Context: an optimization exercise on an open-source flow, tuned for small area. The choices shown serve that exercise and are no tape-out recipe. The RTL was checked by simulation tests, not by an equivalence proof against the original design. Some runs may be left out. An edit can pass the tests and still lose a function that they never use. The clock port is modelled as an ideal driver; clocking choices that lean on that would not hold on a real chip.

### config.mk
export PLATFORM = sky130hd
export DESIGN_NAME = adc_processing
export DESIGN_NICKNAME = adc_processing
export VERILOG_FILES = /design/flow/design.v
export SDC_FILE = /design/flow/constraint.sdc
export NUM_CORES = 4
export LEC_CHECK = 0
export CAP_MARGIN = 20
export CORE_MARGIN = 2
export CORE_UTILIZATION = 50
export PLACE_DENSITY = 0.6
export SLEW_MARGIN = 20
### constraint.sdc
create_clock -name core_clock -period 10.0 [get_ports {clk}]
set_input_delay 2.0000 -clock core_clock [delete_from_list [all_inputs] [get_ports {clk}]]
set_output_delay 2.0000 -clock core_clock [all_outputs]
set_load 0.01 [all_outputs]
### design.v
module averager
    #(parameter int
        power = 8,  
        N = 12)     
    (
        input logic clk,
        reset,
        EN,
        input logic [N-1:0] Din,    
        output logic [N-1:0] Q      
    );
    logic [power+N-1:0] sum;
    assign Q = sum[power+N-1:power];
    logic [power-1:0] cnt;
    logic full;
    logic [N-1:0] REG_ARRAY [2**power:1];
    logic [N-1:0] din_d;
    logic shift_d, hold_d;
    logic [N-1:0] oldest;
    assign oldest = !full   ? '0 :
                    shift_d ? REG_ARRAY[2**power-1] : REG_ARRAY[2**power];
    always_ff @(posedge clk) begin
        if (reset) begin
            sum  <= 0;
            cnt  <= 0;
            full <= 1'b0;
        end
        else if (EN) begin
            sum <= sum + Din - oldest;
            cnt <= cnt + 1'b1;
            if (&cnt) full <= 1'b1;
        end
    end
    always_ff @(posedge clk) begin
        din_d   <= Din;
        shift_d <= EN;
        hold_d  <= ~EN;
    end
    always_ff @(posedge clk) begin
        for (int j = 2**power; j > 1; j--) begin
            REG_ARRAY[j] <= ({N{shift_d}} & REG_ARRAY[j-1]) | ({N{hold_d}} & REG_ARRAY[j]);
        end
        REG_ARRAY[1] <= ({N{shift_d}} & din_d) | ({N{hold_d}} & REG_ARRAY[1]);
    end
endmodule
module adc_processing #(
    parameter int SCALING_FACTOR = 310866,
    parameter int SHIFT_FACTOR   = 19,
    parameter int NEGATIVE_FACTOR = 12
) (
    input  logic        clk,
    input  logic        reset,
    input  logic        ready,
    input  logic [15:0] data,
    output logic [15:0] ave_data,
    output logic [15:0] scaled_adc_data
);
    localparam int SCALING_FACTOR_WIDTH = $clog2(SCALING_FACTOR) + 1;
    localparam int INTERMEDIATE_WIDTH = 16 + SCALING_FACTOR_WIDTH;
    logic [INTERMEDIATE_WIDTH-1:0] scaled_adc_data_temp; 
    logic [15:0] scaled_adc_data_pipe;
    averager #(
        .power(8),  
        .N(16)      
    ) AVERAGER (
        .reset(reset),
        .clk(clk),
        .EN(ready),
        .Din(data),
        .Q(ave_data)
    );
    always_ff @(posedge clk) begin
        if (reset) begin
            scaled_adc_data <= 0;
            scaled_adc_data_temp <= 0;
            scaled_adc_data_pipe <= 0;
        end
        else if (ready) begin
            scaled_adc_data_temp <= ave_data * SCALING_FACTOR;             
            scaled_adc_data_pipe <= scaled_adc_data_temp >> SHIFT_FACTOR;  
            scaled_adc_data      <= scaled_adc_data_pipe - 12;             
        end                                                
    end                                                    
endmodule
### run.sh
#!/bin/bash
# synth_recipe.tcl (not shown) runs the flow's synth.tcl, then flattens the netlist and writes it again
# the make line also repeats each setting of config.mk as NAME=value (left out here)
make -C /OpenROAD-flow-scripts/flow DESIGN_CONFIG=/design/flow/config.mk WORK_HOME=/design/flow/orfs CLKGATE_MAP_FILE= SYNTH_SCRIPT=/design/flow/synth_recipe.tcl finish
==> run_1/clk_routes.png <==
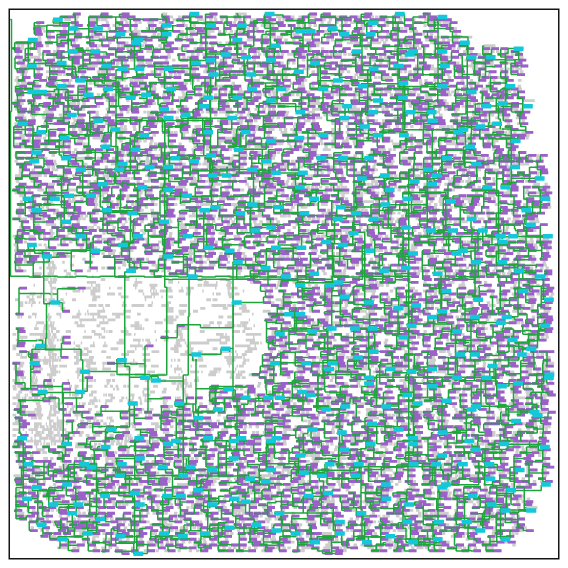
[green] clock wires | length: 45.8 mm
[cyan] clock drivers | count: 411
[purple] flip-flops | count: 4195
routed clock nets: 412
worst clock skew: 0.07000 ns

==> run_1/clocks.png <==
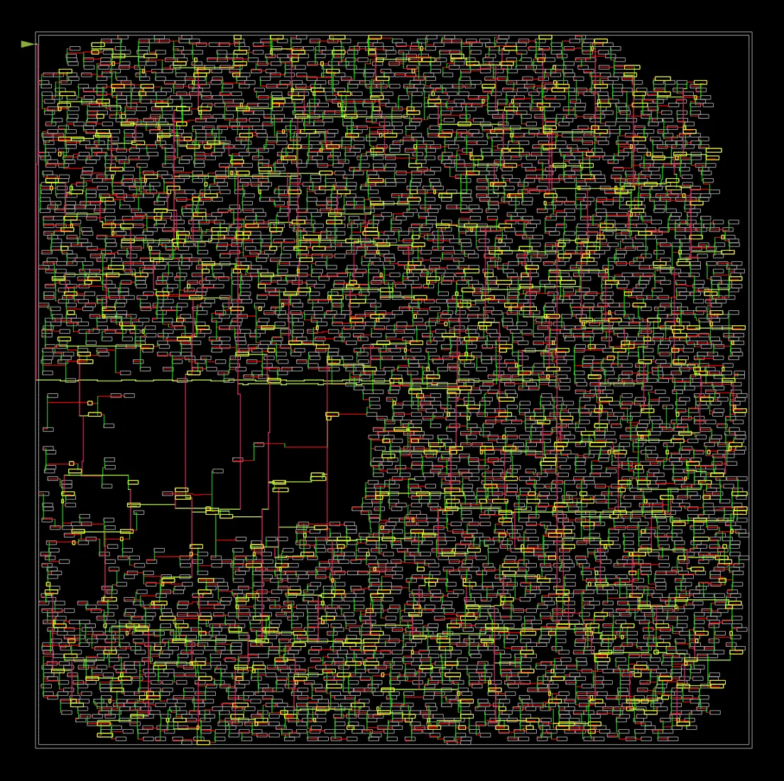
sequential cell count: 4195
CTS Buf Count: 411
clock sink count: 4195

==> run_1/routing.png <==
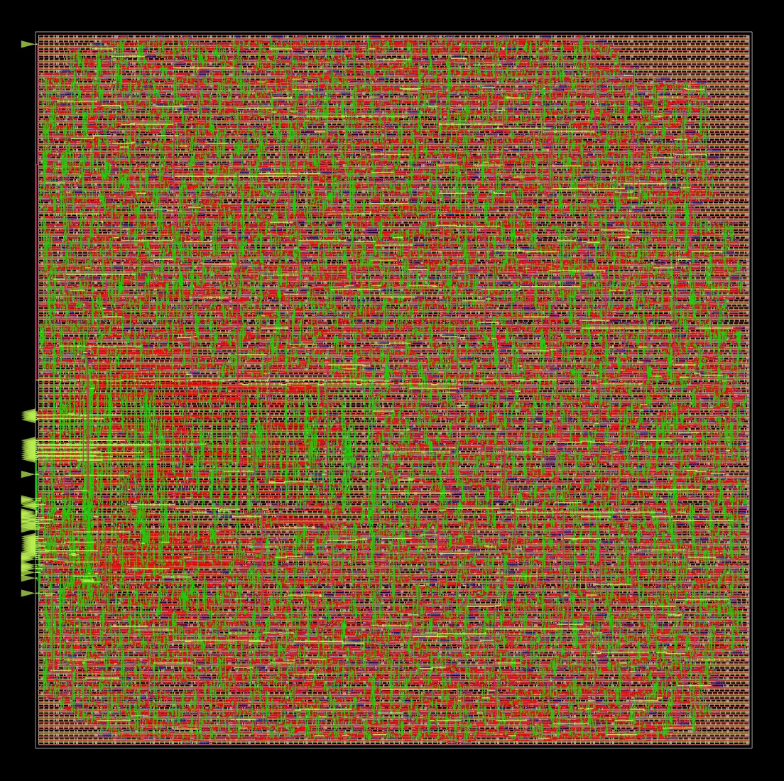
via count: 75.90k
routed wl met2: 85950 um
wire length on met3: 7113 um
total wire length: 211700 um

==> run summary, run 1 <==
- Run status: no timing/DRC/antenna violations
- Drt wl/cell: 15.58 um
- Multi-In Gates: about 4.8k
- Top area cells in the synthesized netlist: dfxtp_1 (64%), a22o_1 (27%), clkbuf_1 (2.5%)
- Post-Place Cells: 12.83k
- Initial antenna violation count: 1
- RSZ-0062 raised after global routing: false
- Post-Synth Adder-Cell Area: 3.110%
- Largest net degree at the start of global routing: 270
- Setup slack, reg-to-reg: 3.50 ns
- Setup bufs post-CTS: 0
- Commonest cells post-synth: dfxtp_1 (4195), a22o_1 (4096), clkbuf_1 (885)
- Number of flops mapped to enable cells by yosys: 0
- Main combinational cell family by area after synthesis: compound AO/OA/AOI/OAI gates
- Most flops, register: AVERAGER.REG_ARRAY
- Crit-path slowest cell: dfxtp_1
- Hold slack: 0.4065 ns
- Hold/Removal Path Class: reg2reg
- Number of buffers and inverters on the critical path: 2
- Gr busiest metal: met1
- GP Congestion: ~0.8
- Top cell type's share of synthesized area: 63.95%
- Synth Cell Area: 0.1313 mm2
- Placement Cell Area: 0.1333 mm2
- Final Hold Fails: 0
- Reg clk slew, reported paths: 0.06 ns
==> inputs of run 2 (changes only) <==
==> design.v (replaced) <==
module averager
    #(parameter int
        power = 8,  
        N = 12)     
    (
        input logic clk,
        reset,
        EN,
        input logic [N-1:0] Din,    
        output logic [N-1:0] Q      
    );
    logic [power+N-1:0] sum;
    assign Q = sum[power+N-1:power];
    logic [N-1:0] REG_ARRAY [2**power:1];
    logic [N-1:0] din_d;
    logic shift_d, hold_d, clear_d;
    logic [N-1:0] oldest;
    assign oldest = clear_d ? '0 :
                    shift_d ? REG_ARRAY[2**power-1] : REG_ARRAY[2**power];
    always_ff @(posedge clk) begin
        if (reset)
            sum <= 0;
        else if (EN)
            sum <= sum + Din - oldest;
    end
    always_ff @(posedge clk) begin
        din_d   <= Din;
        shift_d <= EN & ~reset;
        hold_d  <= ~(EN | reset);
        clear_d <= reset;
    end
    always_ff @(posedge clk) begin
        for (int j = 2**power; j > 1; j--) begin
            REG_ARRAY[j] <= ({N{shift_d}} & REG_ARRAY[j-1]) | ({N{hold_d}} & REG_ARRAY[j]);
        end
        REG_ARRAY[1] <= ({N{shift_d}} & din_d) | ({N{hold_d}} & REG_ARRAY[1]);
    end
endmodule
module adc_processing #(
    parameter int SCALING_FACTOR = 310866,
    parameter int SHIFT_FACTOR   = 19,
    parameter int NEGATIVE_FACTOR = 12
) (
    input  logic        clk,
    input  logic        reset,
    input  logic        ready,
    input  logic [15:0] data,
    output logic [15:0] ave_data,
    output logic [15:0] scaled_adc_data
);
    localparam int SCALING_FACTOR_WIDTH = $clog2(SCALING_FACTOR) + 1;
    localparam int INTERMEDIATE_WIDTH = 16 + SCALING_FACTOR_WIDTH;
    localparam logic [INTERMEDIATE_WIDTH-1:0] OFFSET =
        INTERMEDIATE_WIDTH'(-(longint'(NEGATIVE_FACTOR) << SHIFT_FACTOR));
    localparam logic [15:0] STAGE_RESET = 16'(-NEGATIVE_FACTOR);
    logic [INTERMEDIATE_WIDTH-1:0] product;
    logic [15:0] stage1, stage2;
    averager #(
        .power(8),  
        .N(16)      
    ) AVERAGER (
        .reset(reset),
        .clk(clk),
        .EN(ready),
        .Din(data),
        .Q(ave_data)
    );
    localparam logic [INTERMEDIATE_WIDTH-1:0] NEG_FIX =
        INTERMEDIATE_WIDTH'((64'd1 << 9) - (64'd1 << 25));
    logic [15:0] ave_n;
    logic [INTERMEDIATE_WIDTH-1:0] x, xn;
    assign ave_n = ~ave_data;
    assign x  = INTERMEDIATE_WIDTH'(ave_data);
    assign xn = INTERMEDIATE_WIDTH'(ave_n);
    assign product = (x << 18) + (x << 15) + (x << 14) + (xn << 9) + (x << 6) + (x << 4) + (x << 1)
                   + NEG_FIX + OFFSET;
    always_ff @(posedge clk) begin
        if (reset) begin
            scaled_adc_data <= 0;
            stage1          <= STAGE_RESET;
            stage2          <= STAGE_RESET;
        end
        else if (ready) begin
            stage1          <= product[SHIFT_FACTOR +: 16];
            stage2          <= stage1;
            scaled_adc_data <= stage2;
        end
    end
endmodule
--- a/config.mk
+++ b/config.mk
@@ -8,5 +8,8 @@
 export CAP_MARGIN = 20
 export CORE_MARGIN = 2
-export CORE_UTILIZATION = 50
-export PLACE_DENSITY = 0.6
+export CORE_UTILIZATION = 80
+export CTS_BUF_LIST = sky130_fd_sc_hd__clkbuf_8
+export CTS_CLUSTER_DIAMETER = 40
+export CTS_CLUSTER_SIZE = 18
+export PLACE_DENSITY = 0.88
 export SLEW_MARGIN = 20
==> run_2/metal_density.png <==
Bar = 100 um. The die is cut into 20 by 20 equal tiles; black is low, pale yellow is high, scaled to the fullest tile. Values are wire area over tile area, all layers added.
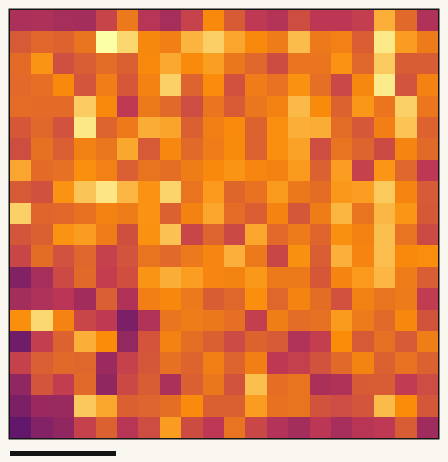
tiles over half the peak: 90%
fullest tile: 0.38
mean over tiles: 0.25

==> run_2/clk_routes.png <==
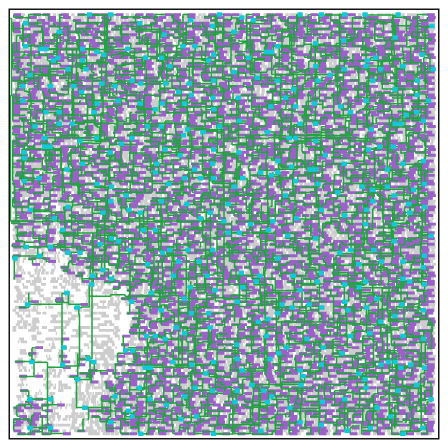
[purple] flip-flops | count: 4187
[green] clock wires | length: 42.0 mm
[cyan] clock drivers | count: 371
routed clock nets: 372

==> run 2 against run 1 <==
Effect of this change: fmax rose by 26%; global-route usage is 15 points higher.
==> run summary, run 2 <==
- Setup slack, reg-to-reg: 4.84 ns (+1.34 ns)
- FF+latch count, synth: 4187
- Final Hold Fails: 0 (unchanged)
- Placement Setup Slack: 4.570 ns
- Worst-path fanout max: between 200 and 250
- Multi-In Gates: 4658 (-3.4%)
- Clock sink count: 4187 (-0.19%)
- Hold slack: 0.4050 ns (-0.001516 ns)
- Diodes inserted: 5
- Top cell type's share of synthesized area: 64.97% (+1.0 points)
- Gr busiest metal: met2
- Area leader, netlist: dfxtp_1
- Largest net degree at the start of global routing: 278 (+3.0%)
- Main combinational cell family by area after synthesis: compound AO/OA/AOI/OAI gates
- Nets: roughly 9.6k
- Hold_sp: AVERAGER.din_d[11]
- Hold/Removal Path Class: reg2reg
- Most frequent cells in the layout: dfxtp_1 (4185), a22o_1 (4097), clkbuf_8 (404)
- Largest registers: AVERAGER.REG_ARRAY x4096, AVERAGER.sum x24
- RSZ-0062 raised after global routing: false
- Fraction of area in multi-input gates: between 20% and 30%
- H-tree depth: 5
- Count leader, synth: dfxtp_1
- Reg clk slew, reported paths: 0.10 ns (+0.04 ns)
- Simple-gate share of the synthesized area: less than 1%
- Initial antenna violation count: 2 (+1)
- Number of flops mapped to enable cells by yosys: 0 (unchanged)
- Drt drc: 0
- Top area cells in the synthesized netlist: dfxtp_1 (65%), a22o_1 (28%), clkbuf_1 (2.7%)
- Placement Cell Area: 0.1292 mm2 (-3.1%)
- Crit-path slowest cell: dfxtp_4
- Pin slew with the least headroom to its limit: ~1.2 ns
- Post-Synth Adder-Cell Area: 1.938% (-1.2 points)
- Asr flop ratio synth: 0%
- Routed wl met2: 130500 um (+52%)
- Run status: no timing/DRC/antenna violations
- Worst clock skew: 0.08145 ns (+0.01145 ns)
- Via count: 78.95k (+4.0%)
- Synth Cell Area: 0.1290 mm2 (-1.8%)
- Setup bufs post-CTS: 0 (unchanged)
- Post-Place Cells: 11.24k (-12%)
- Commonest cells post-synth: dfxtp_1 (4187), a22o_1 (4097), clkbuf_1 (912)
- Syn_nets: 10.12k
- Sequential cell count: 4187 (-0.19%)
- GP Congestion: 0.8355 (+6.4%)
- Number of buffers and inverters on the critical path: 2 (unchanged)
- Most flops, register: AVERAGER.REG_ARRAY
==> run_2/clocks.png <==
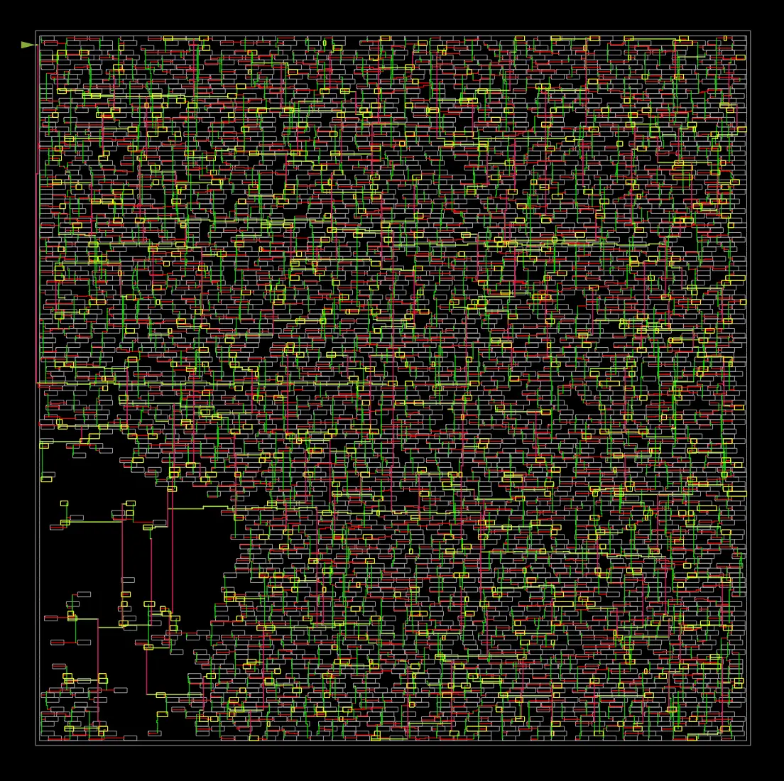
clk_buf instances: 404
CTS Buf Count: 371

==> run_2/routing.png <==
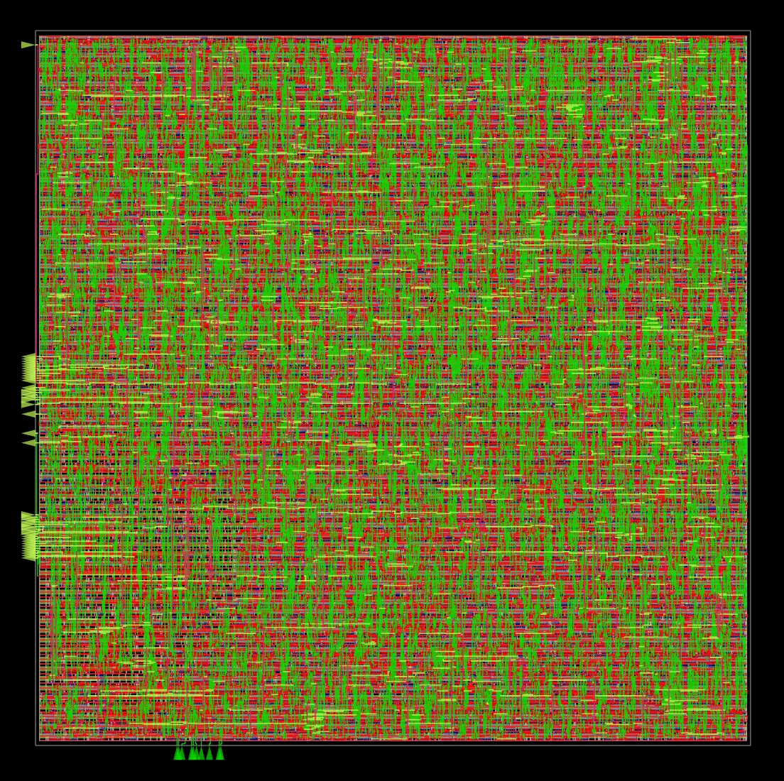
Total GRT Usage: 30.57%
drt wl/cell: 21.92 um
total wire length: 260500 um
wire length on met3: 10360 um

==> inputs of run 3 (changes only) <==
--- a/config.mk
+++ b/config.mk
@@ -8,8 +8,8 @@
 export CAP_MARGIN = 20
 export CORE_MARGIN = 2
-export CORE_UTILIZATION = 80
-export CTS_BUF_LIST = sky130_fd_sc_hd__clkbuf_8
-export CTS_CLUSTER_DIAMETER = 40
-export CTS_CLUSTER_SIZE = 18
-export PLACE_DENSITY = 0.88
+export CORE_UTILIZATION = 70
+export CTS_BUF_LIST = sky130_fd_sc_hd__clkbuf_16
+export CTS_CLUSTER_DIAMETER = 50
+export CTS_CLUSTER_SIZE = 25
+export PLACE_DENSITY = 0.8
 export SLEW_MARGIN = 20
==> run_3/cell_density.png <==
Bar = 100 um. The die is cut into 22 by 22 equal tiles; black is low, pale yellow is high, 0 to 100% covered.
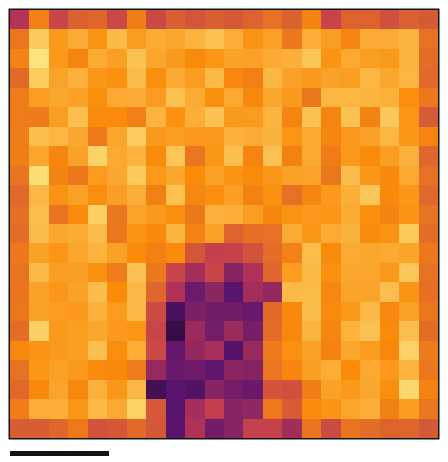
tiles over 75% full: 54%
mean over tiles: 72%
emptiest ninth of the die: bottom middle
fullest tile: 94%
initial core utilization: 70.46%
CORE AREA: 0.1831 mm2

==> run_3/routing.png <==
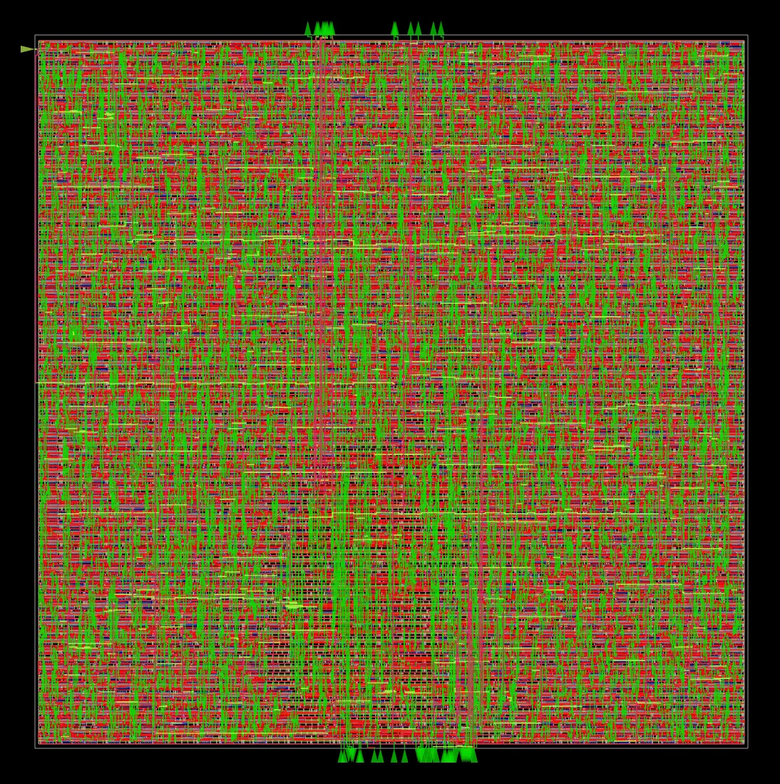
met1 wire length: 104900 um
via count: 74.59k
total wire length: 227400 um
routed wl met2: 110300 um

==> run 3 against run 2 <==
Effect of this change: still clean on timing, DRC and antenna; synthesized cell count stayed put; synthesized area unchanged.
==> run summary, run 3 <==
- Hold_sp: AVERAGER.REG_ARRAY[188][8]
- Crit-path slowest cell: dfxtp_4
- Final Hold Fails: 0 (unchanged)
- Largest registers: AVERAGER.REG_ARRAY x4096, AVERAGER.sum x24
- Area leader, netlist: dfxtp_1
- Diodes inserted: 4 (-1)
- Worst-path fanout max: 84 (-66%)
- Gr busiest metal: met2
- Initial antenna violation count: 1 (-1)
- Pins over their slew limit: 0
- Multi-In Gates: 4658 (unchanged)
- Synth Cell Area: 0.1290 mm2 (unchanged)
- Number of buffers and inverters on the critical path: 2 (unchanged)
- Hold/Removal Path Class: reg2reg
- Post-Place Cells: 11.57k (+2.9%)
- Sequential cell count: 4187 (unchanged)
- Hold slack: 0.4589 ns (+0.05399 ns)
- Clock sink count: 4187 (unchanged)
- RSZ-0062 raised after global routing: false
- Pin slew with the least headroom to its limit: 1.219 ns (+0.006178 ns)
- Clk_buf instances: 232 (-43%)
- Most frequent cells in the layout: dfxtp_1 (4185), a22o_1 (4097), clkbuf_16 (232)
- Simple-gate share of the synthesized area: 0.5916% (unchanged)
- Setup slack, reg-to-reg: 4.79 ns (-0.06 ns)
- Run status: no timing/DRC/antenna violations
- Commonest cells post-synth: dfxtp_1 (4187), a22o_1 (4097), clkbuf_1 (912)
- H-tree depth: 4 (-1)
- NonClk Buf Share: less than 1%
- Wire length on met3: 5090 um (-51%)
- Top cell type's share of synthesized area: 64.97% (unchanged)
- Drt drc: 0 (unchanged)
- FF+latch count, synth: 4187 (unchanged)
- Syn_nets: 10.12k (unchanged)
- Nets: 9513 (-1.2%)
- Area occupied by multi-input gates: 0.04101 mm2
- CTS Buf Count: 230 (-38%)
- Setup bufs post-CTS: 0 (unchanged)
- Largest net degree at the start of global routing: 274 (-1.4%)
- Placement Cell Area: 0.1296 mm2 (+0.30%)
- Asr flop ratio synth: 0% (unchanged)
- Top area cells in the synthesized netlist: dfxtp_1 (65%), a22o_1 (28%), clkbuf_1 (2.7%)
- Fraction of area in multi-input gates: 29.80% (-0.099 points)
- Reg clk slew, reported paths: 0.09 ns (about the same)
- GP Congestion: 0.8168 (-2.2%)
- Total GRT Usage: 23.53% (-7.0 points)
- Count leader, synth: dfxtp_1
- Drt wl/cell: 18.97 um (-13%)
==> run_3/metal_density.png <==
Bar = 100 um. The die is cut into 22 by 22 equal tiles; black is low, pale yellow is high, scaled to the fullest tile. Values are wire area over tile area, all layers added.
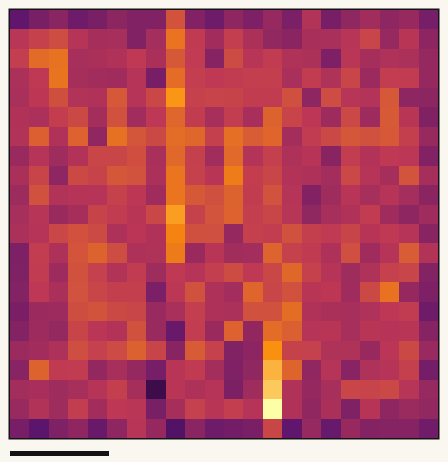
fullest tile: 0.39
tiles over half the peak: 41%
mean over tiles: 0.19

==> run_3/clk_routes.png <==
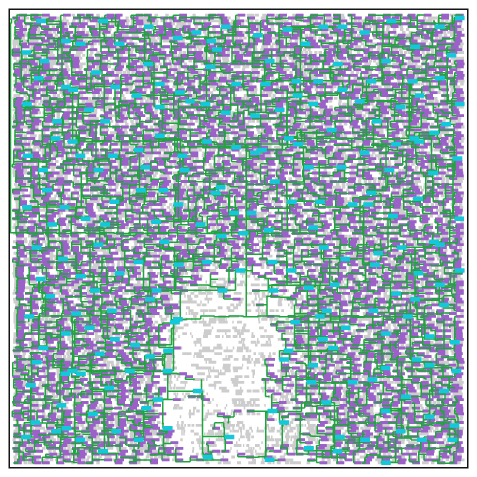
[cyan] clock drivers | count: 230
[green] clock wires | length: 37.2 mm
[purple] flip-flops | count: 4187
flops lie: widely spread
routed clock nets: 231
clk latency of the worst-skew pair: 0.89 ns
worst clock skew: 0.03609 ns

==> inputs of run 4 (changes only) <==
--- a/config.mk
+++ b/config.mk
@@ -10,6 +10,6 @@
 export CORE_UTILIZATION = 70
 export CTS_BUF_LIST = sky130_fd_sc_hd__clkbuf_16
-export CTS_CLUSTER_DIAMETER = 50
-export CTS_CLUSTER_SIZE = 25
+export CTS_CLUSTER_DIAMETER = 55
+export CTS_CLUSTER_SIZE = 32
 export PLACE_DENSITY = 0.8
 export SLEW_MARGIN = 20
==> run_4/clocks.png <==
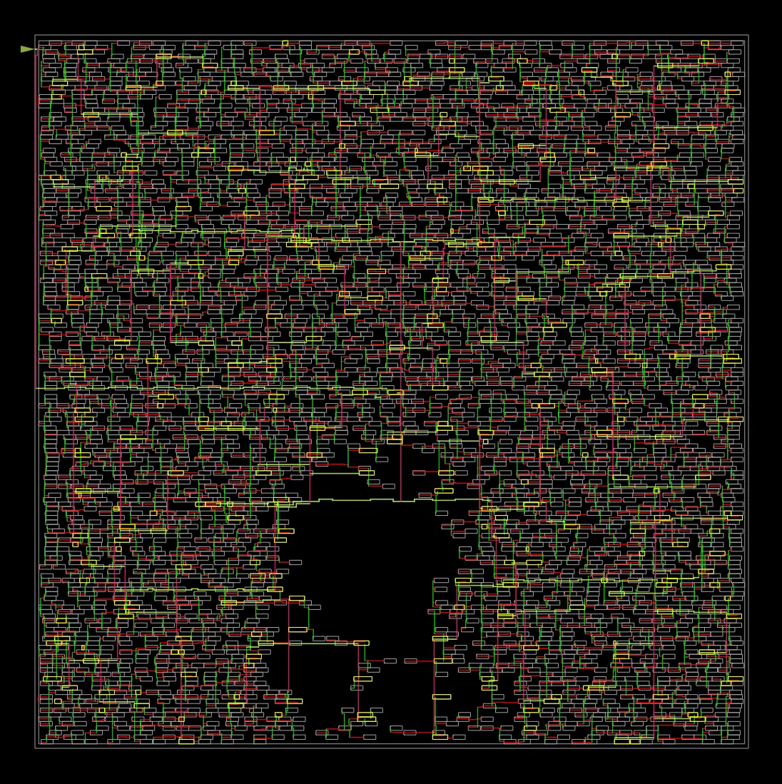
CTS Buf Count: 191
clk latency of the worst-skew pair: 0.88 ns
sequential cell count: 4187
clk_buf instances: 195

==> run_4/routing.png <==
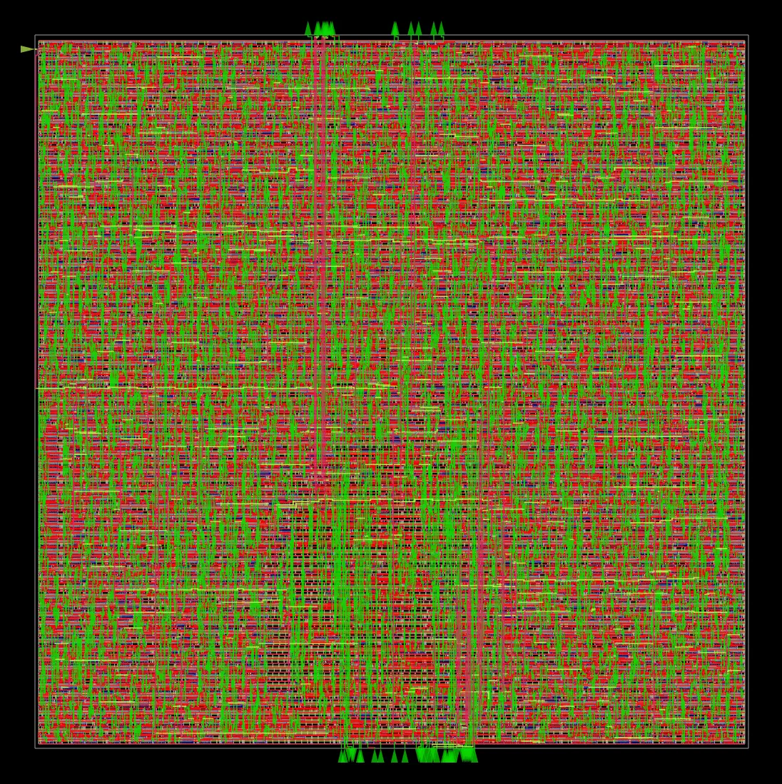
met1 wire length: 104300 um
Total GRT Usage: 23.23%
drt wl/cell: 18.81 um

==> run 4 against run 3 <==
Effect of this change: still clean; core utilization fell by 0.57 points; non-clock buffer count down 1; first-iteration DRC count fell by 1.1%.
==> run summary, run 4 <==
- Worst clock skew: 0.04809 ns (+0.01201 ns)
- Run status: no timing/DRC/antenna violations
- Routed wl met2: 107600 um (-2.5%)
- Hold/Removal Path Class: reg2reg
- FF+latch count, synth: 4187 (unchanged)
- Area occupied by multi-input gates: 0.04101 mm2 (unchanged)
- Top cell type's share of synthesized area: 64.97% (unchanged)
- Wire length on met3: 4919 um (-3.4%)
- Gr busiest metal: met2
- Placement Cell Area: 0.1296 mm2 (unchanged)
- Clock sink count: 4187 (unchanged)
- Nets: 9473 (-0.42%)
- Top Layer Used: met4
- CORE AREA: 0.1831 mm2 (unchanged)
- Pin slew with the least headroom to its limit: 1.090 ns (-0.1288 ns)
- Largest registers: AVERAGER.REG_ARRAY x4096, AVERAGER.sum x24
- Initial antenna violation count: 1 (unchanged)
- Reg clk slew, reported paths: 0.11 ns (+0.02 ns)
- Setup bufs post-CTS: 0 (unchanged)
- Diodes inserted: 1 (-3)
- Count leader, synth: dfxtp_1
- Commonest cells post-synth: dfxtp_1 (4187), a22o_1 (4097), clkbuf_1 (912)
- NonClk Buf Share: 0.8986% (-0.0050 points)
- Hold_sp: AVERAGER.REG_ARRAY[121][4]
- Fraction of area in multi-input gates: 30.03% (+0.23 points)
- Synth Cell Area: 0.1290 mm2 (unchanged)
- GP Congestion: 0.8168 (unchanged)
- Initial core utilization: 70.46% (unchanged)
- RSZ-0062 raised after global routing: false
- Area leader, netlist: dfxtp_1
- Worst-path fanout max: 84 (unchanged)
- Post-Place Cells: 11.57k (unchanged)
- Simple-gate share of the synthesized area: 0.5916% (unchanged)
- Syn_nets: 10.12k (unchanged)
- Hold slack: 0.4533 ns (-0.005653 ns)
- Crit-path slowest cell: dfxtp_4
- H-tree depth: 4 (unchanged)
- Most frequent cells in the layout: dfxtp_1 (4185), a22o_1 (4097), clkbuf_16 (195)
- Multi-In Gates: 4658 (unchanged)
==> run_4/metal_density.png <==
Bar = 100 um. The die is cut into 22 by 22 equal tiles; black is low, pale yellow is high, scaled to the fullest tile. Values are wire area over tile area, all layers added.
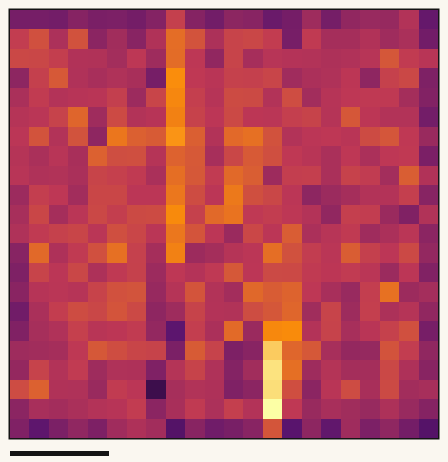
mean over tiles: 0.19
tiles over half the peak: 41%
fullest tile: 0.38
total wire length: 224000 um
via count: 74.07k

==> run_4/cell_density.png <==
Bar = 100 um. The die is cut into 22 by 22 equal tiles; black is low, pale yellow is high, 0 to 100% covered.
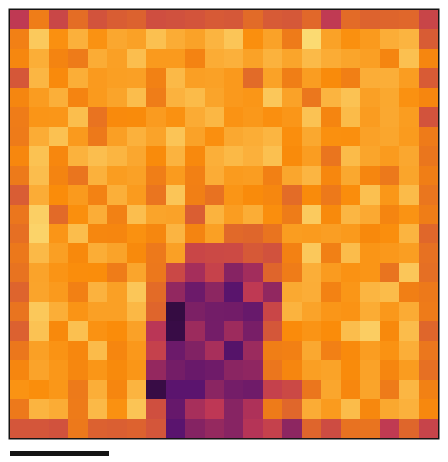
fullest tile: 92%
mean over tiles: 71%
tiles over 75% full: 52%
emptiest ninth of the die: bottom middle
Final Util: 74.61%

==> inputs of run 5 (changes only) <==
==> flow/run.sh (new file) <==
#!/bin/bash
# Standard layout, except that clock tree synthesis inserts no dummy loads
# and clusters up to 30 flip-flops per leaf buffer.
set -euo pipefail
export CTS_ARGS="-sink_clustering_enable -repair_clock_nets -dont_use_dummy_load -buf_list sky130_fd_sc_hd__clkbuf_16 -sink_clustering_size 30 -sink_clustering_max_diameter 50"
bash standard.sh > standard.log 2>&1
==> standard.sh (new file) <==
#!/bin/bash
# synth_recipe.tcl (not shown) runs the flow's synth.tcl, then flattens the netlist and writes it again
# the make line also repeats each setting of config.mk as NAME=value (left out here)
make -C /OpenROAD-flow-scripts/flow DESIGN_CONFIG=/design/flow/config.mk WORK_HOME=/design/flow/orfs CLKGATE_MAP_FILE= SYNTH_SCRIPT=/design/flow/synth_recipe.tcl "${@:-finish}"
--- a/config.mk
+++ b/config.mk
@@ -9,7 +9,4 @@
 export CORE_MARGIN = 2
 export CORE_UTILIZATION = 70
-export CTS_BUF_LIST = sky130_fd_sc_hd__clkbuf_16
-export CTS_CLUSTER_DIAMETER = 55
-export CTS_CLUSTER_SIZE = 32
 export PLACE_DENSITY = 0.8
 export SLEW_MARGIN = 20
removed: run.sh
==> run_5/cell_density.png <==
Bar = 100 um. The die is cut into 22 by 22 equal tiles; black is low, pale yellow is high, 0 to 100% covered.
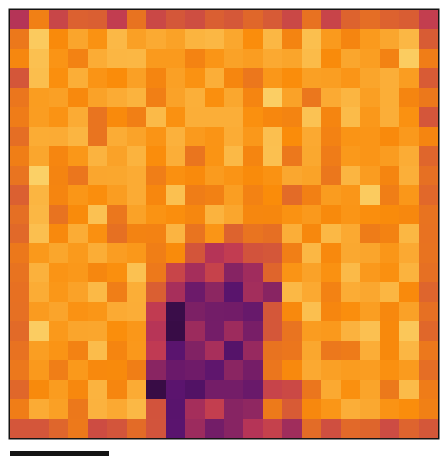
fullest tile: 90%
mean over tiles: 71%
tiles over 75% full: 50%
emptiest ninth of the die: bottom middle

==> run_5/metal_density.png <==
Bar = 100 um. The die is cut into 22 by 22 equal tiles; black is low, pale yellow is high, scaled to the fullest tile. Values are wire area over tile area, all layers added.
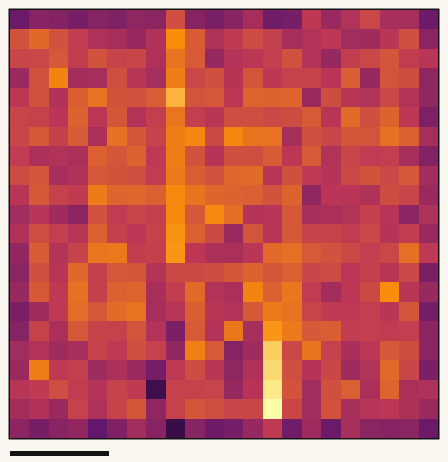
tiles over half the peak: 59%
mean over tiles: 0.19
fullest tile: 0.35
total wire length: 224700 um
via count: 73.85k

==> run 5 against run 4 <==
Effect of this change: still clean; final area is 0.91% lower; via count is 0.29% lower; core utilization is 0.68 points lower; critical endpoint unchanged; highest routed layer unchanged.
==> run summary, run 5 <==
- Multi-In Gates: 4658 (unchanged)
- Area leader, netlist: dfxtp_1
- NonClk Buf Share: 0.9216% (+0.023 points)
- GP Congestion: 0.8168 (unchanged)
- Post-Place Cells: 11.57k (unchanged)
- Synth Cell Area: 0.1290 mm2 (unchanged)
- Diodes inserted: 0 (-1)
- Area occupied by multi-input gates: 0.04101 mm2 (unchanged)
- Hold slack: 0.4151 ns (-0.03820 ns)
- Commonest cells post-synth: dfxtp_1 (4187), a22o_1 (4097), clkbuf_1 (912)
- Simple-gate share of the synthesized area: 0.5916% (unchanged)
- Hold/Removal Path Class: reg2reg
- Initial antenna violation count: 0 (-1)
- H-tree depth: 4 (unchanged)
- Final Util: 73.93% (-0.68 points)
- Clk latency of the worst-skew pair: 0.88 ns (about the same)
- Gr busiest metal: met2
- Most frequent cells in the layout: dfxtp_1 (4185), a22o_1 (4097), clkbuf_16 (226)
- Clk_buf instances: 226 (+16%)
- RSZ-0062 raised after global routing: false
- Worst-path fanout max: 84 (unchanged)
- Drt wl/cell: 19.06 um (+1.3%)
- CTS Buf Count: 226 (+18%)
- Initial core utilization: 70.46% (unchanged)
- Pin slew with the least headroom to its limit: 1.115 ns (+0.02447 ns)
- Sequential cell count: 4187 (unchanged)
- Clock sink count: 4187 (unchanged)
- FF+latch count, synth: 4187 (unchanged)
- Crit-path slowest cell: dfxtp_4
- Hold_sp: AVERAGER.REG_ARRAY[77][15]
- Run status: no timing/DRC/antenna violations
- Nets: 9509 (+0.38%)
- Top cell type's share of synthesized area: 64.97% (unchanged)
==> run_5/clk_routes.png <==
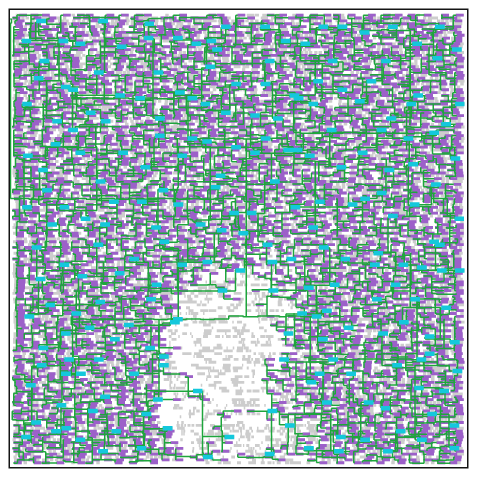
[cyan] clock drivers | count: 226
[green] clock wires | length: 36.2 mm
[purple] flip-flops | count: 4187
routed clock nets: 227
worst clock skew: 0.1027 ns

==> run_5/routing.png <==
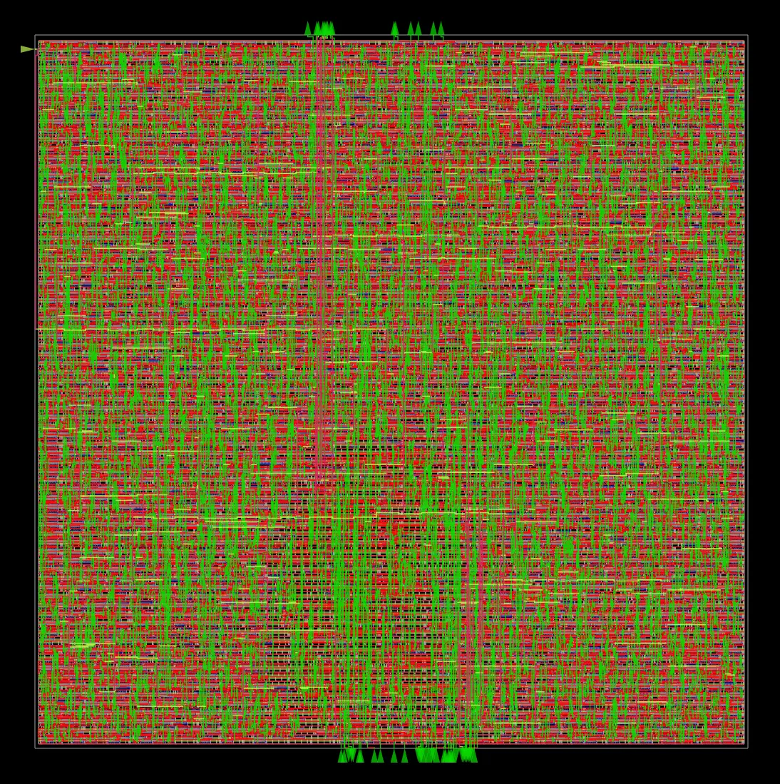
Top Layer Used: met4
Total GRT Usage: 23.27%
routed wl met2: 109500 um
wire length on met3: 4845 um
met1 wire length: 104500 um

==> run 6: a larger rewrite; changed files in full <==
==> design.v <==
module averager
    #(parameter int
        power = 8,  
        N = 12)     
    (
        input logic clk,
        reset,
        EN,
        input logic [N-1:0] Din,    
        output logic [N-1:0] Q      
    );
    logic [power+N-1:0] sum;
    assign Q = sum[power+N-1:power];
    logic [N-1:0] REG_ARRAY [2**power:1];
    logic [N-1:0] din_d;
    logic shift_d, hold_d, clear_d;
    logic [N-1:0] oldest;
    assign oldest = clear_d ? '0 :
                    shift_d ? REG_ARRAY[2**power-1] : REG_ARRAY[2**power];
    localparam int SW = power + N;
    localparam int B0 = SW / 3, B1 = SW / 3, B2 = SW - B0 - B1;
    logic [SW-1:0] opx, opy, cs_s, cs_c, ra, rb, sum_next;
    assign opx = SW'(Din);
    assign opy = {{power{1'b1}}, ~oldest};
    for (genvar i = 0; i < SW; i++) begin : g_csa
        assign {cs_c[i], cs_s[i]} = sum[i] + opx[i] + opy[i];
    end
    assign ra = cs_s;
    assign rb = {cs_c[SW-2:0], 1'b1};
    logic [B0:0] k0;
    logic [B1:0] k1a, k1b;
    logic [B2:0] k2a, k2b;
    logic [B1-1:0] q1a, q1b;
    logic [B2-1:0] q2a, q2b;
    logic c1;
    assign k0[0]  = 1'b0;
    assign k1a[0] = 1'b0;
    assign k1b[0] = 1'b1;
    assign k2a[0] = 1'b0;
    assign k2b[0] = 1'b1;
    for (genvar i = 0; i < B0; i++) begin : g_rc0
        assign {k0[i+1], sum_next[i]} = ra[i] + rb[i] + k0[i];
    end
    for (genvar i = 0; i < B1; i++) begin : g_rc1
        assign {k1a[i+1], q1a[i]} = ra[B0+i] + rb[B0+i] + k1a[i];
        assign {k1b[i+1], q1b[i]} = ra[B0+i] + rb[B0+i] + k1b[i];
    end
    for (genvar i = 0; i < B2; i++) begin : g_rc2
        assign {k2a[i+1], q2a[i]} = ra[B0+B1+i] + rb[B0+B1+i] + k2a[i];
        assign {k2b[i+1], q2b[i]} = ra[B0+B1+i] + rb[B0+B1+i] + k2b[i];
    end
    assign sum_next[B0 +: B1] = k0[B0] ? q1b : q1a;
    assign c1 = k0[B0] ? k1b[B1] : k1a[B1];
    assign sum_next[B0+B1 +: B2] = c1 ? q2b : q2a;
    always_ff @(posedge clk) begin
        if (reset)
            sum <= 0;
        else if (EN)
            sum <= sum_next;
    end
    always_ff @(posedge clk) begin
        din_d   <= Din;
        shift_d <= EN & ~reset;
        hold_d  <= ~(EN | reset);
        clear_d <= reset;
    end
    always_ff @(posedge clk) begin
        for (int j = 2**power; j > 1; j--) begin
            REG_ARRAY[j] <= ({N{shift_d}} & REG_ARRAY[j-1]) | ({N{hold_d}} & REG_ARRAY[j]);
        end
        REG_ARRAY[1] <= ({N{shift_d}} & din_d) | ({N{hold_d}} & REG_ARRAY[1]);
    end
endmodule
module adc_processing #(
    parameter int SCALING_FACTOR = 310866,
    parameter int SHIFT_FACTOR   = 19,
    parameter int NEGATIVE_FACTOR = 12
) (
    input  logic        clk,
    input  logic        reset,
    input  logic        ready,
    input  logic [15:0] data,
    output logic [15:0] ave_data,
    output logic [15:0] scaled_adc_data
);
    localparam int SCALING_FACTOR_WIDTH = $clog2(SCALING_FACTOR) + 1;
    localparam int INTERMEDIATE_WIDTH = 16 + SCALING_FACTOR_WIDTH;
    localparam logic [15:0] STAGE_RESET = 16'(-NEGATIVE_FACTOR);
    logic [15:0] stage1, stage2;
    averager #(
        .power(8),  
        .N(16)      
    ) AVERAGER (
        .reset(reset),
        .clk(clk),
        .EN(ready),
        .Din(data),
        .Q(ave_data)
    );
    logic [15:0] scaled;
    scale_mul SCALE (.a(ave_data), .y(scaled));
    always_ff @(posedge clk) begin
        if (reset) begin
            scaled_adc_data <= 0;
            stage1          <= STAGE_RESET;
            stage2          <= STAGE_RESET;
        end
        else if (ready) begin
            stage1          <= scaled;
            stage2          <= stage1;
            scaled_adc_data <= stage2;
        end
    end
endmodule
module scale_mul (
    input  logic [15:0] a,
    output logic [15:0] y
);
    logic [15:0] an;
    assign an = ~a;
    logic t1;
    logic t2;
    logic t3;
    logic t4;
    logic t5;
    logic t6;
    logic t7;
    logic t8;
    logic t9;
    logic t10;
    logic t11;
    logic t12;
    logic t13;
    logic t14;
    logic t15;
    logic t16;
    logic t17;
    logic t18;
    logic t19;
    logic t20;
    logic t21;
    logic t22;
    logic t23;
    logic t24;
    logic t25;
    logic t26;
    logic t27;
    logic t28;
    logic t29;
    logic t30;
    logic t31;
    logic t32;
    logic t33;
    logic t34;
    logic t35;
    logic t36;
    logic t37;
    logic t38;
    logic t39;
    logic t40;
    logic t41;
    logic t42;
    logic t43;
    logic t44;
    logic t45;
    logic t46;
    logic t47;
    logic t48;
    logic t49;
    logic t50;
    logic t51;
    logic t52;
    logic t53;
    logic t54;
    logic t55;
    logic t56;
    logic t57;
    logic t58;
    logic t59;
    logic t60;
    logic t61;
    logic t62;
    logic t63;
    logic t64;
    logic t65;
    logic t66;
    logic t67;
    logic t68;
    logic t69;
    logic t70;
    logic t71;
    logic t72;
    logic t73;
    logic t74;
    logic t75;
    logic t76;
    logic t77;
    logic t78;
    logic t79;
    logic t80;
    logic t81;
    logic t82;
    logic t83;
    logic t84;
    logic t85;
    logic t86;
    logic t87;
    logic t88;
    logic t89;
    logic t90;
    logic t91;
    logic t92;
    logic t93;
    logic t94;
    logic t95;
    logic t96;
    logic t97;
    logic t98;
    logic t99;
    logic t100;
    logic t101;
    logic t102;
    logic t103;
    logic t104;
    logic t105;
    logic t106;
    logic t107;
    logic t108;
    logic t109;
    logic t110;
    logic t111;
    logic t112;
    logic t113;
    logic t114;
    logic t115;
    logic t116;
    logic t117;
    logic t118;
    logic t119;
    logic t120;
    logic t121;
    logic t122;
    logic t123;
    logic t124;
    logic t125;
    logic t126;
    logic t127;
    logic t128;
    logic t129;
    logic t130;
    logic t131;
    logic t132;
    logic t133;
    logic t134;
    logic t135;
    logic t136;
    logic t137;
    logic t138;
    logic t139;
    logic t140;
    logic t141;
    logic t142;
    logic t143;
    logic t144;
    logic t145;
    logic t146;
    assign {t2, t1} = a[8] + a[5];
    assign {t4, t3} = a[9] + a[6];
    assign {t6, t5} = a[10] + a[7];
    assign {t8, t7} = a[11] + a[8];
    assign {t10, t9} = a[12] + a[9];
    assign {t12, t11} = a[13] + a[10] + a[8];
    assign {t14, t13} = an[5] + an[0];
    assign {t16, t15} = a[14] + a[11] + a[9];
    assign {t18, t17} = an[6] + an[1];
    assign {t20, t19} = a[15] + a[12] + a[10];
    assign {t22, t21} = an[7] + an[2] + a[0];
    assign {t24, t23} = a[13] + a[11] + an[8];
    assign {t26, t25} = an[3] + a[1];
    assign {t28, t27} = a[14] + a[12] + an[9];
    assign {t30, t29} = an[4] + a[2] + a[0];
    assign {t32, t31} = a[15] + a[13] + an[10];
    assign {t34, t33} = an[5] + a[3] + a[1];
    assign {t36, t35} = a[14] + an[11] + an[6];
    assign {t38, t37} = a[4] + a[2];
    assign {t40, t39} = a[15] + an[12] + an[7];
    assign {t42, t41} = a[5] + a[3] + 1'b1;
    assign {t44, t43} = an[13] + an[8] + a[6];
    assign {t46, t45} = an[14] + an[9] + a[7];
    assign {t48, t47} = an[15] + an[10] + a[8];
    assign {t50, t49} = a[3] + an[0];
    assign {t52, t51} = a[4] + an[1] + t3;
    assign {t54, t53} = a[5] + an[2] + t5;
    assign {t56, t55} = a[6] + an[3] + t7;
    assign {t58, t57} = a[7] + an[4] + t9;
    assign {t60, t59} = 1'b1 + t11 + t13;
    assign {t62, t61} = t15 + t17 + t12;
    assign {t64, t63} = t19 + t21 + t16;
    assign {t66, t65} = t23 + t25 + t20;
    assign {t68, t67} = t27 + t29 + t24;
    assign {t70, t69} = t31 + t33 + t28;
    assign {t72, t71} = t35 + t37 + t32;
    assign {t74, t73} = t39 + t41 + t36;
    assign {t76, t75} = a[4] + t43 + t40;
    assign {t78, t77} = a[5] + 1'b1 + t45;
    assign {t80, t79} = a[6] + 1'b1 + t47;
    assign {t82, t81} = an[11] + a[9] + a[7];
    assign {t84, t83} = an[12] + a[10] + a[8];
    assign {t86, t85} = an[13] + a[11] + a[9];
    assign {t88, t87} = an[14] + a[12] + a[10];
    assign {t90, t89} = an[15] + a[13] + a[11];
    assign {t92, t91} = a[5] + a[2];
    assign {t94, t93} = a[6] + a[3] + a[1];
    assign {t96, t95} = a[7] + a[4] + a[2];
    assign {t98, t97} = 1'b1 + t1 + t49;
    assign {t100, t99} = t2 + t51 + t50;
    assign {t102, t101} = t4 + t53 + t52;
    assign {t104, t103} = t6 + t55 + t54;
    assign {t106, t105} = t8 + t57 + t56;
    assign {t108, t107} = t10 + t59 + t58;
    assign {t110, t109} = t14 + t61 + t60;
    assign {t112, t111} = t18 + t63 + t62;
    assign {t114, t113} = t22 + t65 + t64;
    assign {t116, t115} = t26 + t67 + t66;
    assign {t118, t117} = t30 + t69 + t68;
    assign {t120, t119} = t34 + t71 + t70;
    assign {t122, t121} = t38 + t73 + t72;
    assign {t124, t123} = t42 + t75 + t74;
    assign {t126, t125} = t44 + t77 + t76;
    assign {t128, t127} = t46 + t79 + t78;
    assign {t130, t129} = t48 + t81 + t80;
    assign {t132, t131} = 1'b1 + t83 + t82;
    assign {t134, t133} = 1'b1 + t85 + t84;
    assign {t136, t135} = 1'b1 + t87 + t86;
    assign {t138, t137} = 1'b1 + t89 + t88;
    assign {t140, t139} = a[14] + a[12] + t90;
    assign {t142, t141} = a[15] + a[13] + 1'b1;
    assign {t144, t143} = a[14] + 1'b1;
    assign {t146, t145} = a[15] + 1'b1;
    logic [35:0] ra, rb, p;
    assign ra = {1'b1, 1'b1, t145, t143, t141, t139, t137, t135, t133, t131, t129, t127, t125, t123, t121, t119, t117, t115, t113, t111, t109, t107, t105, t103, t101, t99, t97, t95, t93, a[0], a[4], a[3], a[2], a[1], a[0], 1'b0};
    assign rb = {1'b0, t146, t144, t142, t140, t138, t136, t134, t132, t130, t128, t126, t124, t122, t120, t118, t116, t114, t112, t110, t108, t106, t104, t102, t100, t98, t96, t94, t92, t91, a[1], a[0], 1'b0, 1'b0, 1'b0, 1'b0};
    assign p = ra + rb;
    assign y = p[34:19];
endmodule
==> flow/run.sh <==
#!/bin/bash
# Standard layout (standard.sh), except that:
#  - clock tree synthesis inserts no dummy loads and clusters up to 35
#    flip-flops within 60 um per leaf clkbuf_16;
#  - the port buffers are buf_1 cells.
set -euo pipefail
export CTS_ARGS="-sink_clustering_enable -repair_clock_nets -dont_use_dummy_load -buf_list sky130_fd_sc_hd__clkbuf_16 -sink_clustering_size 35 -sink_clustering_max_diameter 60"
export BUFFER_PORTS_ARGS="-buffer_cell sky130_fd_sc_hd__buf_1"
bash standard.sh > standard.log 2>&1
==> run_6/routing.png <==
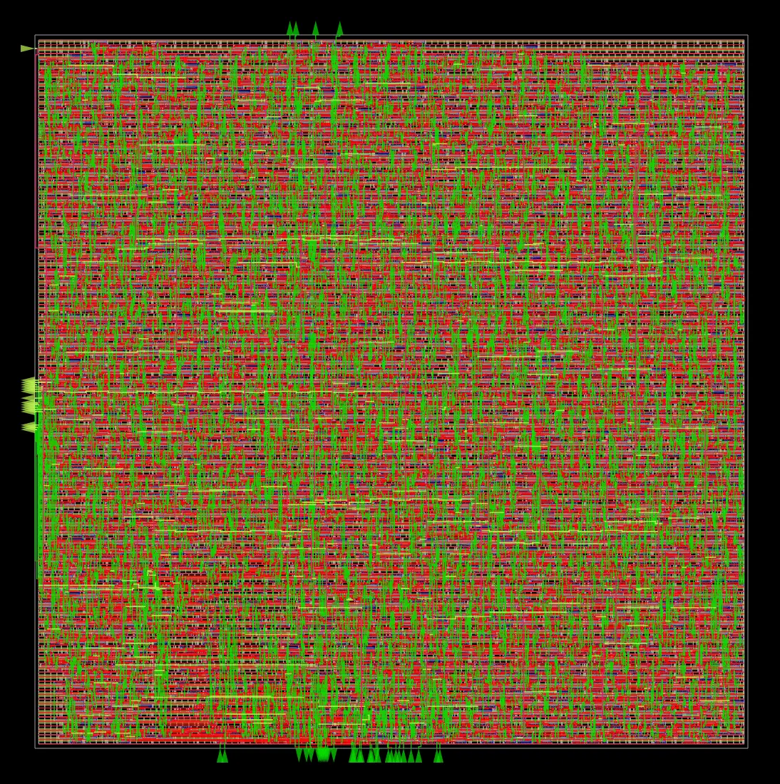
met1 wire length: 100200 um
total wire length: 200500 um
drt wl/cell: 17.20 um
wire length on met3: 4386 um
Total GRT Usage: 20.84%

==> run_6/clocks.png <==
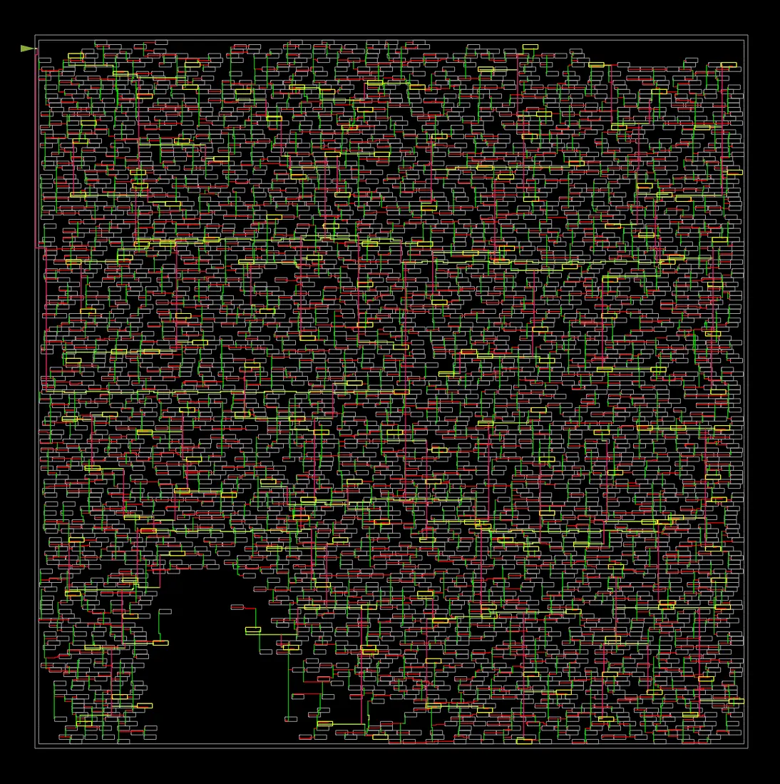
clk_buf instances: 177
worst clock skew: 0.09867 ns
CTS Buf Count: 177
clock sink count: 4187

==> run 6 against run 5 <==
Effect of this change: synthesized cell count is 0.78% lower; final area shrank 1.3%; worst hold slack worse by 0.0061 ns; flip-flop and latch count did not move; fmax is 21% lower; clock skew fell by 0.0040 ns; critical path type is now in2reg; critical endpoint is now AVERAGER.sum[23]; highest routed layer unchanged.
==> run summary, run 6 <==
- Run status: no timing/DRC/antenna violations
- Synth Cell Area: 0.1288 mm2 (-0.19%)
- Crit path arrival time: 7.42 ns
- Routed wl met2: 92670 um (-15%)
- Initial antenna violation count: 2 (+2)
- Layout area overhead: 3.726%
- GP Congestion: 0.7874 (-3.6%)
- RSZ-0062 raised after global routing: false
- Top Layer Used: met4
- Crit end category: register
- Netlist cell types: 56
- Multi-In Gates: 4579 (-1.7%)
- CTS tree: built
- Post-Place Cells: 11.48k (-0.74%)
- Most frequent cells in the layout: dfxtp_1 (4185), a22o_1 (4096), clkbuf_16 (177)
- Diodes inserted: 3 (+3)
- Average instance area after synthesis: 13.06 um2
- Pin slew with the least headroom to its limit: 1.205 ns (+0.09070 ns)
- Simple-gate share of the synthesized area: 0.4878% (-0.10 points)
- Pins over their slew limit: 0
- NonClk Buf Share: 0.6876% (-0.23 points)
- Largest net degree at the start of global routing: between 200 and 300
- FF+latch count, synth: 4187 (unchanged)
- Area occupied by multi-input gates: 0.04076 mm2 (-0.62%)
- Clk latency of the worst-skew pair: 0.87 ns (about the same)
- First-pass GRT wire length: 342600 um
- Via count: 72.39k (-2.0%)
- Hold/Removal Path Class: reg2reg
- Fin Setup TNS: 0 ns
- Commonest cells post-synth: dfxtp_1 (4187), a22o_1 (4096), clkbuf_1 (861)
- Top cell type's share of synthesized area: 65.10% (+0.12 points)
- Worst-path fanout max: 9 (-89%)
- Hold slack: 0.4090 ns (-0.006134 ns)
- Ys Warns: 3
- Main combinational cell family by area after synthesis: compound AO/OA/AOI/OAI gates
- Drt drc: 0
- H-tree depth: 4 (unchanged)
- Area leader, netlist: dfxtp_1
- Post-Synth Adder-Cell Area: under 10%
- Nets: 9368 (-1.5%)
- Crit-path slowest cell: mux2i_2
- Hold_sp: AVERAGER.din_d[1]
- Floorplan row count: approximately 160
==> run_6/cell_density.png <==
Bar = 100 um. The die is cut into 22 by 22 equal tiles; black is low, pale yellow is high, 0 to 100% covered.
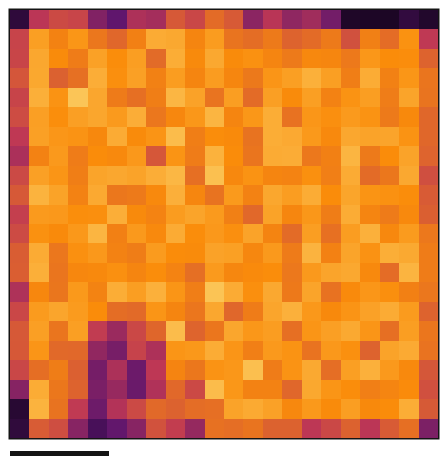
tiles over 75% full: 44%
emptiest ninth of the die: bottom left
fullest tile: 87%
mean over tiles: 70%
Final Util: 73.03%
CORE AREA: 0.1829 mm2
initial core utilization: 70.41%

==> run_6/clk_routes.png <==
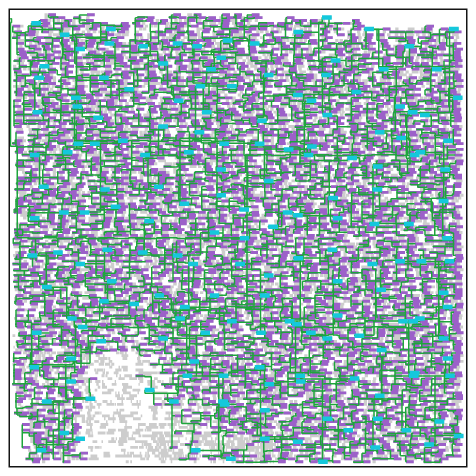
[green] clock wires | length: 35.2 mm
[cyan] clock drivers | count: 177
[purple] flip-flops | count: 4187
routed clock nets: 178
flops lie: widely spread

==> inputs of run 7 (changes only) <==
==> flow/run.sh (replaced) <==
#!/bin/bash
# Standard layout (standard.sh), except that:
#  - clock tree synthesis inserts no dummy loads and clusters up to 35
#    flip-flops within 80 um per leaf clkbuf_16;
#  - the port buffers are buf_1 cells.
set -euo pipefail
export CTS_ARGS="-sink_clustering_enable -repair_clock_nets -dont_use_dummy_load -buf_list sky130_fd_sc_hd__clkbuf_16 -sink_clustering_size 35 -sink_clustering_max_diameter 80"
export BUFFER_PORTS_ARGS="-buffer_cell sky130_fd_sc_hd__buf_1"
bash standard.sh > standard.log 2>&1
==> run_7/clocks.png <==
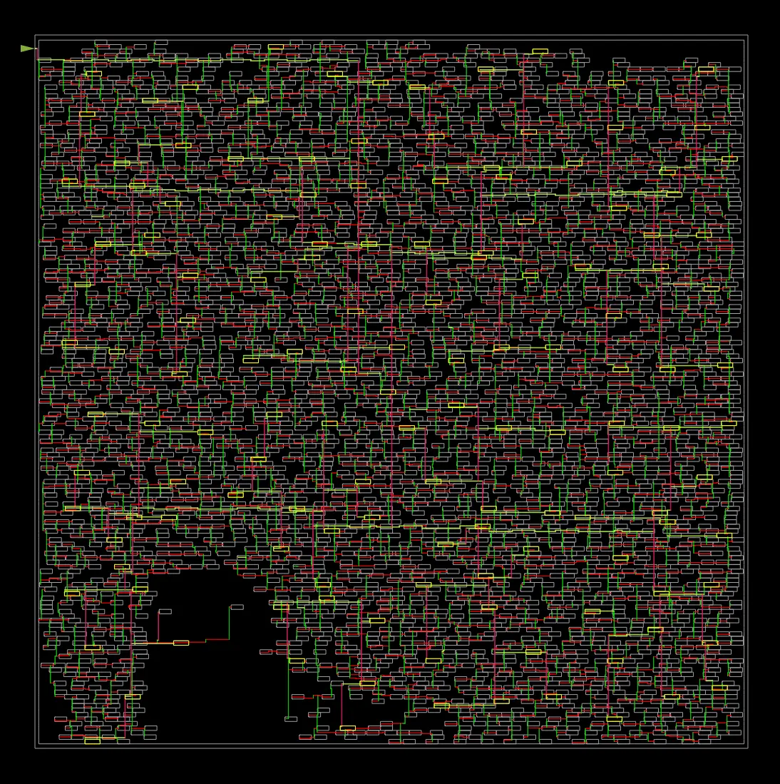
clk latency of the worst-skew pair: 0.82 ns
worst clock skew: 0.09106 ns

==> run_7/clk_routes.png <==
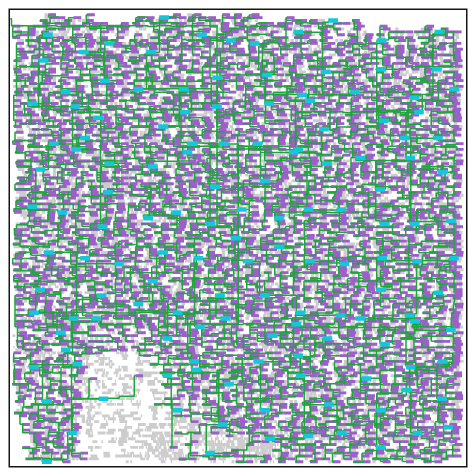
[cyan] clock drivers | count: 142
[purple] flip-flops | count: 4187
[green] clock wires | length: 34.4 mm
routed clock nets: 143

==> run 7 against run 6 <==
Effect of this change: worst hold slack improved by 0.0024 ns; final cell count is 0.31% lower; largest cell class unchanged; setup slack lost 0.067 ns; synthesized area did not move; final area fell by 0.66%; first-iteration DRC count is 0.49% higher.
==> run summary, run 7 <==
- Run status: no timing/DRC/antenna violations
- CTS Buf Count: 142 (-20%)
- Top Layer Used: met4
- Clock sink count: 4187 (unchanged)
- FF+latch count, synth: 4187 (unchanged)
- Layout area overhead: 3.044%
- Hold/Removal Path Class: reg2reg
- Simple-gate share of the synthesized area: 0.4878% (unchanged)
- Post-Synth Adder-Cell Area: 2.074% (unchanged)
- Initial antenna violation count: 0 (-2)
- Crit end category: register
- Area leader, netlist: dfxtp_1
- Area occupied by multi-input gates: 0.04076 mm2 (unchanged)
- Post-Place Cells: 11.48k (unchanged)
- Initial core utilization: 70.41% (unchanged)
- Pin slew with the least headroom to its limit: 1.278 ns (+0.07254 ns)
- Final Util: 72.55% (-0.48 points)
- Clk_buf instances: 142 (-20%)
- Crit path arrival time: 7.41 ns (about the same)
- Most frequent cells in the layout: dfxtp_1 (4185), a22o_1 (4096), clkbuf_16 (142)
- First-pass GRT wire length: 339400 um (-0.94%)
- Multi-In Gates: 4579 (unchanged)
- Synth Cell Area: 0.1288 mm2 (unchanged)
==> run_7/metal_density.png <==
Bar = 100 um. The die is cut into 22 by 22 equal tiles; black is low, pale yellow is high, scaled to the fullest tile. Values are wire area over tile area, all layers added.
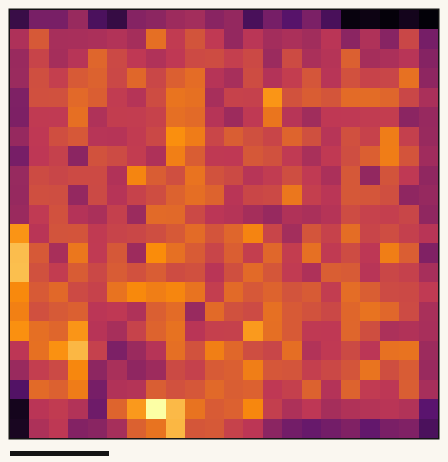
nearly empty tiles: 0.40%
tiles over half the peak: 65%
fullest tile: 0.31
mean over tiles: 0.16
total wire length: 198500 um
drt wl/cell: 17.07 um
via count: 72.17k
Total GRT Usage: 20.61%

==> run_7/routing.png <==
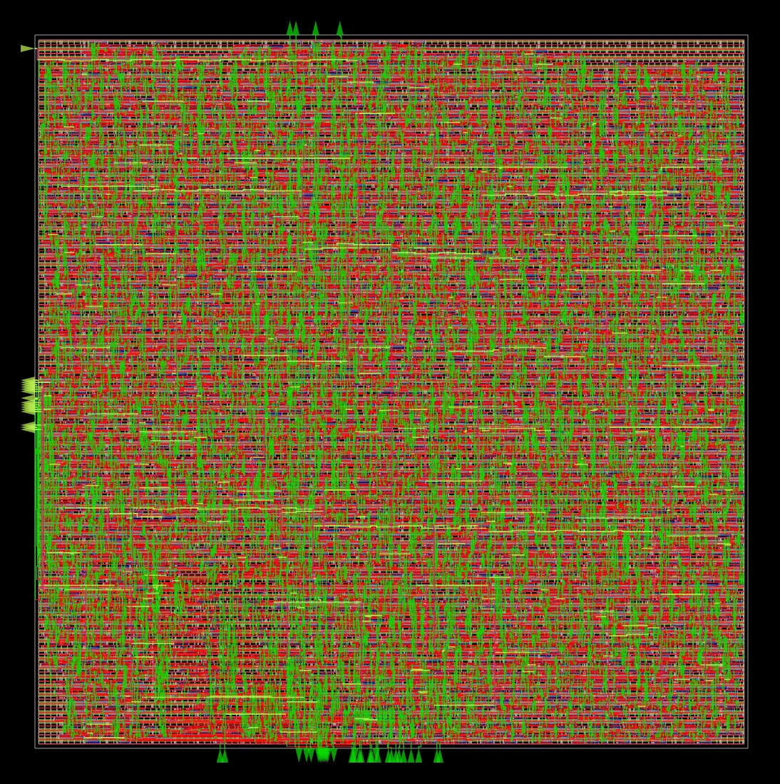
met1 wire length: 99530 um
routed wl met2: 91950 um
wire length on met3: 4018 um

==> inputs of run 8 (changes only) <==
--- a/config.mk
+++ b/config.mk
@@ -8,5 +8,5 @@
 export CAP_MARGIN = 20
 export CORE_MARGIN = 2
-export CORE_UTILIZATION = 70
-export PLACE_DENSITY = 0.8
+export CORE_UTILIZATION = 60
+export PLACE_DENSITY = 0.7
 export SLEW_MARGIN = 20
==> run_8/metal_density.png <==
Bar = 100 um. The die is cut into 23 by 23 equal tiles; black is low, pale yellow is high, scaled to the fullest tile. Values are wire area over tile area, all layers added.
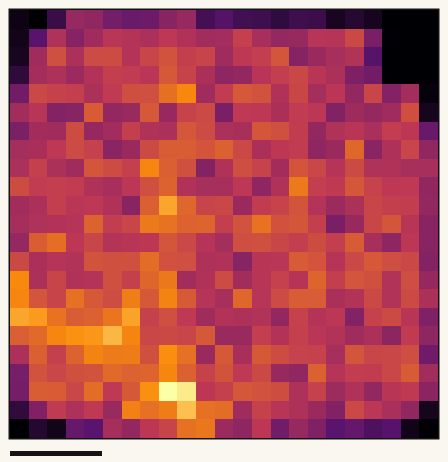
fullest tile: 0.29
tiles over half the peak: 48%
nearly empty tiles: 3.0%
emptiest ninth of the die: top right
total wire length: 193900 um
via count: 71.98k
drt wl/cell: 16.16 um
Total GRT Usage: 17.20%

==> run_8/clk_routes.png <==
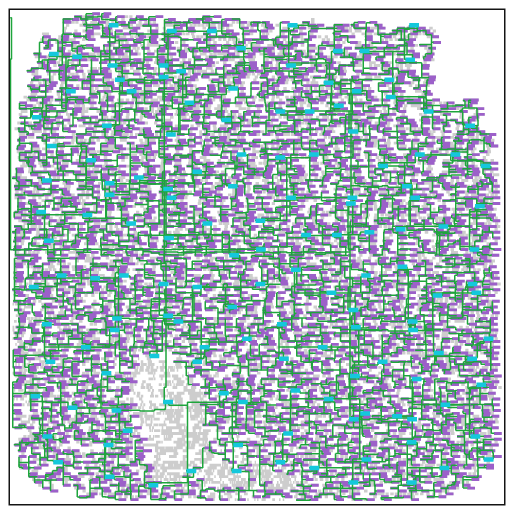
[purple] flip-flops | count: 4187
[cyan] clock drivers | count: 146
[green] clock wires | length: 36.0 mm
flops lie: widely spread
routed clock nets: 147

==> run 8 against run 7 <==
Effect of this change: critical path type unchanged; global-route usage fell by 3.4 points; highest routed layer unchanged; critical endpoint unchanged; synthesized cell count is the same; flip-flop and latch count is the same; still clean.
==> run summary, run 8 <==
- Run status: no timing/DRC/antenna violations
- CP Cell Sequence: buf_1, inv_1, fa_1, ha_1, inv_1, fa_1, fa_1, fa_1, fa_1, fa_1, fa_1, fa_1, mux2i_2, mux2i_1, xnor2_1, a211oi_1
- Floorplan row count: 170
- Initial core utilization: 60.17% (-10 points)
- Achievable frequency: about 150 MHz
- Hold/Removal Path Class: reg2reg
- Hold_sp: AVERAGER.din_d[6]
- Seq/total area: 62.90%
- Layout area overhead: 3.504%
- Met1 wire length: 100300 um (+0.80%)
- Reg clk slew, reported paths: 0.10 ns
- Gr busiest metal: met2
- Simple-gate share of the synthesized area: 0.4878% (unchanged)
- Area leader, netlist: dfxtp_1
- Final Util: 62.28% (-10 points)
- CP top delay family: adder cells
- Crit end category: register
- Routed wl met2: 85530 um (-7.0%)
- Synth Area in XOR/XNOR: less than 1%
- FF+latch count, synth: 4187 (unchanged)
- GR Layer Usage met1: 24.00%
- Die Width: 467.3 um
- Post-Synth Adder-Cell Area: 2.074% (unchanged)
- Area occupied by multi-input gates: 0.04076 mm2 (unchanged)
- Hold slack: 0.4069 ns
- Worst setup SP type: input port
- Multi-In Gates: 4579 (unchanged)
- I/O Pins: 51
- Dpl hpwl: 104100 um
- Post-route ant nets: 0
- DRT iter0 DRCs: 5222
- Vias in the first global route: 70.53k
- Top Layer Used: met4
- Pin slew with the least headroom to its limit: 1.225 ns (-0.05237 ns)
- Synth Cell Area: 0.1288 mm2 (unchanged)
- Initial antenna violation count: 2 (+2)
- First-pass GRT wire length: 333400 um (-1.8%)
- FF-to-FF Start: AVERAGER.shift_d
- Crit path arrival time: 7.35 ns (-0.06 ns)
- GP Congestion: between 0.7 and 0.8
- Clock sink count: 4187 (unchanged)
- IO buf count: 50
- Most flops, register: AVERAGER.REG_ARRAY
- Post-Place Cells: 11.85k (+3.2%)
- GR Util met2: 28.41%
- Drt drc: 0
- Wire length on met3: 4359 um (+8.5%)
- Most frequent cells in the layout: dfxtp_1 (4185), a22o_1 (4096), clkbuf_16 (146)
- Die Y: 467.3 um
- Largest registers: AVERAGER.REG_ARRAY x4096, AVERAGER.sum x24
==> run_8/cell_density.png <==
Bar = 100 um. The die is cut into 23 by 23 equal tiles; black is low, pale yellow is high, 0 to 100% covered.
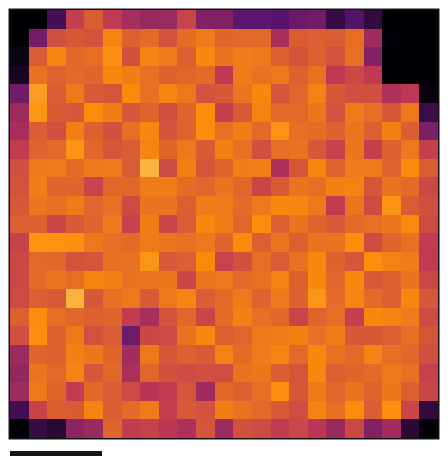
emptiest ninth of the die: top right
nearly empty tiles: 3.2%
mean over tiles: 59%
fullest tile: 84%
tiles over 75% full: 4.5%

==> run_8/clocks.png <==
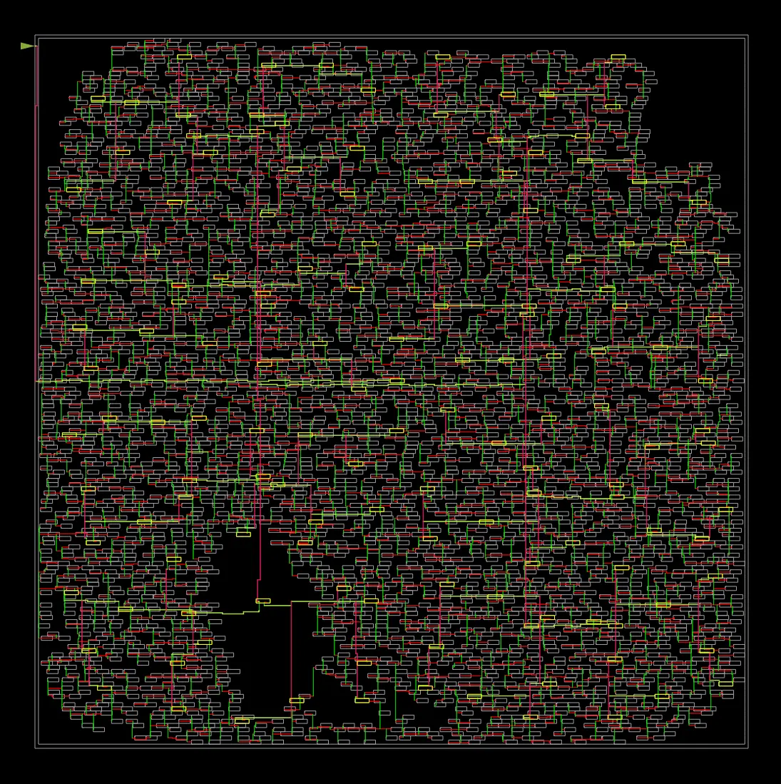
worst clock skew: 0.07671 ns
clk_buf instances: 146
CTS Buf Count: 146
clk latency of the worst-skew pair: 0.83 ns

==> inputs of run 9 (changes only) <==
--- a/config.mk
+++ b/config.mk
@@ -6,7 +6,7 @@
 export NUM_CORES = 4
 export LEC_CHECK = 0
-export CAP_MARGIN = 20
+export CAP_MARGIN = 5
 export CORE_MARGIN = 2
-export CORE_UTILIZATION = 60
-export PLACE_DENSITY = 0.7
-export SLEW_MARGIN = 20
+export CORE_UTILIZATION = 70
+export PLACE_DENSITY = 0.8
+export SLEW_MARGIN = 5
==> run_9/metal_density.png <==
Bar = 100 um. The die is cut into 22 by 22 equal tiles; black is low, pale yellow is high, scaled to the fullest tile. Values are wire area over tile area, all layers added.
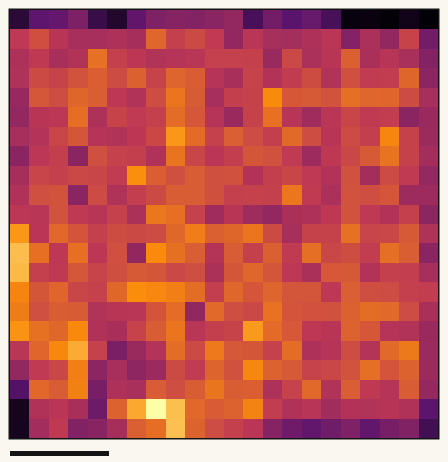
tiles over half the peak: 62%
mean over tiles: 0.16
nearly empty tiles: 0.40%
fullest tile: 0.31

==> run_9/clocks.png <==
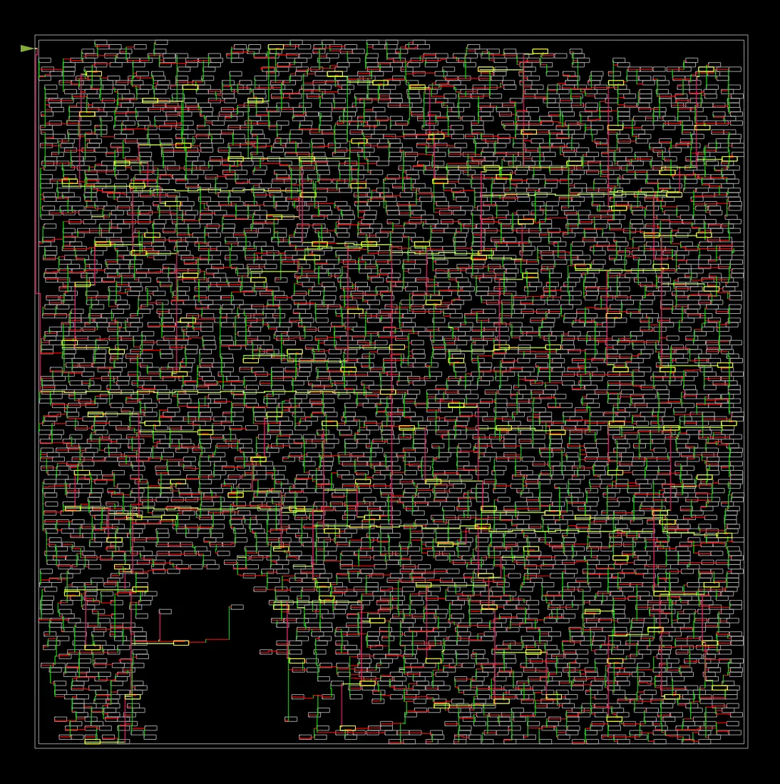
CTS Buf Count: 142
clk_buf instances: 142
clk latency of the worst-skew pair: 0.82 ns
worst clock skew: 0.09084 ns

==> run 9 against run 8 <==
Effect of this change: still clean; setup slack worse by 0.073 ns; via count is 0.18% higher; register-to-register slack better by 0.09 ns; clock skew is 0.014 ns higher; die area is 14% lower; fmax is 1.1% lower; count of clock-buffer cells in the layout is 4 lower; core utilization is 10 points higher; critical path depth stayed put.
==> run summary, run 9 <==
- I/O Pins: 51 (unchanged)
- Drt drc: 0 (unchanged)
- FF+latch count, synth: 4187 (unchanged)
- First-pass GRT wire length: 339400 um (+1.8%)
- Initial core utilization: 70.41% (+10 points)
- Area leader, netlist: dfxtp_1
- IO buf count: 50 (unchanged)
- Crit end category: register
- Run status: no timing/DRC/antenna violations
- Floorplan row count: 157 (-7.6%)
- Simple-gate share of the synthesized area: 0.4878% (unchanged)
- Met1 wire length: 99410 um (-0.91%)
- Layout area overhead: 3.013%
- Dpl hpwl: 110100 um (+5.8%)
- Clock sink count: 4187 (unchanged)
- Via count: 72.11k (+0.18%)
- DRT iter0 DRCs: 5000 (-4.3%)
- Most frequent cells in the layout: dfxtp_1 (4185), a22o_1 (4096), clkbuf_16 (142)
- Achievable frequency: 148.4 MHz (-1.1%)
- Area occupied by multi-input gates: 0.04076 mm2 (unchanged)
- Vias in the first global route: 69.32k (-1.7%)
- Synth Area in XOR/XNOR: 0.09523% (unchanged)
- GR Layer Usage met1: 30.37% (+6.4 points)
- Die Width: 432.9 um (-7.4%)
- Total wire length: 198200 um (+2.2%)
- CP top delay family: adder cells
- Post-route ant nets: 0 (unchanged)
- Gr busiest metal: met2
- Post-Place Cells: 11.48k (-3.1%)
==> run_9/clk_routes.png <==
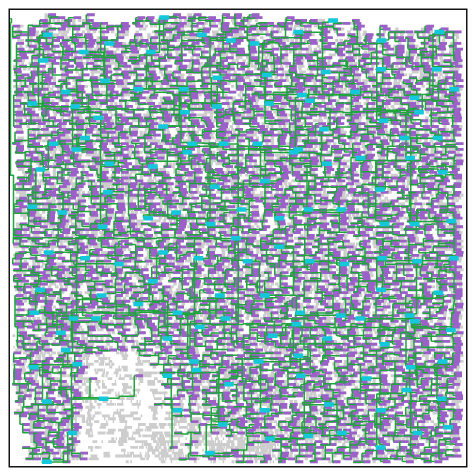
[cyan] clock drivers | count: 142
[green] clock wires | length: 34.3 mm
[purple] flip-flops | count: 4187
flops lie: widely spread

==> run_9/cell_density.png <==
Bar = 100 um. The die is cut into 22 by 22 equal tiles; black is low, pale yellow is high, 0 to 100% covered.
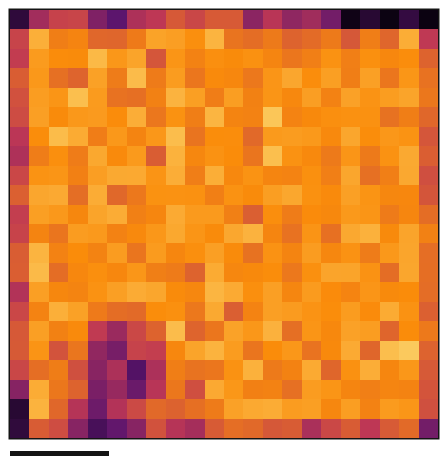
mean over tiles: 69%
fullest tile: 88%
emptiest ninth of the die: bottom left
tiles over 75% full: 42%

==> inputs of run 10 (changes only) <==
==> flow/run.sh (replaced) <==
#!/bin/bash
# Standard layout (standard.sh), except that:
#  - clock tree synthesis inserts no dummy loads and clusters up to 30
#    flip-flops within 80 um per leaf buf_12;
#  - the port buffers are buf_1 cells.
set -euo pipefail
export CTS_ARGS="-sink_clustering_enable -repair_clock_nets -dont_use_dummy_load -buf_list sky130_fd_sc_hd__buf_12 -sink_clustering_size 30 -sink_clustering_max_diameter 80"
export BUFFER_PORTS_ARGS="-buffer_cell sky130_fd_sc_hd__buf_1"
bash standard.sh > standard.log 2>&1
==> run_10/cell_density.png <==
Bar = 100 um. The die is cut into 22 by 22 equal tiles; black is low, pale yellow is high, 0 to 100% covered.
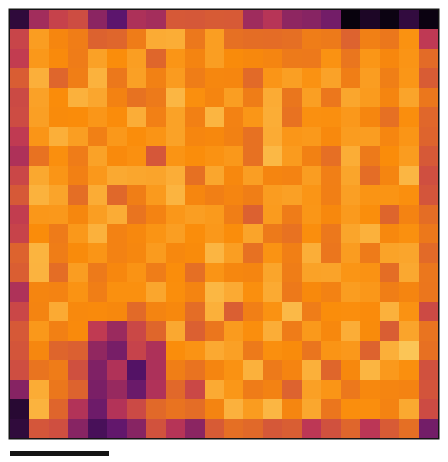
fullest tile: 87%
tiles over 75% full: 41%
mean over tiles: 69%
emptiest ninth of the die: bottom left

==> run_10/clk_routes.png <==
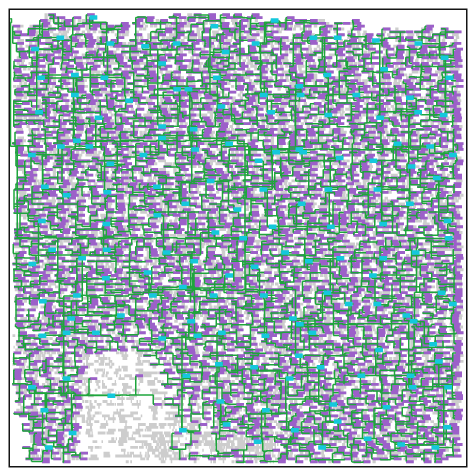
[purple] flip-flops | count: 4187
[cyan] clock drivers | count: 159
[green] clock wires | length: 34.8 mm
flops lie: widely spread
routed clock nets: 160

==> run 10 against run 9 <==
Effect of this change: core utilization decreased by 0.20 points; highest routed layer unchanged; sequential share of layout area up 0.18 points; die area unchanged.
==> run summary, run 10 <==
- Run status: no timing/DRC/antenna violations
- FF+latch count, synth: 4187 (unchanged)
- Post-route ant nets: 0 (unchanged)
- Dpl hpwl: 110100 um (unchanged)
- Clock sink count: 4187 (unchanged)
- CTS tree: built
- Clk latency of the worst-skew pair: 0.79 ns (-0.03 ns)
- Synth Area in XOR/XNOR: 0.09523% (unchanged)
- Sequential cell count: 4187
- Simple-gate share of the synthesized area: 0.4878% (unchanged)
- I/O Pins: 51 (unchanged)
- Required time of the critical path: 10.69 ns
- CTS Buf Count: 159 (+12%)
- GR Layer Usage met1: 30.39% (about the same)
- First-pass GRT wire length: 340500 um (+0.32%)
- Met1 wire length: 99520 um (+0.11%)
- NonClk Buf Share: 0.6678%
- Mux cell area share after synthesis: 0.5247%
- Post-Place Cells: 11.48k (unchanged)
- Initial core utilization: 70.41% (unchanged)
- DRT iter0 DRCs: 5030 (+0.60%)
- CP top delay family: adder cells
- Multi-In Gates: around 4.6k
- Via count: 72.32k (+0.29%)
- Drt drc: 0 (unchanged)
- Slew headroom: 17.91%
- Vias in the first global route: 69.57k (+0.36%)
- Crit end category: register
- Floorplan row count: 157 (unchanged)
- Gr busiest metal: met2
- GP Congestion: 0.7874
- Reg clk slew, reported paths: 0.11 ns
- Clk_buf instances: 159 (+12%)
- Die Width: 432.9 um (unchanged)
- Layout area overhead: 2.724%
==> run_10/clocks.png <==
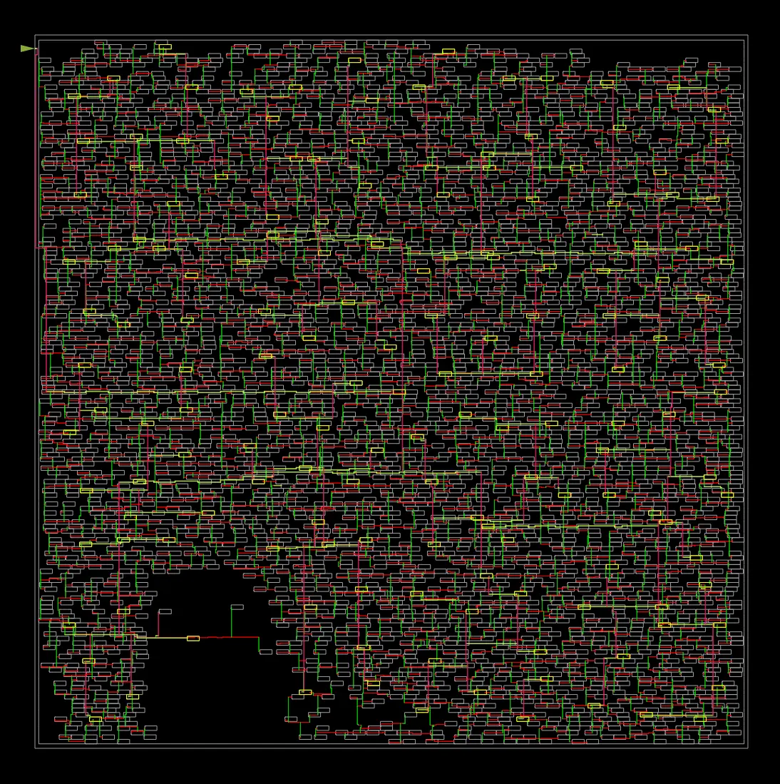
worst clock skew: 0.06745 ns

==> run_10/metal_density.png <==
Bar = 100 um. The die is cut into 22 by 22 equal tiles; black is low, pale yellow is high, scaled to the fullest tile. Values are wire area over tile area, all layers added.
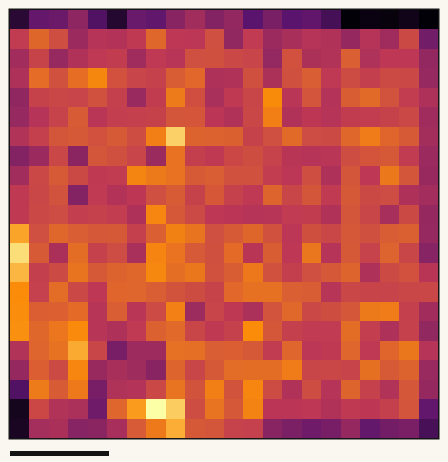
tiles over half the peak: 68%
fullest tile: 0.30
nearly empty tiles: 0.40%
total wire length: 198700 um
Total GRT Usage: 20.70%
drt wl/cell: 17.08 um

==> inputs of run 11 (changes only) <==
==> flow/run.sh (replaced) <==
#!/bin/bash
# Standard layout (standard.sh), except that:
#  - clock tree synthesis inserts no dummy loads and clusters up to 33
#    flip-flops within 80 um per leaf buf_12;
#  - the port buffers are buf_1 cells.
set -euo pipefail
export CTS_ARGS="-sink_clustering_enable -repair_clock_nets -dont_use_dummy_load -buf_list sky130_fd_sc_hd__buf_12 -sink_clustering_size 33 -sink_clustering_max_diameter 80"
export BUFFER_PORTS_ARGS="-buffer_cell sky130_fd_sc_hd__buf_1"
bash standard.sh > standard.log 2>&1
==> run_11/clocks.png <==
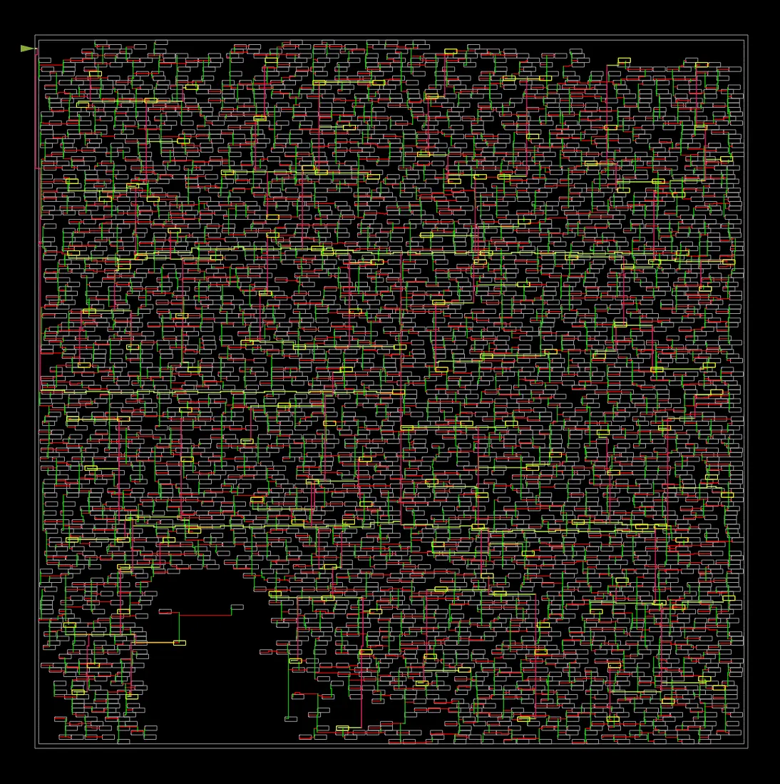
worst clock skew: 0.07442 ns
clk_buf instances: 149

==> run_11/routing.png <==
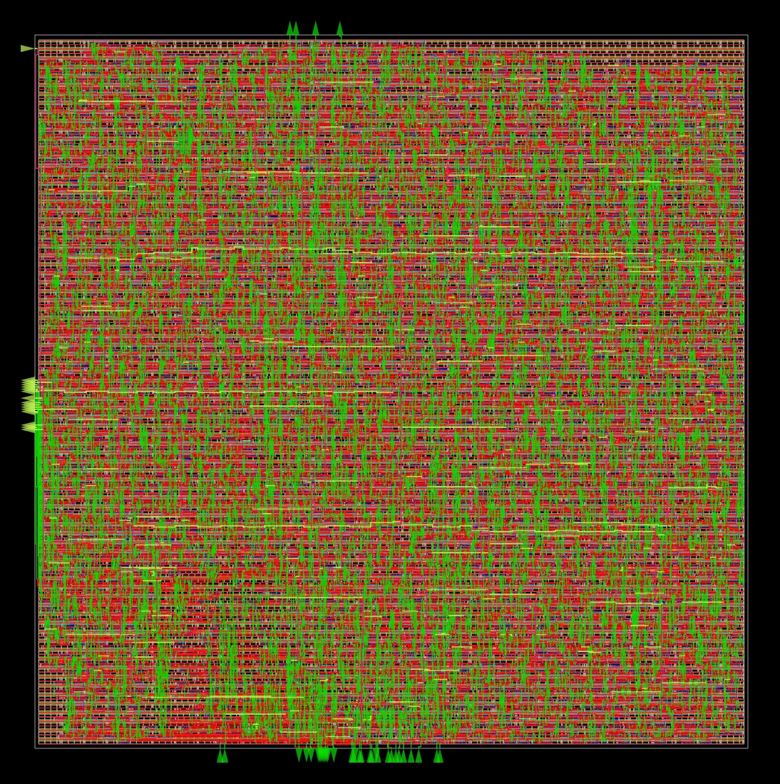
routed wl met2: 91460 um
met1 wire length: 100500 um
total wire length: 198800 um
drt wl/cell: 17.10 um
Total GRT Usage: 20.61%

==> run 11 against run 10 <==
Effect of this change: highest routed layer unchanged; synthesized area unchanged; sequential share of layout area up 0.096 points; core utilization down 0.11 points; worst hold slack worse by 0.0065 ns; largest cell class unchanged; final area down 0.15%; via count down 0.24%; still clean.
==> run summary, run 11 <==
- Run status: no timing/DRC/antenna violations
- Post-route ant nets: 0 (unchanged)
- Gr busiest metal: met2
- Top area cells in the synthesized netlist: dfxtp_1 (65%), a22o_1 (28%), clkbuf_1 (2.5%)
- Max FFs per register: 4096
- Post-Synth Adder-Cell Area: 2.074%
- Post-Place Cells: 11.48k (unchanged)
- Register area: 0.08383 mm2
- Sequential cell count: 4187 (unchanged)
- CTS Buf Count: 149 (-6.3%)
- Die Area: about 0.19 mm2
- Number of buffers and inverters on the critical path: 3
- GP Congestion: 0.7874 (unchanged)
- Die Width: 432.9 um (unchanged)
- First-pass GRT wire length: 339200 um (-0.39%)
- Initial antenna violation count: 0
- Minimum clock period: 6.749 ns
- CTS tree: built
- Hold_sp: AVERAGER.REG_ARRAY[7][15]
- Hold/Removal Path Class: reg2reg
- Dpl hpwl: 110100 um (unchanged)
- RSZ-0062 raised after global routing: false
- Floorplan row count: 157 (unchanged)
- DRT iter0 DRCs: 4819 (-4.2%)
- GR Layer Usage met1: 30.30% (-0.095 points)
- Vias in the first global route: 69.41k (-0.24%)
- Top Layer Used: met4
- CORE AREA: 0.1829 mm2
- Crit end category: register
- FF+latch count, synth: 4187 (unchanged)
- Multi-In Gates: 4579 (unchanged)
- Mux cell area share after synthesis: 0.5247% (unchanged)
- Remaining Overflow, GRT: 0
- I/O Pins: 51 (unchanged)
- Fin Setup TNS: 0 ns
- Initial core utilization: 70.41% (unchanged)
- Synth Area in XOR/XNOR: 0.09523% (unchanged)
- Clock sink count: 4187 (unchanged)
- CP top delay family: adder cells
- Clk latency of the worst-skew pair: 0.77 ns (-0.02 ns)
- Layout area overhead: 2.569%
- Required time of the critical path: 10.66 ns (-0.03 ns)
- Slew headroom: 19.45% (+1.5 points)
- Simple-gate share of the synthesized area: 0.4878% (unchanged)
- Area occupied by multi-input gates: 0.04076 mm2
- NonClk Buf Share: 0.6689% (+0.0010 points)
- Reg clk slew, reported paths: 0.12 ns (about the same)
- Drt drc: 0 (unchanged)
==> run_11/clk_routes.png <==
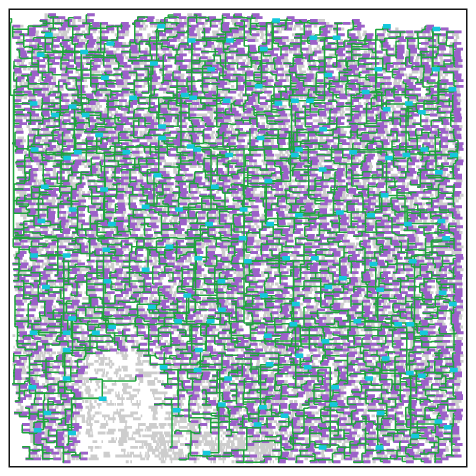
[green] clock wires | length: 34.7 mm
[purple] flip-flops | count: 4187
[cyan] clock drivers | count: 149
routed clock nets: 150
flops lie: widely spread

==> run_11/metal_density.png <==
Bar = 100 um. The die is cut into 22 by 22 equal tiles; black is low, pale yellow is high, scaled to the fullest tile. Values are wire area over tile area, all layers added.
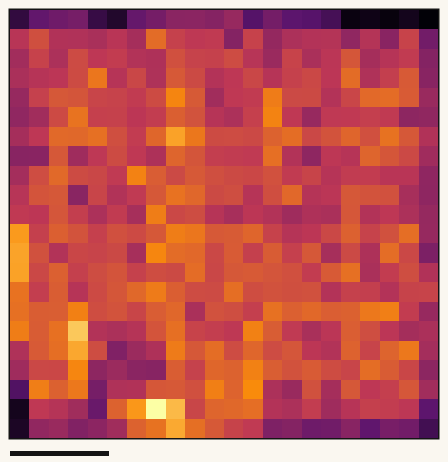
fullest tile: 0.31
nearly empty tiles: 0.20%
mean over tiles: 0.16
tiles over half the peak: 63%
via count: 72.15k

==> inputs of run 12 (changes only) <==
==> flow/run.sh (replaced) <==
#!/bin/bash
# Standard layout (standard.sh), except that:
#  - clock tree synthesis inserts no dummy loads and clusters up to 32
#    flip-flops within 80 um per leaf buf_12;
#  - the port buffers are buf_1 cells.
set -euo pipefail
export CTS_ARGS="-sink_clustering_enable -repair_clock_nets -dont_use_dummy_load -buf_list sky130_fd_sc_hd__buf_12 -sink_clustering_size 32 -sink_clustering_max_diameter 80"
export BUFFER_PORTS_ARGS="-buffer_cell sky130_fd_sc_hd__buf_1"
bash standard.sh > standard.log 2>&1
==> run_12/clocks.png <==
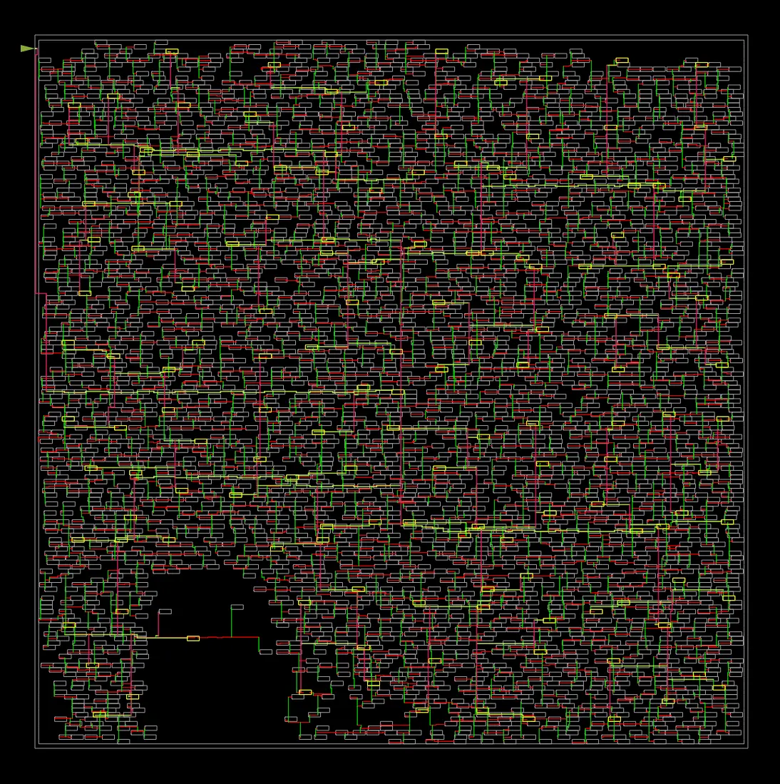
clk_buf instances: 151
CTS Buf Count: 151
clk latency of the worst-skew pair: 0.80 ns

==> run_12/clk_routes.png <==
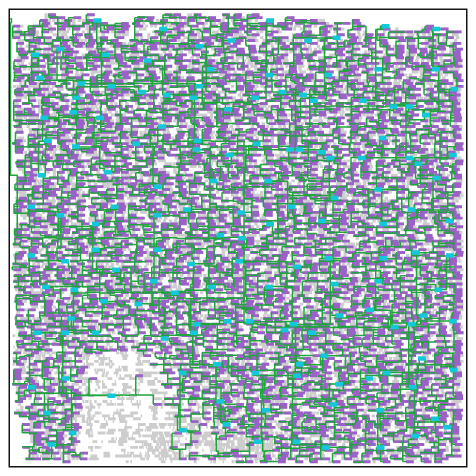
[cyan] clock drivers | count: 151
[purple] flip-flops | count: 4187
[green] clock wires | length: 34.7 mm
routed clock nets: 152
flops lie: widely spread

==> run 12 against run 11 <==
Effect of this change: register-to-register slack improved by 0.02 ns; critical path type unchanged; still clean; via count increased by 0.13%; first-iteration DRC count increased by 3.2%.
==> run summary, run 12 <==
- Die Area: 0.1874 mm2 (unchanged)
- Minimum clock period: 6.710 ns (-0.03917 ns)
- Routed wl met2: 91820 um (+0.39%)
- Fin Setup TNS: 0 ns (unchanged)
- Initial core utilization: 70.41% (unchanged)
- GR Layer Usage met1: 30.38% (+0.083 points)
- Remaining Overflow, GRT: 0 (unchanged)
- Run status: no timing/DRC/antenna violations
- NonClk Buf Share: 0.6687% (about the same)
- Reg clk slew, reported paths: 0.11 ns (about the same)
- Number of buffers and inverters on the critical path: 3 (unchanged)
- Worst clock skew: 0.06619 ns (-0.008227 ns)
- Post-route ant nets: 0 (unchanged)
- Initial antenna violation count: 0 (unchanged)
- GP Congestion: 0.7874 (unchanged)
- Crit end category: register
- Post-Place Cells: 11.48k (unchanged)
- Max FFs per register: 4096 (unchanged)
- Simple-gate share of the synthesized area: 0.4878% (unchanged)
- FF+latch count, synth: 4187 (unchanged)
- DRT iter0 DRCs: 4972 (+3.2%)
- Required time of the critical path: 10.69 ns (+0.03 ns)
- Hold/Removal Path Class: reg2reg
- Slew headroom: 18.79% (-0.65 points)
- Post-Synth Adder-Cell Area: 2.074% (unchanged)
- Total wire length: 198700 um (about the same)
==> run_12/cell_density.png <==
Bar = 100 um. The die is cut into 22 by 22 equal tiles; black is low, pale yellow is high, 0 to 100% covered.
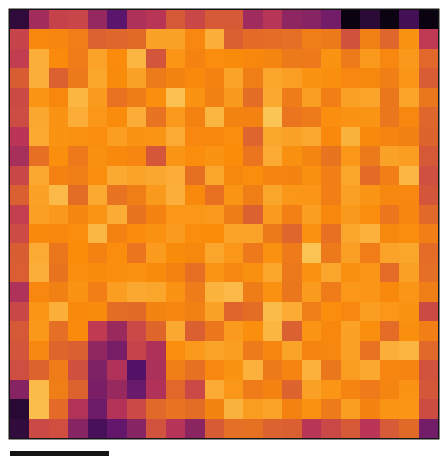
fullest tile: 87%
tiles over 75% full: 40%
mean over tiles: 69%
emptiest ninth of the die: bottom left

==> run_12/metal_density.png <==
Bar = 100 um. The die is cut into 22 by 22 equal tiles; black is low, pale yellow is high, scaled to the fullest tile. Values are wire area over tile area, all layers added.
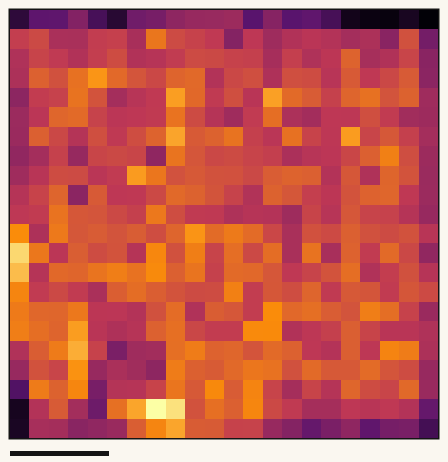
nearly empty tiles: 0.20%
mean over tiles: 0.16
tiles over half the peak: 66%
fullest tile: 0.30
drt wl/cell: 17.09 um
via count: 72.25k

==> inputs of run 13 (changes only) <==
--- a/config.mk
+++ b/config.mk
@@ -8,5 +8,5 @@
 export CAP_MARGIN = 5
 export CORE_MARGIN = 2
-export CORE_UTILIZATION = 70
-export PLACE_DENSITY = 0.8
+export CORE_UTILIZATION = 75
+export PLACE_DENSITY = 0.85
 export SLEW_MARGIN = 5
==> run_13/routing.png <==
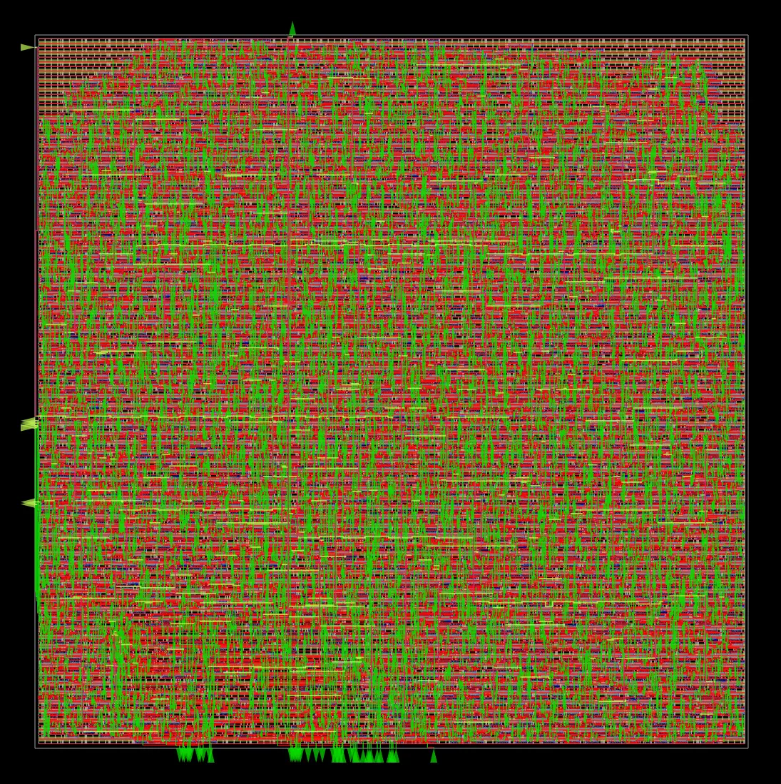
via count: 72.35k
met1 wire length: 99350 um
total wire length: 199800 um
drt wl/cell: 17.52 um
Total GRT Usage: 22.22%

==> run_13/clocks.png <==
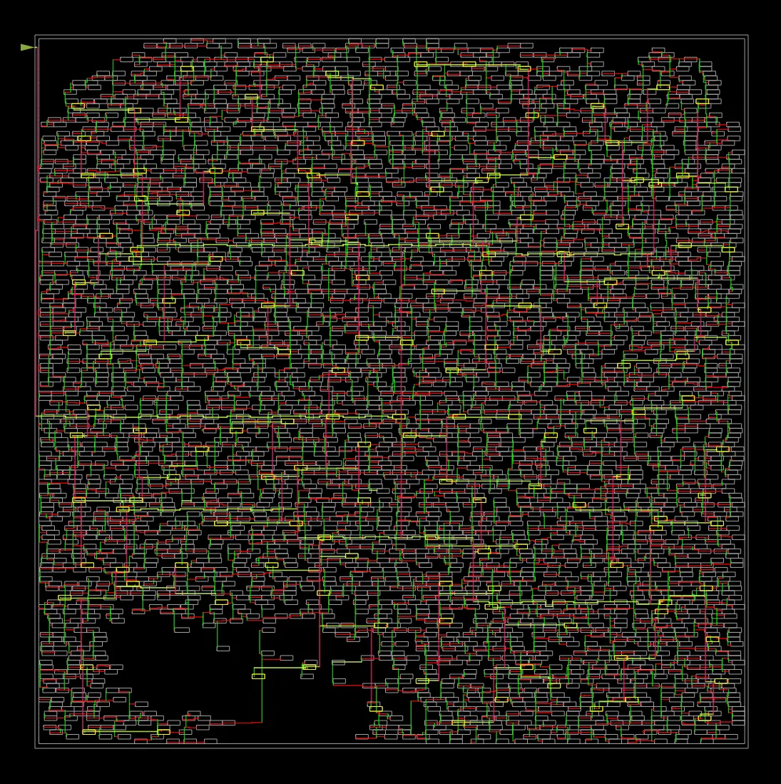
clk_buf instances: 152
clk latency of the worst-skew pair: 0.78 ns

==> run 13 against run 12 <==
Effect of this change: die area is 6.6% lower; setup slack worse by 0.11 ns; first-iteration DRC count is 8.4% higher; sequential share of layout area is 0.14 points higher; flip-flop and latch count stayed put; via count is 0.14% higher; final cell count is 1.9% lower; critical path type is now reg2reg; highest routed layer unchanged.
==> run summary, run 13 <==
- Required time of the critical path: 10.66 ns (-0.03 ns)
- Remaining Overflow, GRT: 0 (unchanged)
- Reg clk slew, reported paths: 0.11 ns (about the same)
- Die Area: 0.1750 mm2 (-6.6%)
- Hold/Removal Path Class: reg2reg
- NonClk Buf Share: 0.6606% (-0.0081 points)
- Post-Place Cells: 11.25k (-2.0%)
- Slew headroom: 20.31% (+1.5 points)
- Most flops, register: AVERAGER.REG_ARRAY
- Slowest stage delay, CP: roughly 1.1 ns
- Placement Setup Slack: about 2.5 ns
- CTS Buf Count: 152 (+0.66%)
- Max FFs per register: 4096 (unchanged)
- Crit end category: register
- Post-Synth Adder-Cell Area: 2.074% (unchanged)
- Fin Setup TNS: 0 ns (unchanged)
- Minimum clock period: 6.823 ns (+0.1129 ns)
- Run status: no timing/DRC/antenna violations
- Initial antenna violation count: 0 (unchanged)
- Number of buffers and inverters on the critical path: 2 (-1)
- FF+latch count, synth: 4187 (unchanged)
- Simple-gate share of the synthesized area: 0.4878% (unchanged)
- Routed wl met2: 92990 um (+1.3%)
- Post-route ant nets: 0 (unchanged)
==> run_13/cell_density.png <==
Bar = 100 um. The die is cut into 21 by 21 equal tiles; black is low, pale yellow is high, 0 to 100% covered.
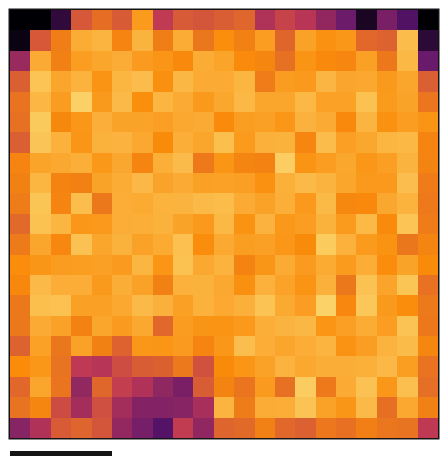
tiles over 75% full: 65%
nearly empty tiles: 0.70%
fullest tile: 90%
mean over tiles: 74%
initial core utilization: 75.23%
Final Util: 77.02%

==> run_13/clk_routes.png <==
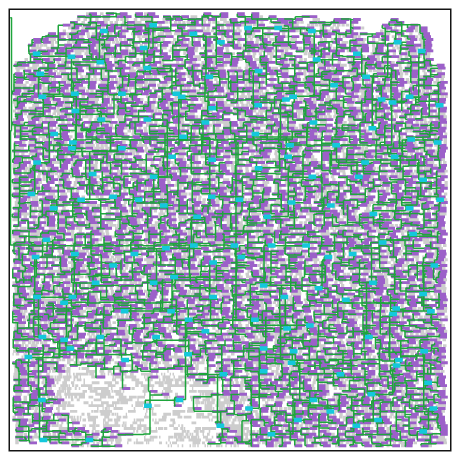
[cyan] clock drivers | count: 152
[purple] flip-flops | count: 4187
[green] clock wires | length: 33.9 mm
routed clock nets: 153
worst clock skew: 0.09960 ns

==> inputs of run 14 (changes only) <==
--- a/design.v
+++ b/design.v
@@ -10,12 +10,12 @@
         output logic [N-1:0] Q      
     );
+    logic load, hold;
+    assign load = EN & ~reset;
+    assign hold = ~(EN | reset);
+    logic [N-1:0] oldest;
+    sample_window #(.DEPTH(2**power), .N(N)) WINDOW (
+        .clk(clk), .load(load), .hold(hold), .din(Din), .oldest(oldest));
     logic [power+N-1:0] sum;
     assign Q = sum[power+N-1:power];
-    logic [N-1:0] REG_ARRAY [2**power:1];
-    logic [N-1:0] din_d;
-    logic shift_d, hold_d, clear_d;
-    logic [N-1:0] oldest;
-    assign oldest = clear_d ? '0 :
-                    shift_d ? REG_ARRAY[2**power-1] : REG_ARRAY[2**power];
     localparam int SW = power + N;
     localparam int B0 = SW / 3, B1 = SW / 3, B2 = SW - B0 - B1;
@@ -53,21 +53,36 @@
     assign c1 = k0[B0] ? k1b[B1] : k1a[B1];
     assign sum_next[B0+B1 +: B2] = c1 ? q2b : q2a;
+    hold_reg #(.W(SW)) SUM (
+        .clk(clk), .load(load), .hold(hold), .d(sum_next), .q(sum));
+endmodule
+module sample_window
+    #(parameter int DEPTH = 256, N = 16)
+    (
+        input  logic clk,
+        input  logic load,
+        input  logic hold,
+        input  logic [N-1:0] din,
+        output logic [N-1:0] oldest
+    );
+    logic [N-1:0] REG_ARRAY [DEPTH:1];
+    assign oldest = REG_ARRAY[DEPTH];
     always_ff @(posedge clk) begin
-        if (reset)
-            sum <= 0;
-        else if (EN)
-            sum <= sum_next;
-    end
-    always_ff @(posedge clk) begin
-        din_d   <= Din;
-        shift_d <= EN & ~reset;
-        hold_d  <= ~(EN | reset);
-        clear_d <= reset;
+        for (int j = DEPTH; j > 1; j--) begin
+            REG_ARRAY[j] <= ({N{load}} & REG_ARRAY[j-1]) | ({N{hold}} & REG_ARRAY[j]);
+        end
+        REG_ARRAY[1] <= ({N{load}} & din) | ({N{hold}} & REG_ARRAY[1]);
     end
+endmodule
+module hold_reg
+    #(parameter int W = 16)
+    (
+        input  logic clk,
+        input  logic load,
+        input  logic hold,
+        input  logic [W-1:0] d,
+        output logic [W-1:0] q
+    );
     always_ff @(posedge clk) begin
-        for (int j = 2**power; j > 1; j--) begin
-            REG_ARRAY[j] <= ({N{shift_d}} & REG_ARRAY[j-1]) | ({N{hold_d}} & REG_ARRAY[j]);
-        end
-        REG_ARRAY[1] <= ({N{shift_d}} & din_d) | ({N{hold_d}} & REG_ARRAY[1]);
+        q <= ({W{load}} & d) | ({W{hold}} & q);
     end
 endmodule
@@ -84,8 +99,5 @@
     output logic [15:0] scaled_adc_data
 );
-    localparam int SCALING_FACTOR_WIDTH = $clog2(SCALING_FACTOR) + 1;
-    localparam int INTERMEDIATE_WIDTH = 16 + SCALING_FACTOR_WIDTH;
-    localparam logic [15:0] STAGE_RESET = 16'(-NEGATIVE_FACTOR);
-    logic [15:0] stage1, stage2;
+    logic [15:0] ave1, ave2, scaled;
     averager #(
         .power(8),  
@@ -98,18 +110,11 @@
         .Q(ave_data)
     );
-    logic [15:0] scaled;
-    scale_mul SCALE (.a(ave_data), .y(scaled));
-    always_ff @(posedge clk) begin
-        if (reset) begin
-            scaled_adc_data <= 0;
-            stage1          <= STAGE_RESET;
-            stage2          <= STAGE_RESET;
-        end
-        else if (ready) begin
-            stage1          <= scaled;
-            stage2          <= stage1;
-            scaled_adc_data <= stage2;
-        end
-    end
+    scale_mul SCALE (.a(ave2), .y(scaled));
+    logic load, hold;
+    assign load = ready & ~reset;
+    assign hold = ~(ready | reset);
+    hold_reg #(.W(16)) STAGE1 (.clk(clk), .load(load), .hold(hold), .d(ave_data), .q(ave1));
+    hold_reg #(.W(16)) STAGE2 (.clk(clk), .load(load), .hold(hold), .d(ave1),     .q(ave2));
+    hold_reg #(.W(16)) OUTPUT (.clk(clk), .load(load), .hold(hold), .d(scaled),   .q(scaled_adc_data));
 endmodule
 module scale_mul (
--- a/config.mk
+++ b/config.mk
@@ -8,5 +8,6 @@
 export CAP_MARGIN = 5
 export CORE_MARGIN = 2
-export CORE_UTILIZATION = 75
-export PLACE_DENSITY = 0.85
+export CORE_UTILIZATION = 70
+export PLACE_DENSITY = 0.8
 export SLEW_MARGIN = 5
+export SYNTH_HIERARCHICAL = 1
==> run_14/clk_routes.png <==
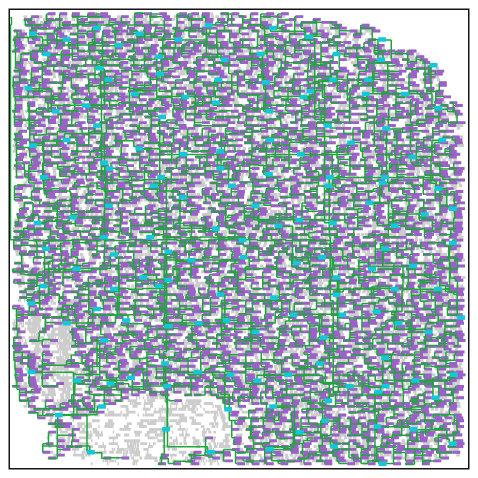
[cyan] clock drivers | count: 152
[green] clock wires | length: 34.6 mm
[purple] flip-flops | count: 4168
routed clock nets: 153
flops lie: widely spread
worst clock skew: 0.09359 ns

==> run_14/routing.png <==
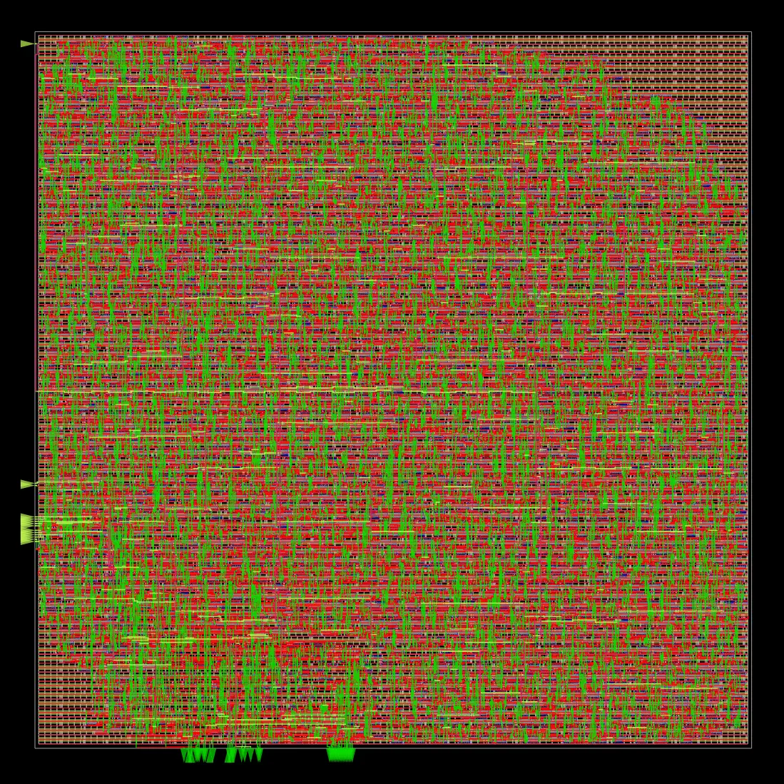
total wire length: 189100 um
Total GRT Usage: 19.44%
wire length on met3: 4398 um
routed wl met2: 82850 um
met1 wire length: 98870 um

==> run 14 against run 13 <==
Effect of this change: critical endpoint is now AVERAGER.SUM.q[23]; count of clock-buffer cells in the layout is the same; critical path type is now in2reg; global-route usage down 2.8 points; final area shrank 0.20%.
==> run summary, run 14 <==
- Initial core utilization: 70.26% (-5.0 points)
- Clk latency of the worst-skew pair: 0.78 ns (about the same)
- Die Area: 0.1890 mm2 (+8.0%)
- FF+latch count, synth: 4168 (-0.45%)
- Remaining Overflow, GRT: 0 (unchanged)
- Average instance area after synthesis: 13.30 um2
- Initial antenna violation count: 0 (unchanged)
- GR Util met2: 31.34%
- Crit end category: register
- Root buffer cell: buf_12
- R2R cell count: 14
- Post-Synth Adder-Cell Area: 2.056% (-0.018 points)
- Number of buffers and inverters on the critical path: 3 (+1)
- Post-Place Cells: 11.42k (+1.4%)
- Minimum clock period: 6.656 ns (-0.1667 ns)
- Most flops, register: AVERAGER.WINDOW.REG_ARRAY
- Run status: no timing/DRC/antenna violations
- Max FFs per register: 4096 (unchanged)
- GP Congestion: approximately 0.77
- Placement Setup Slack: 2.514 ns (+0.05929 ns)
- Number of flops mapped to enable cells by yosys: 0
- Hold/Removal Path Class: reg2reg
- Required time of the critical path: 10.66 ns (about the same)
- Slew headroom: 16.15% (-4.2 points)
- Clk_buf instances: 152 (unchanged)
==> run_14/metal_density.png <==
Bar = 100 um. The die is cut into 22 by 22 equal tiles; black is low, pale yellow is high, scaled to the fullest tile. Values are wire area over tile area, all layers added.
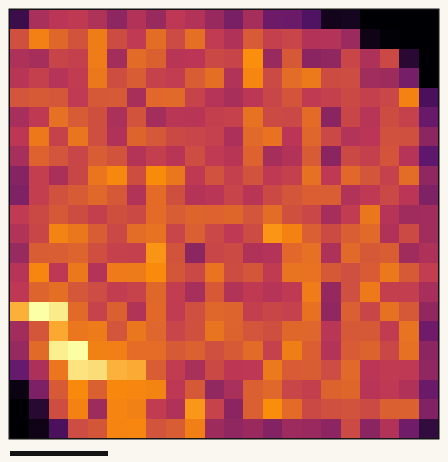
emptiest ninth of the die: top right
mean over tiles: 0.15
tiles over half the peak: 69%
nearly empty tiles: 2.3%
fullest tile: 0.29
drt wl/cell: 16.35 um
via count: 71.71k

==> run_14/clocks.png <==
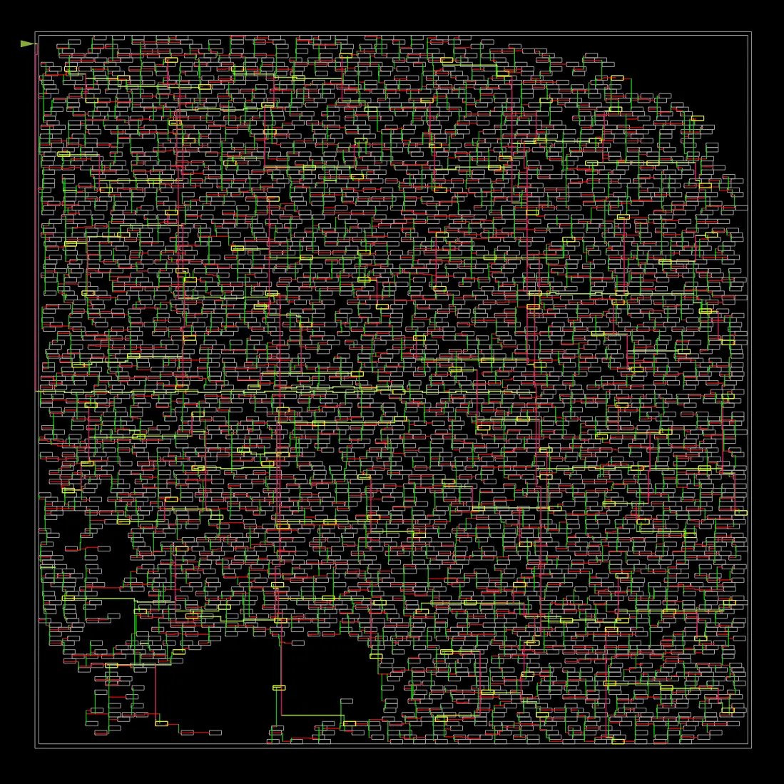
CTS Buf Count: 152
sequential cell count: 4168
clock sink count: 4168


==> gallery <==
Local utilization.
image #1
Bar = 100 um. The die is cut into 20 by 20 equal tiles; black is low, pale yellow is high, 0 to 100% covered.
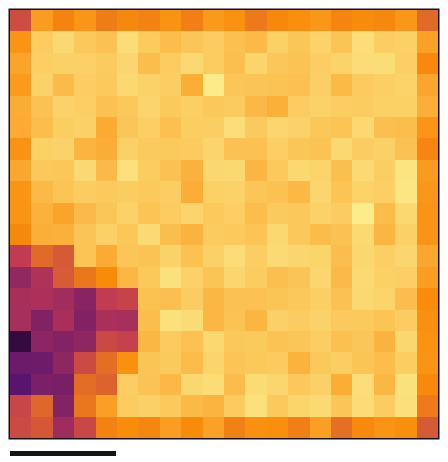
image #2
Bar = 100 um. The die is cut into 22 by 22 equal tiles; black is low, pale yellow is high, 0 to 100% covered.
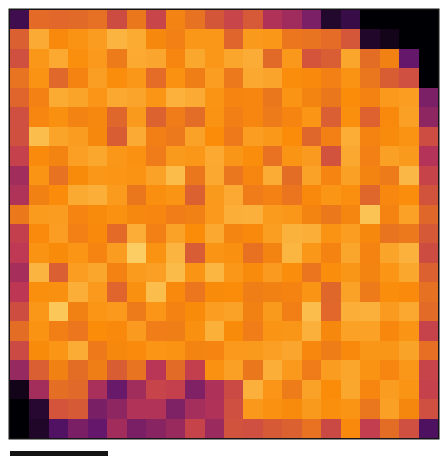
image #3
Bar = 100 um. The die is cut into 22 by 22 equal tiles; black is low, pale yellow is high, 0 to 100% covered.
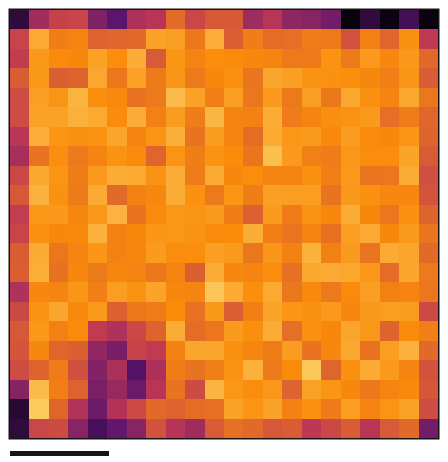
image #4
Bar = 200 um. The die is cut into 26 by 26 equal tiles; black is low, pale yellow is high, 0 to 100% covered.
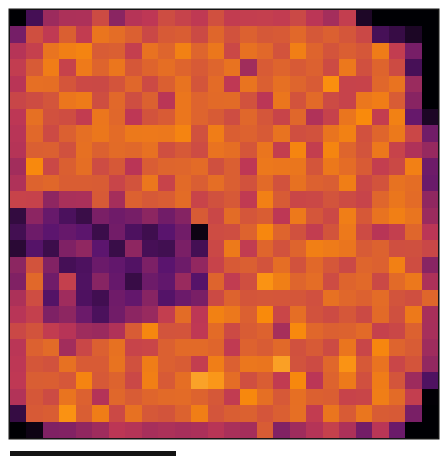
- highest utilization: image #1
image #1 -> run 2
image #4 -> run 1
image #3 -> run 11
image #2 -> run 14

Key to image #3:
emptiest ninth of the die: bottom left
mean over tiles: 69%
fullest tile: 89%

[static timing again, ports no longer ideal]
In the flow no input, the clock included, has a driving cell. The finished layouts below were timed again as built, in two steps. Step 1: set_driving_cell puts a clkbuf_16 on clk and a buf_2 on each other input, an assumption about the parent block. Step 2 adds t to the input delays and takes it off the output delays; t is the mean of the earliest and latest rising clock arrival at the registers after step 1. Input paths then give back, and output paths get back, about the clock's delay inside the block. a / b / c = ideal ports / drivers / drivers and shift; a / b = the first two.
run | shift t [ns] | setup WS [ns] | pins driven straight from the clock port
run 1 | 0.972 | 3.503 / 3.503 / 3.503 | 1
run 2 | 1.135 | 4.841 / 4.841 / 4.478 | 1
run 3 | 0.968 | 4.786 / 4.786 / 4.363 | 1
run 4 | 0.944 | 4.760 / 4.760 / 4.371 | 1
run 5 | 0.922 | 4.727 / 4.727 / 4.310 | 1
run 6 | 0.903 | 3.330 / 3.389 / 2.485 | 1
run 7 | 0.871 | 3.263 / 3.329 / 2.459 | 1
run 8 | 0.877 | 3.336 / 3.395 / 2.518 | 1
run 9 | 0.857 | 3.263 / 3.316 / 2.459 | 1
run 10 | 0.849 | 3.288 / 3.347 / 2.498 | 1
run 11 | 0.828 | 3.251 / 3.309 / 2.481 | 1
run 12 | 0.851 | 3.290 / 3.347 / 2.495 | 1
run 13 | 0.826 | 3.177 / 3.177 / 2.472 | 1
run 14 | 0.819 | 3.344 / 3.400 / 2.581 | 1
After both steps every run listed still meets setup and hold. The setup slack of run 6, which loses most, moves by +0.059 ns with the drivers and by -0.845 ns with both steps.
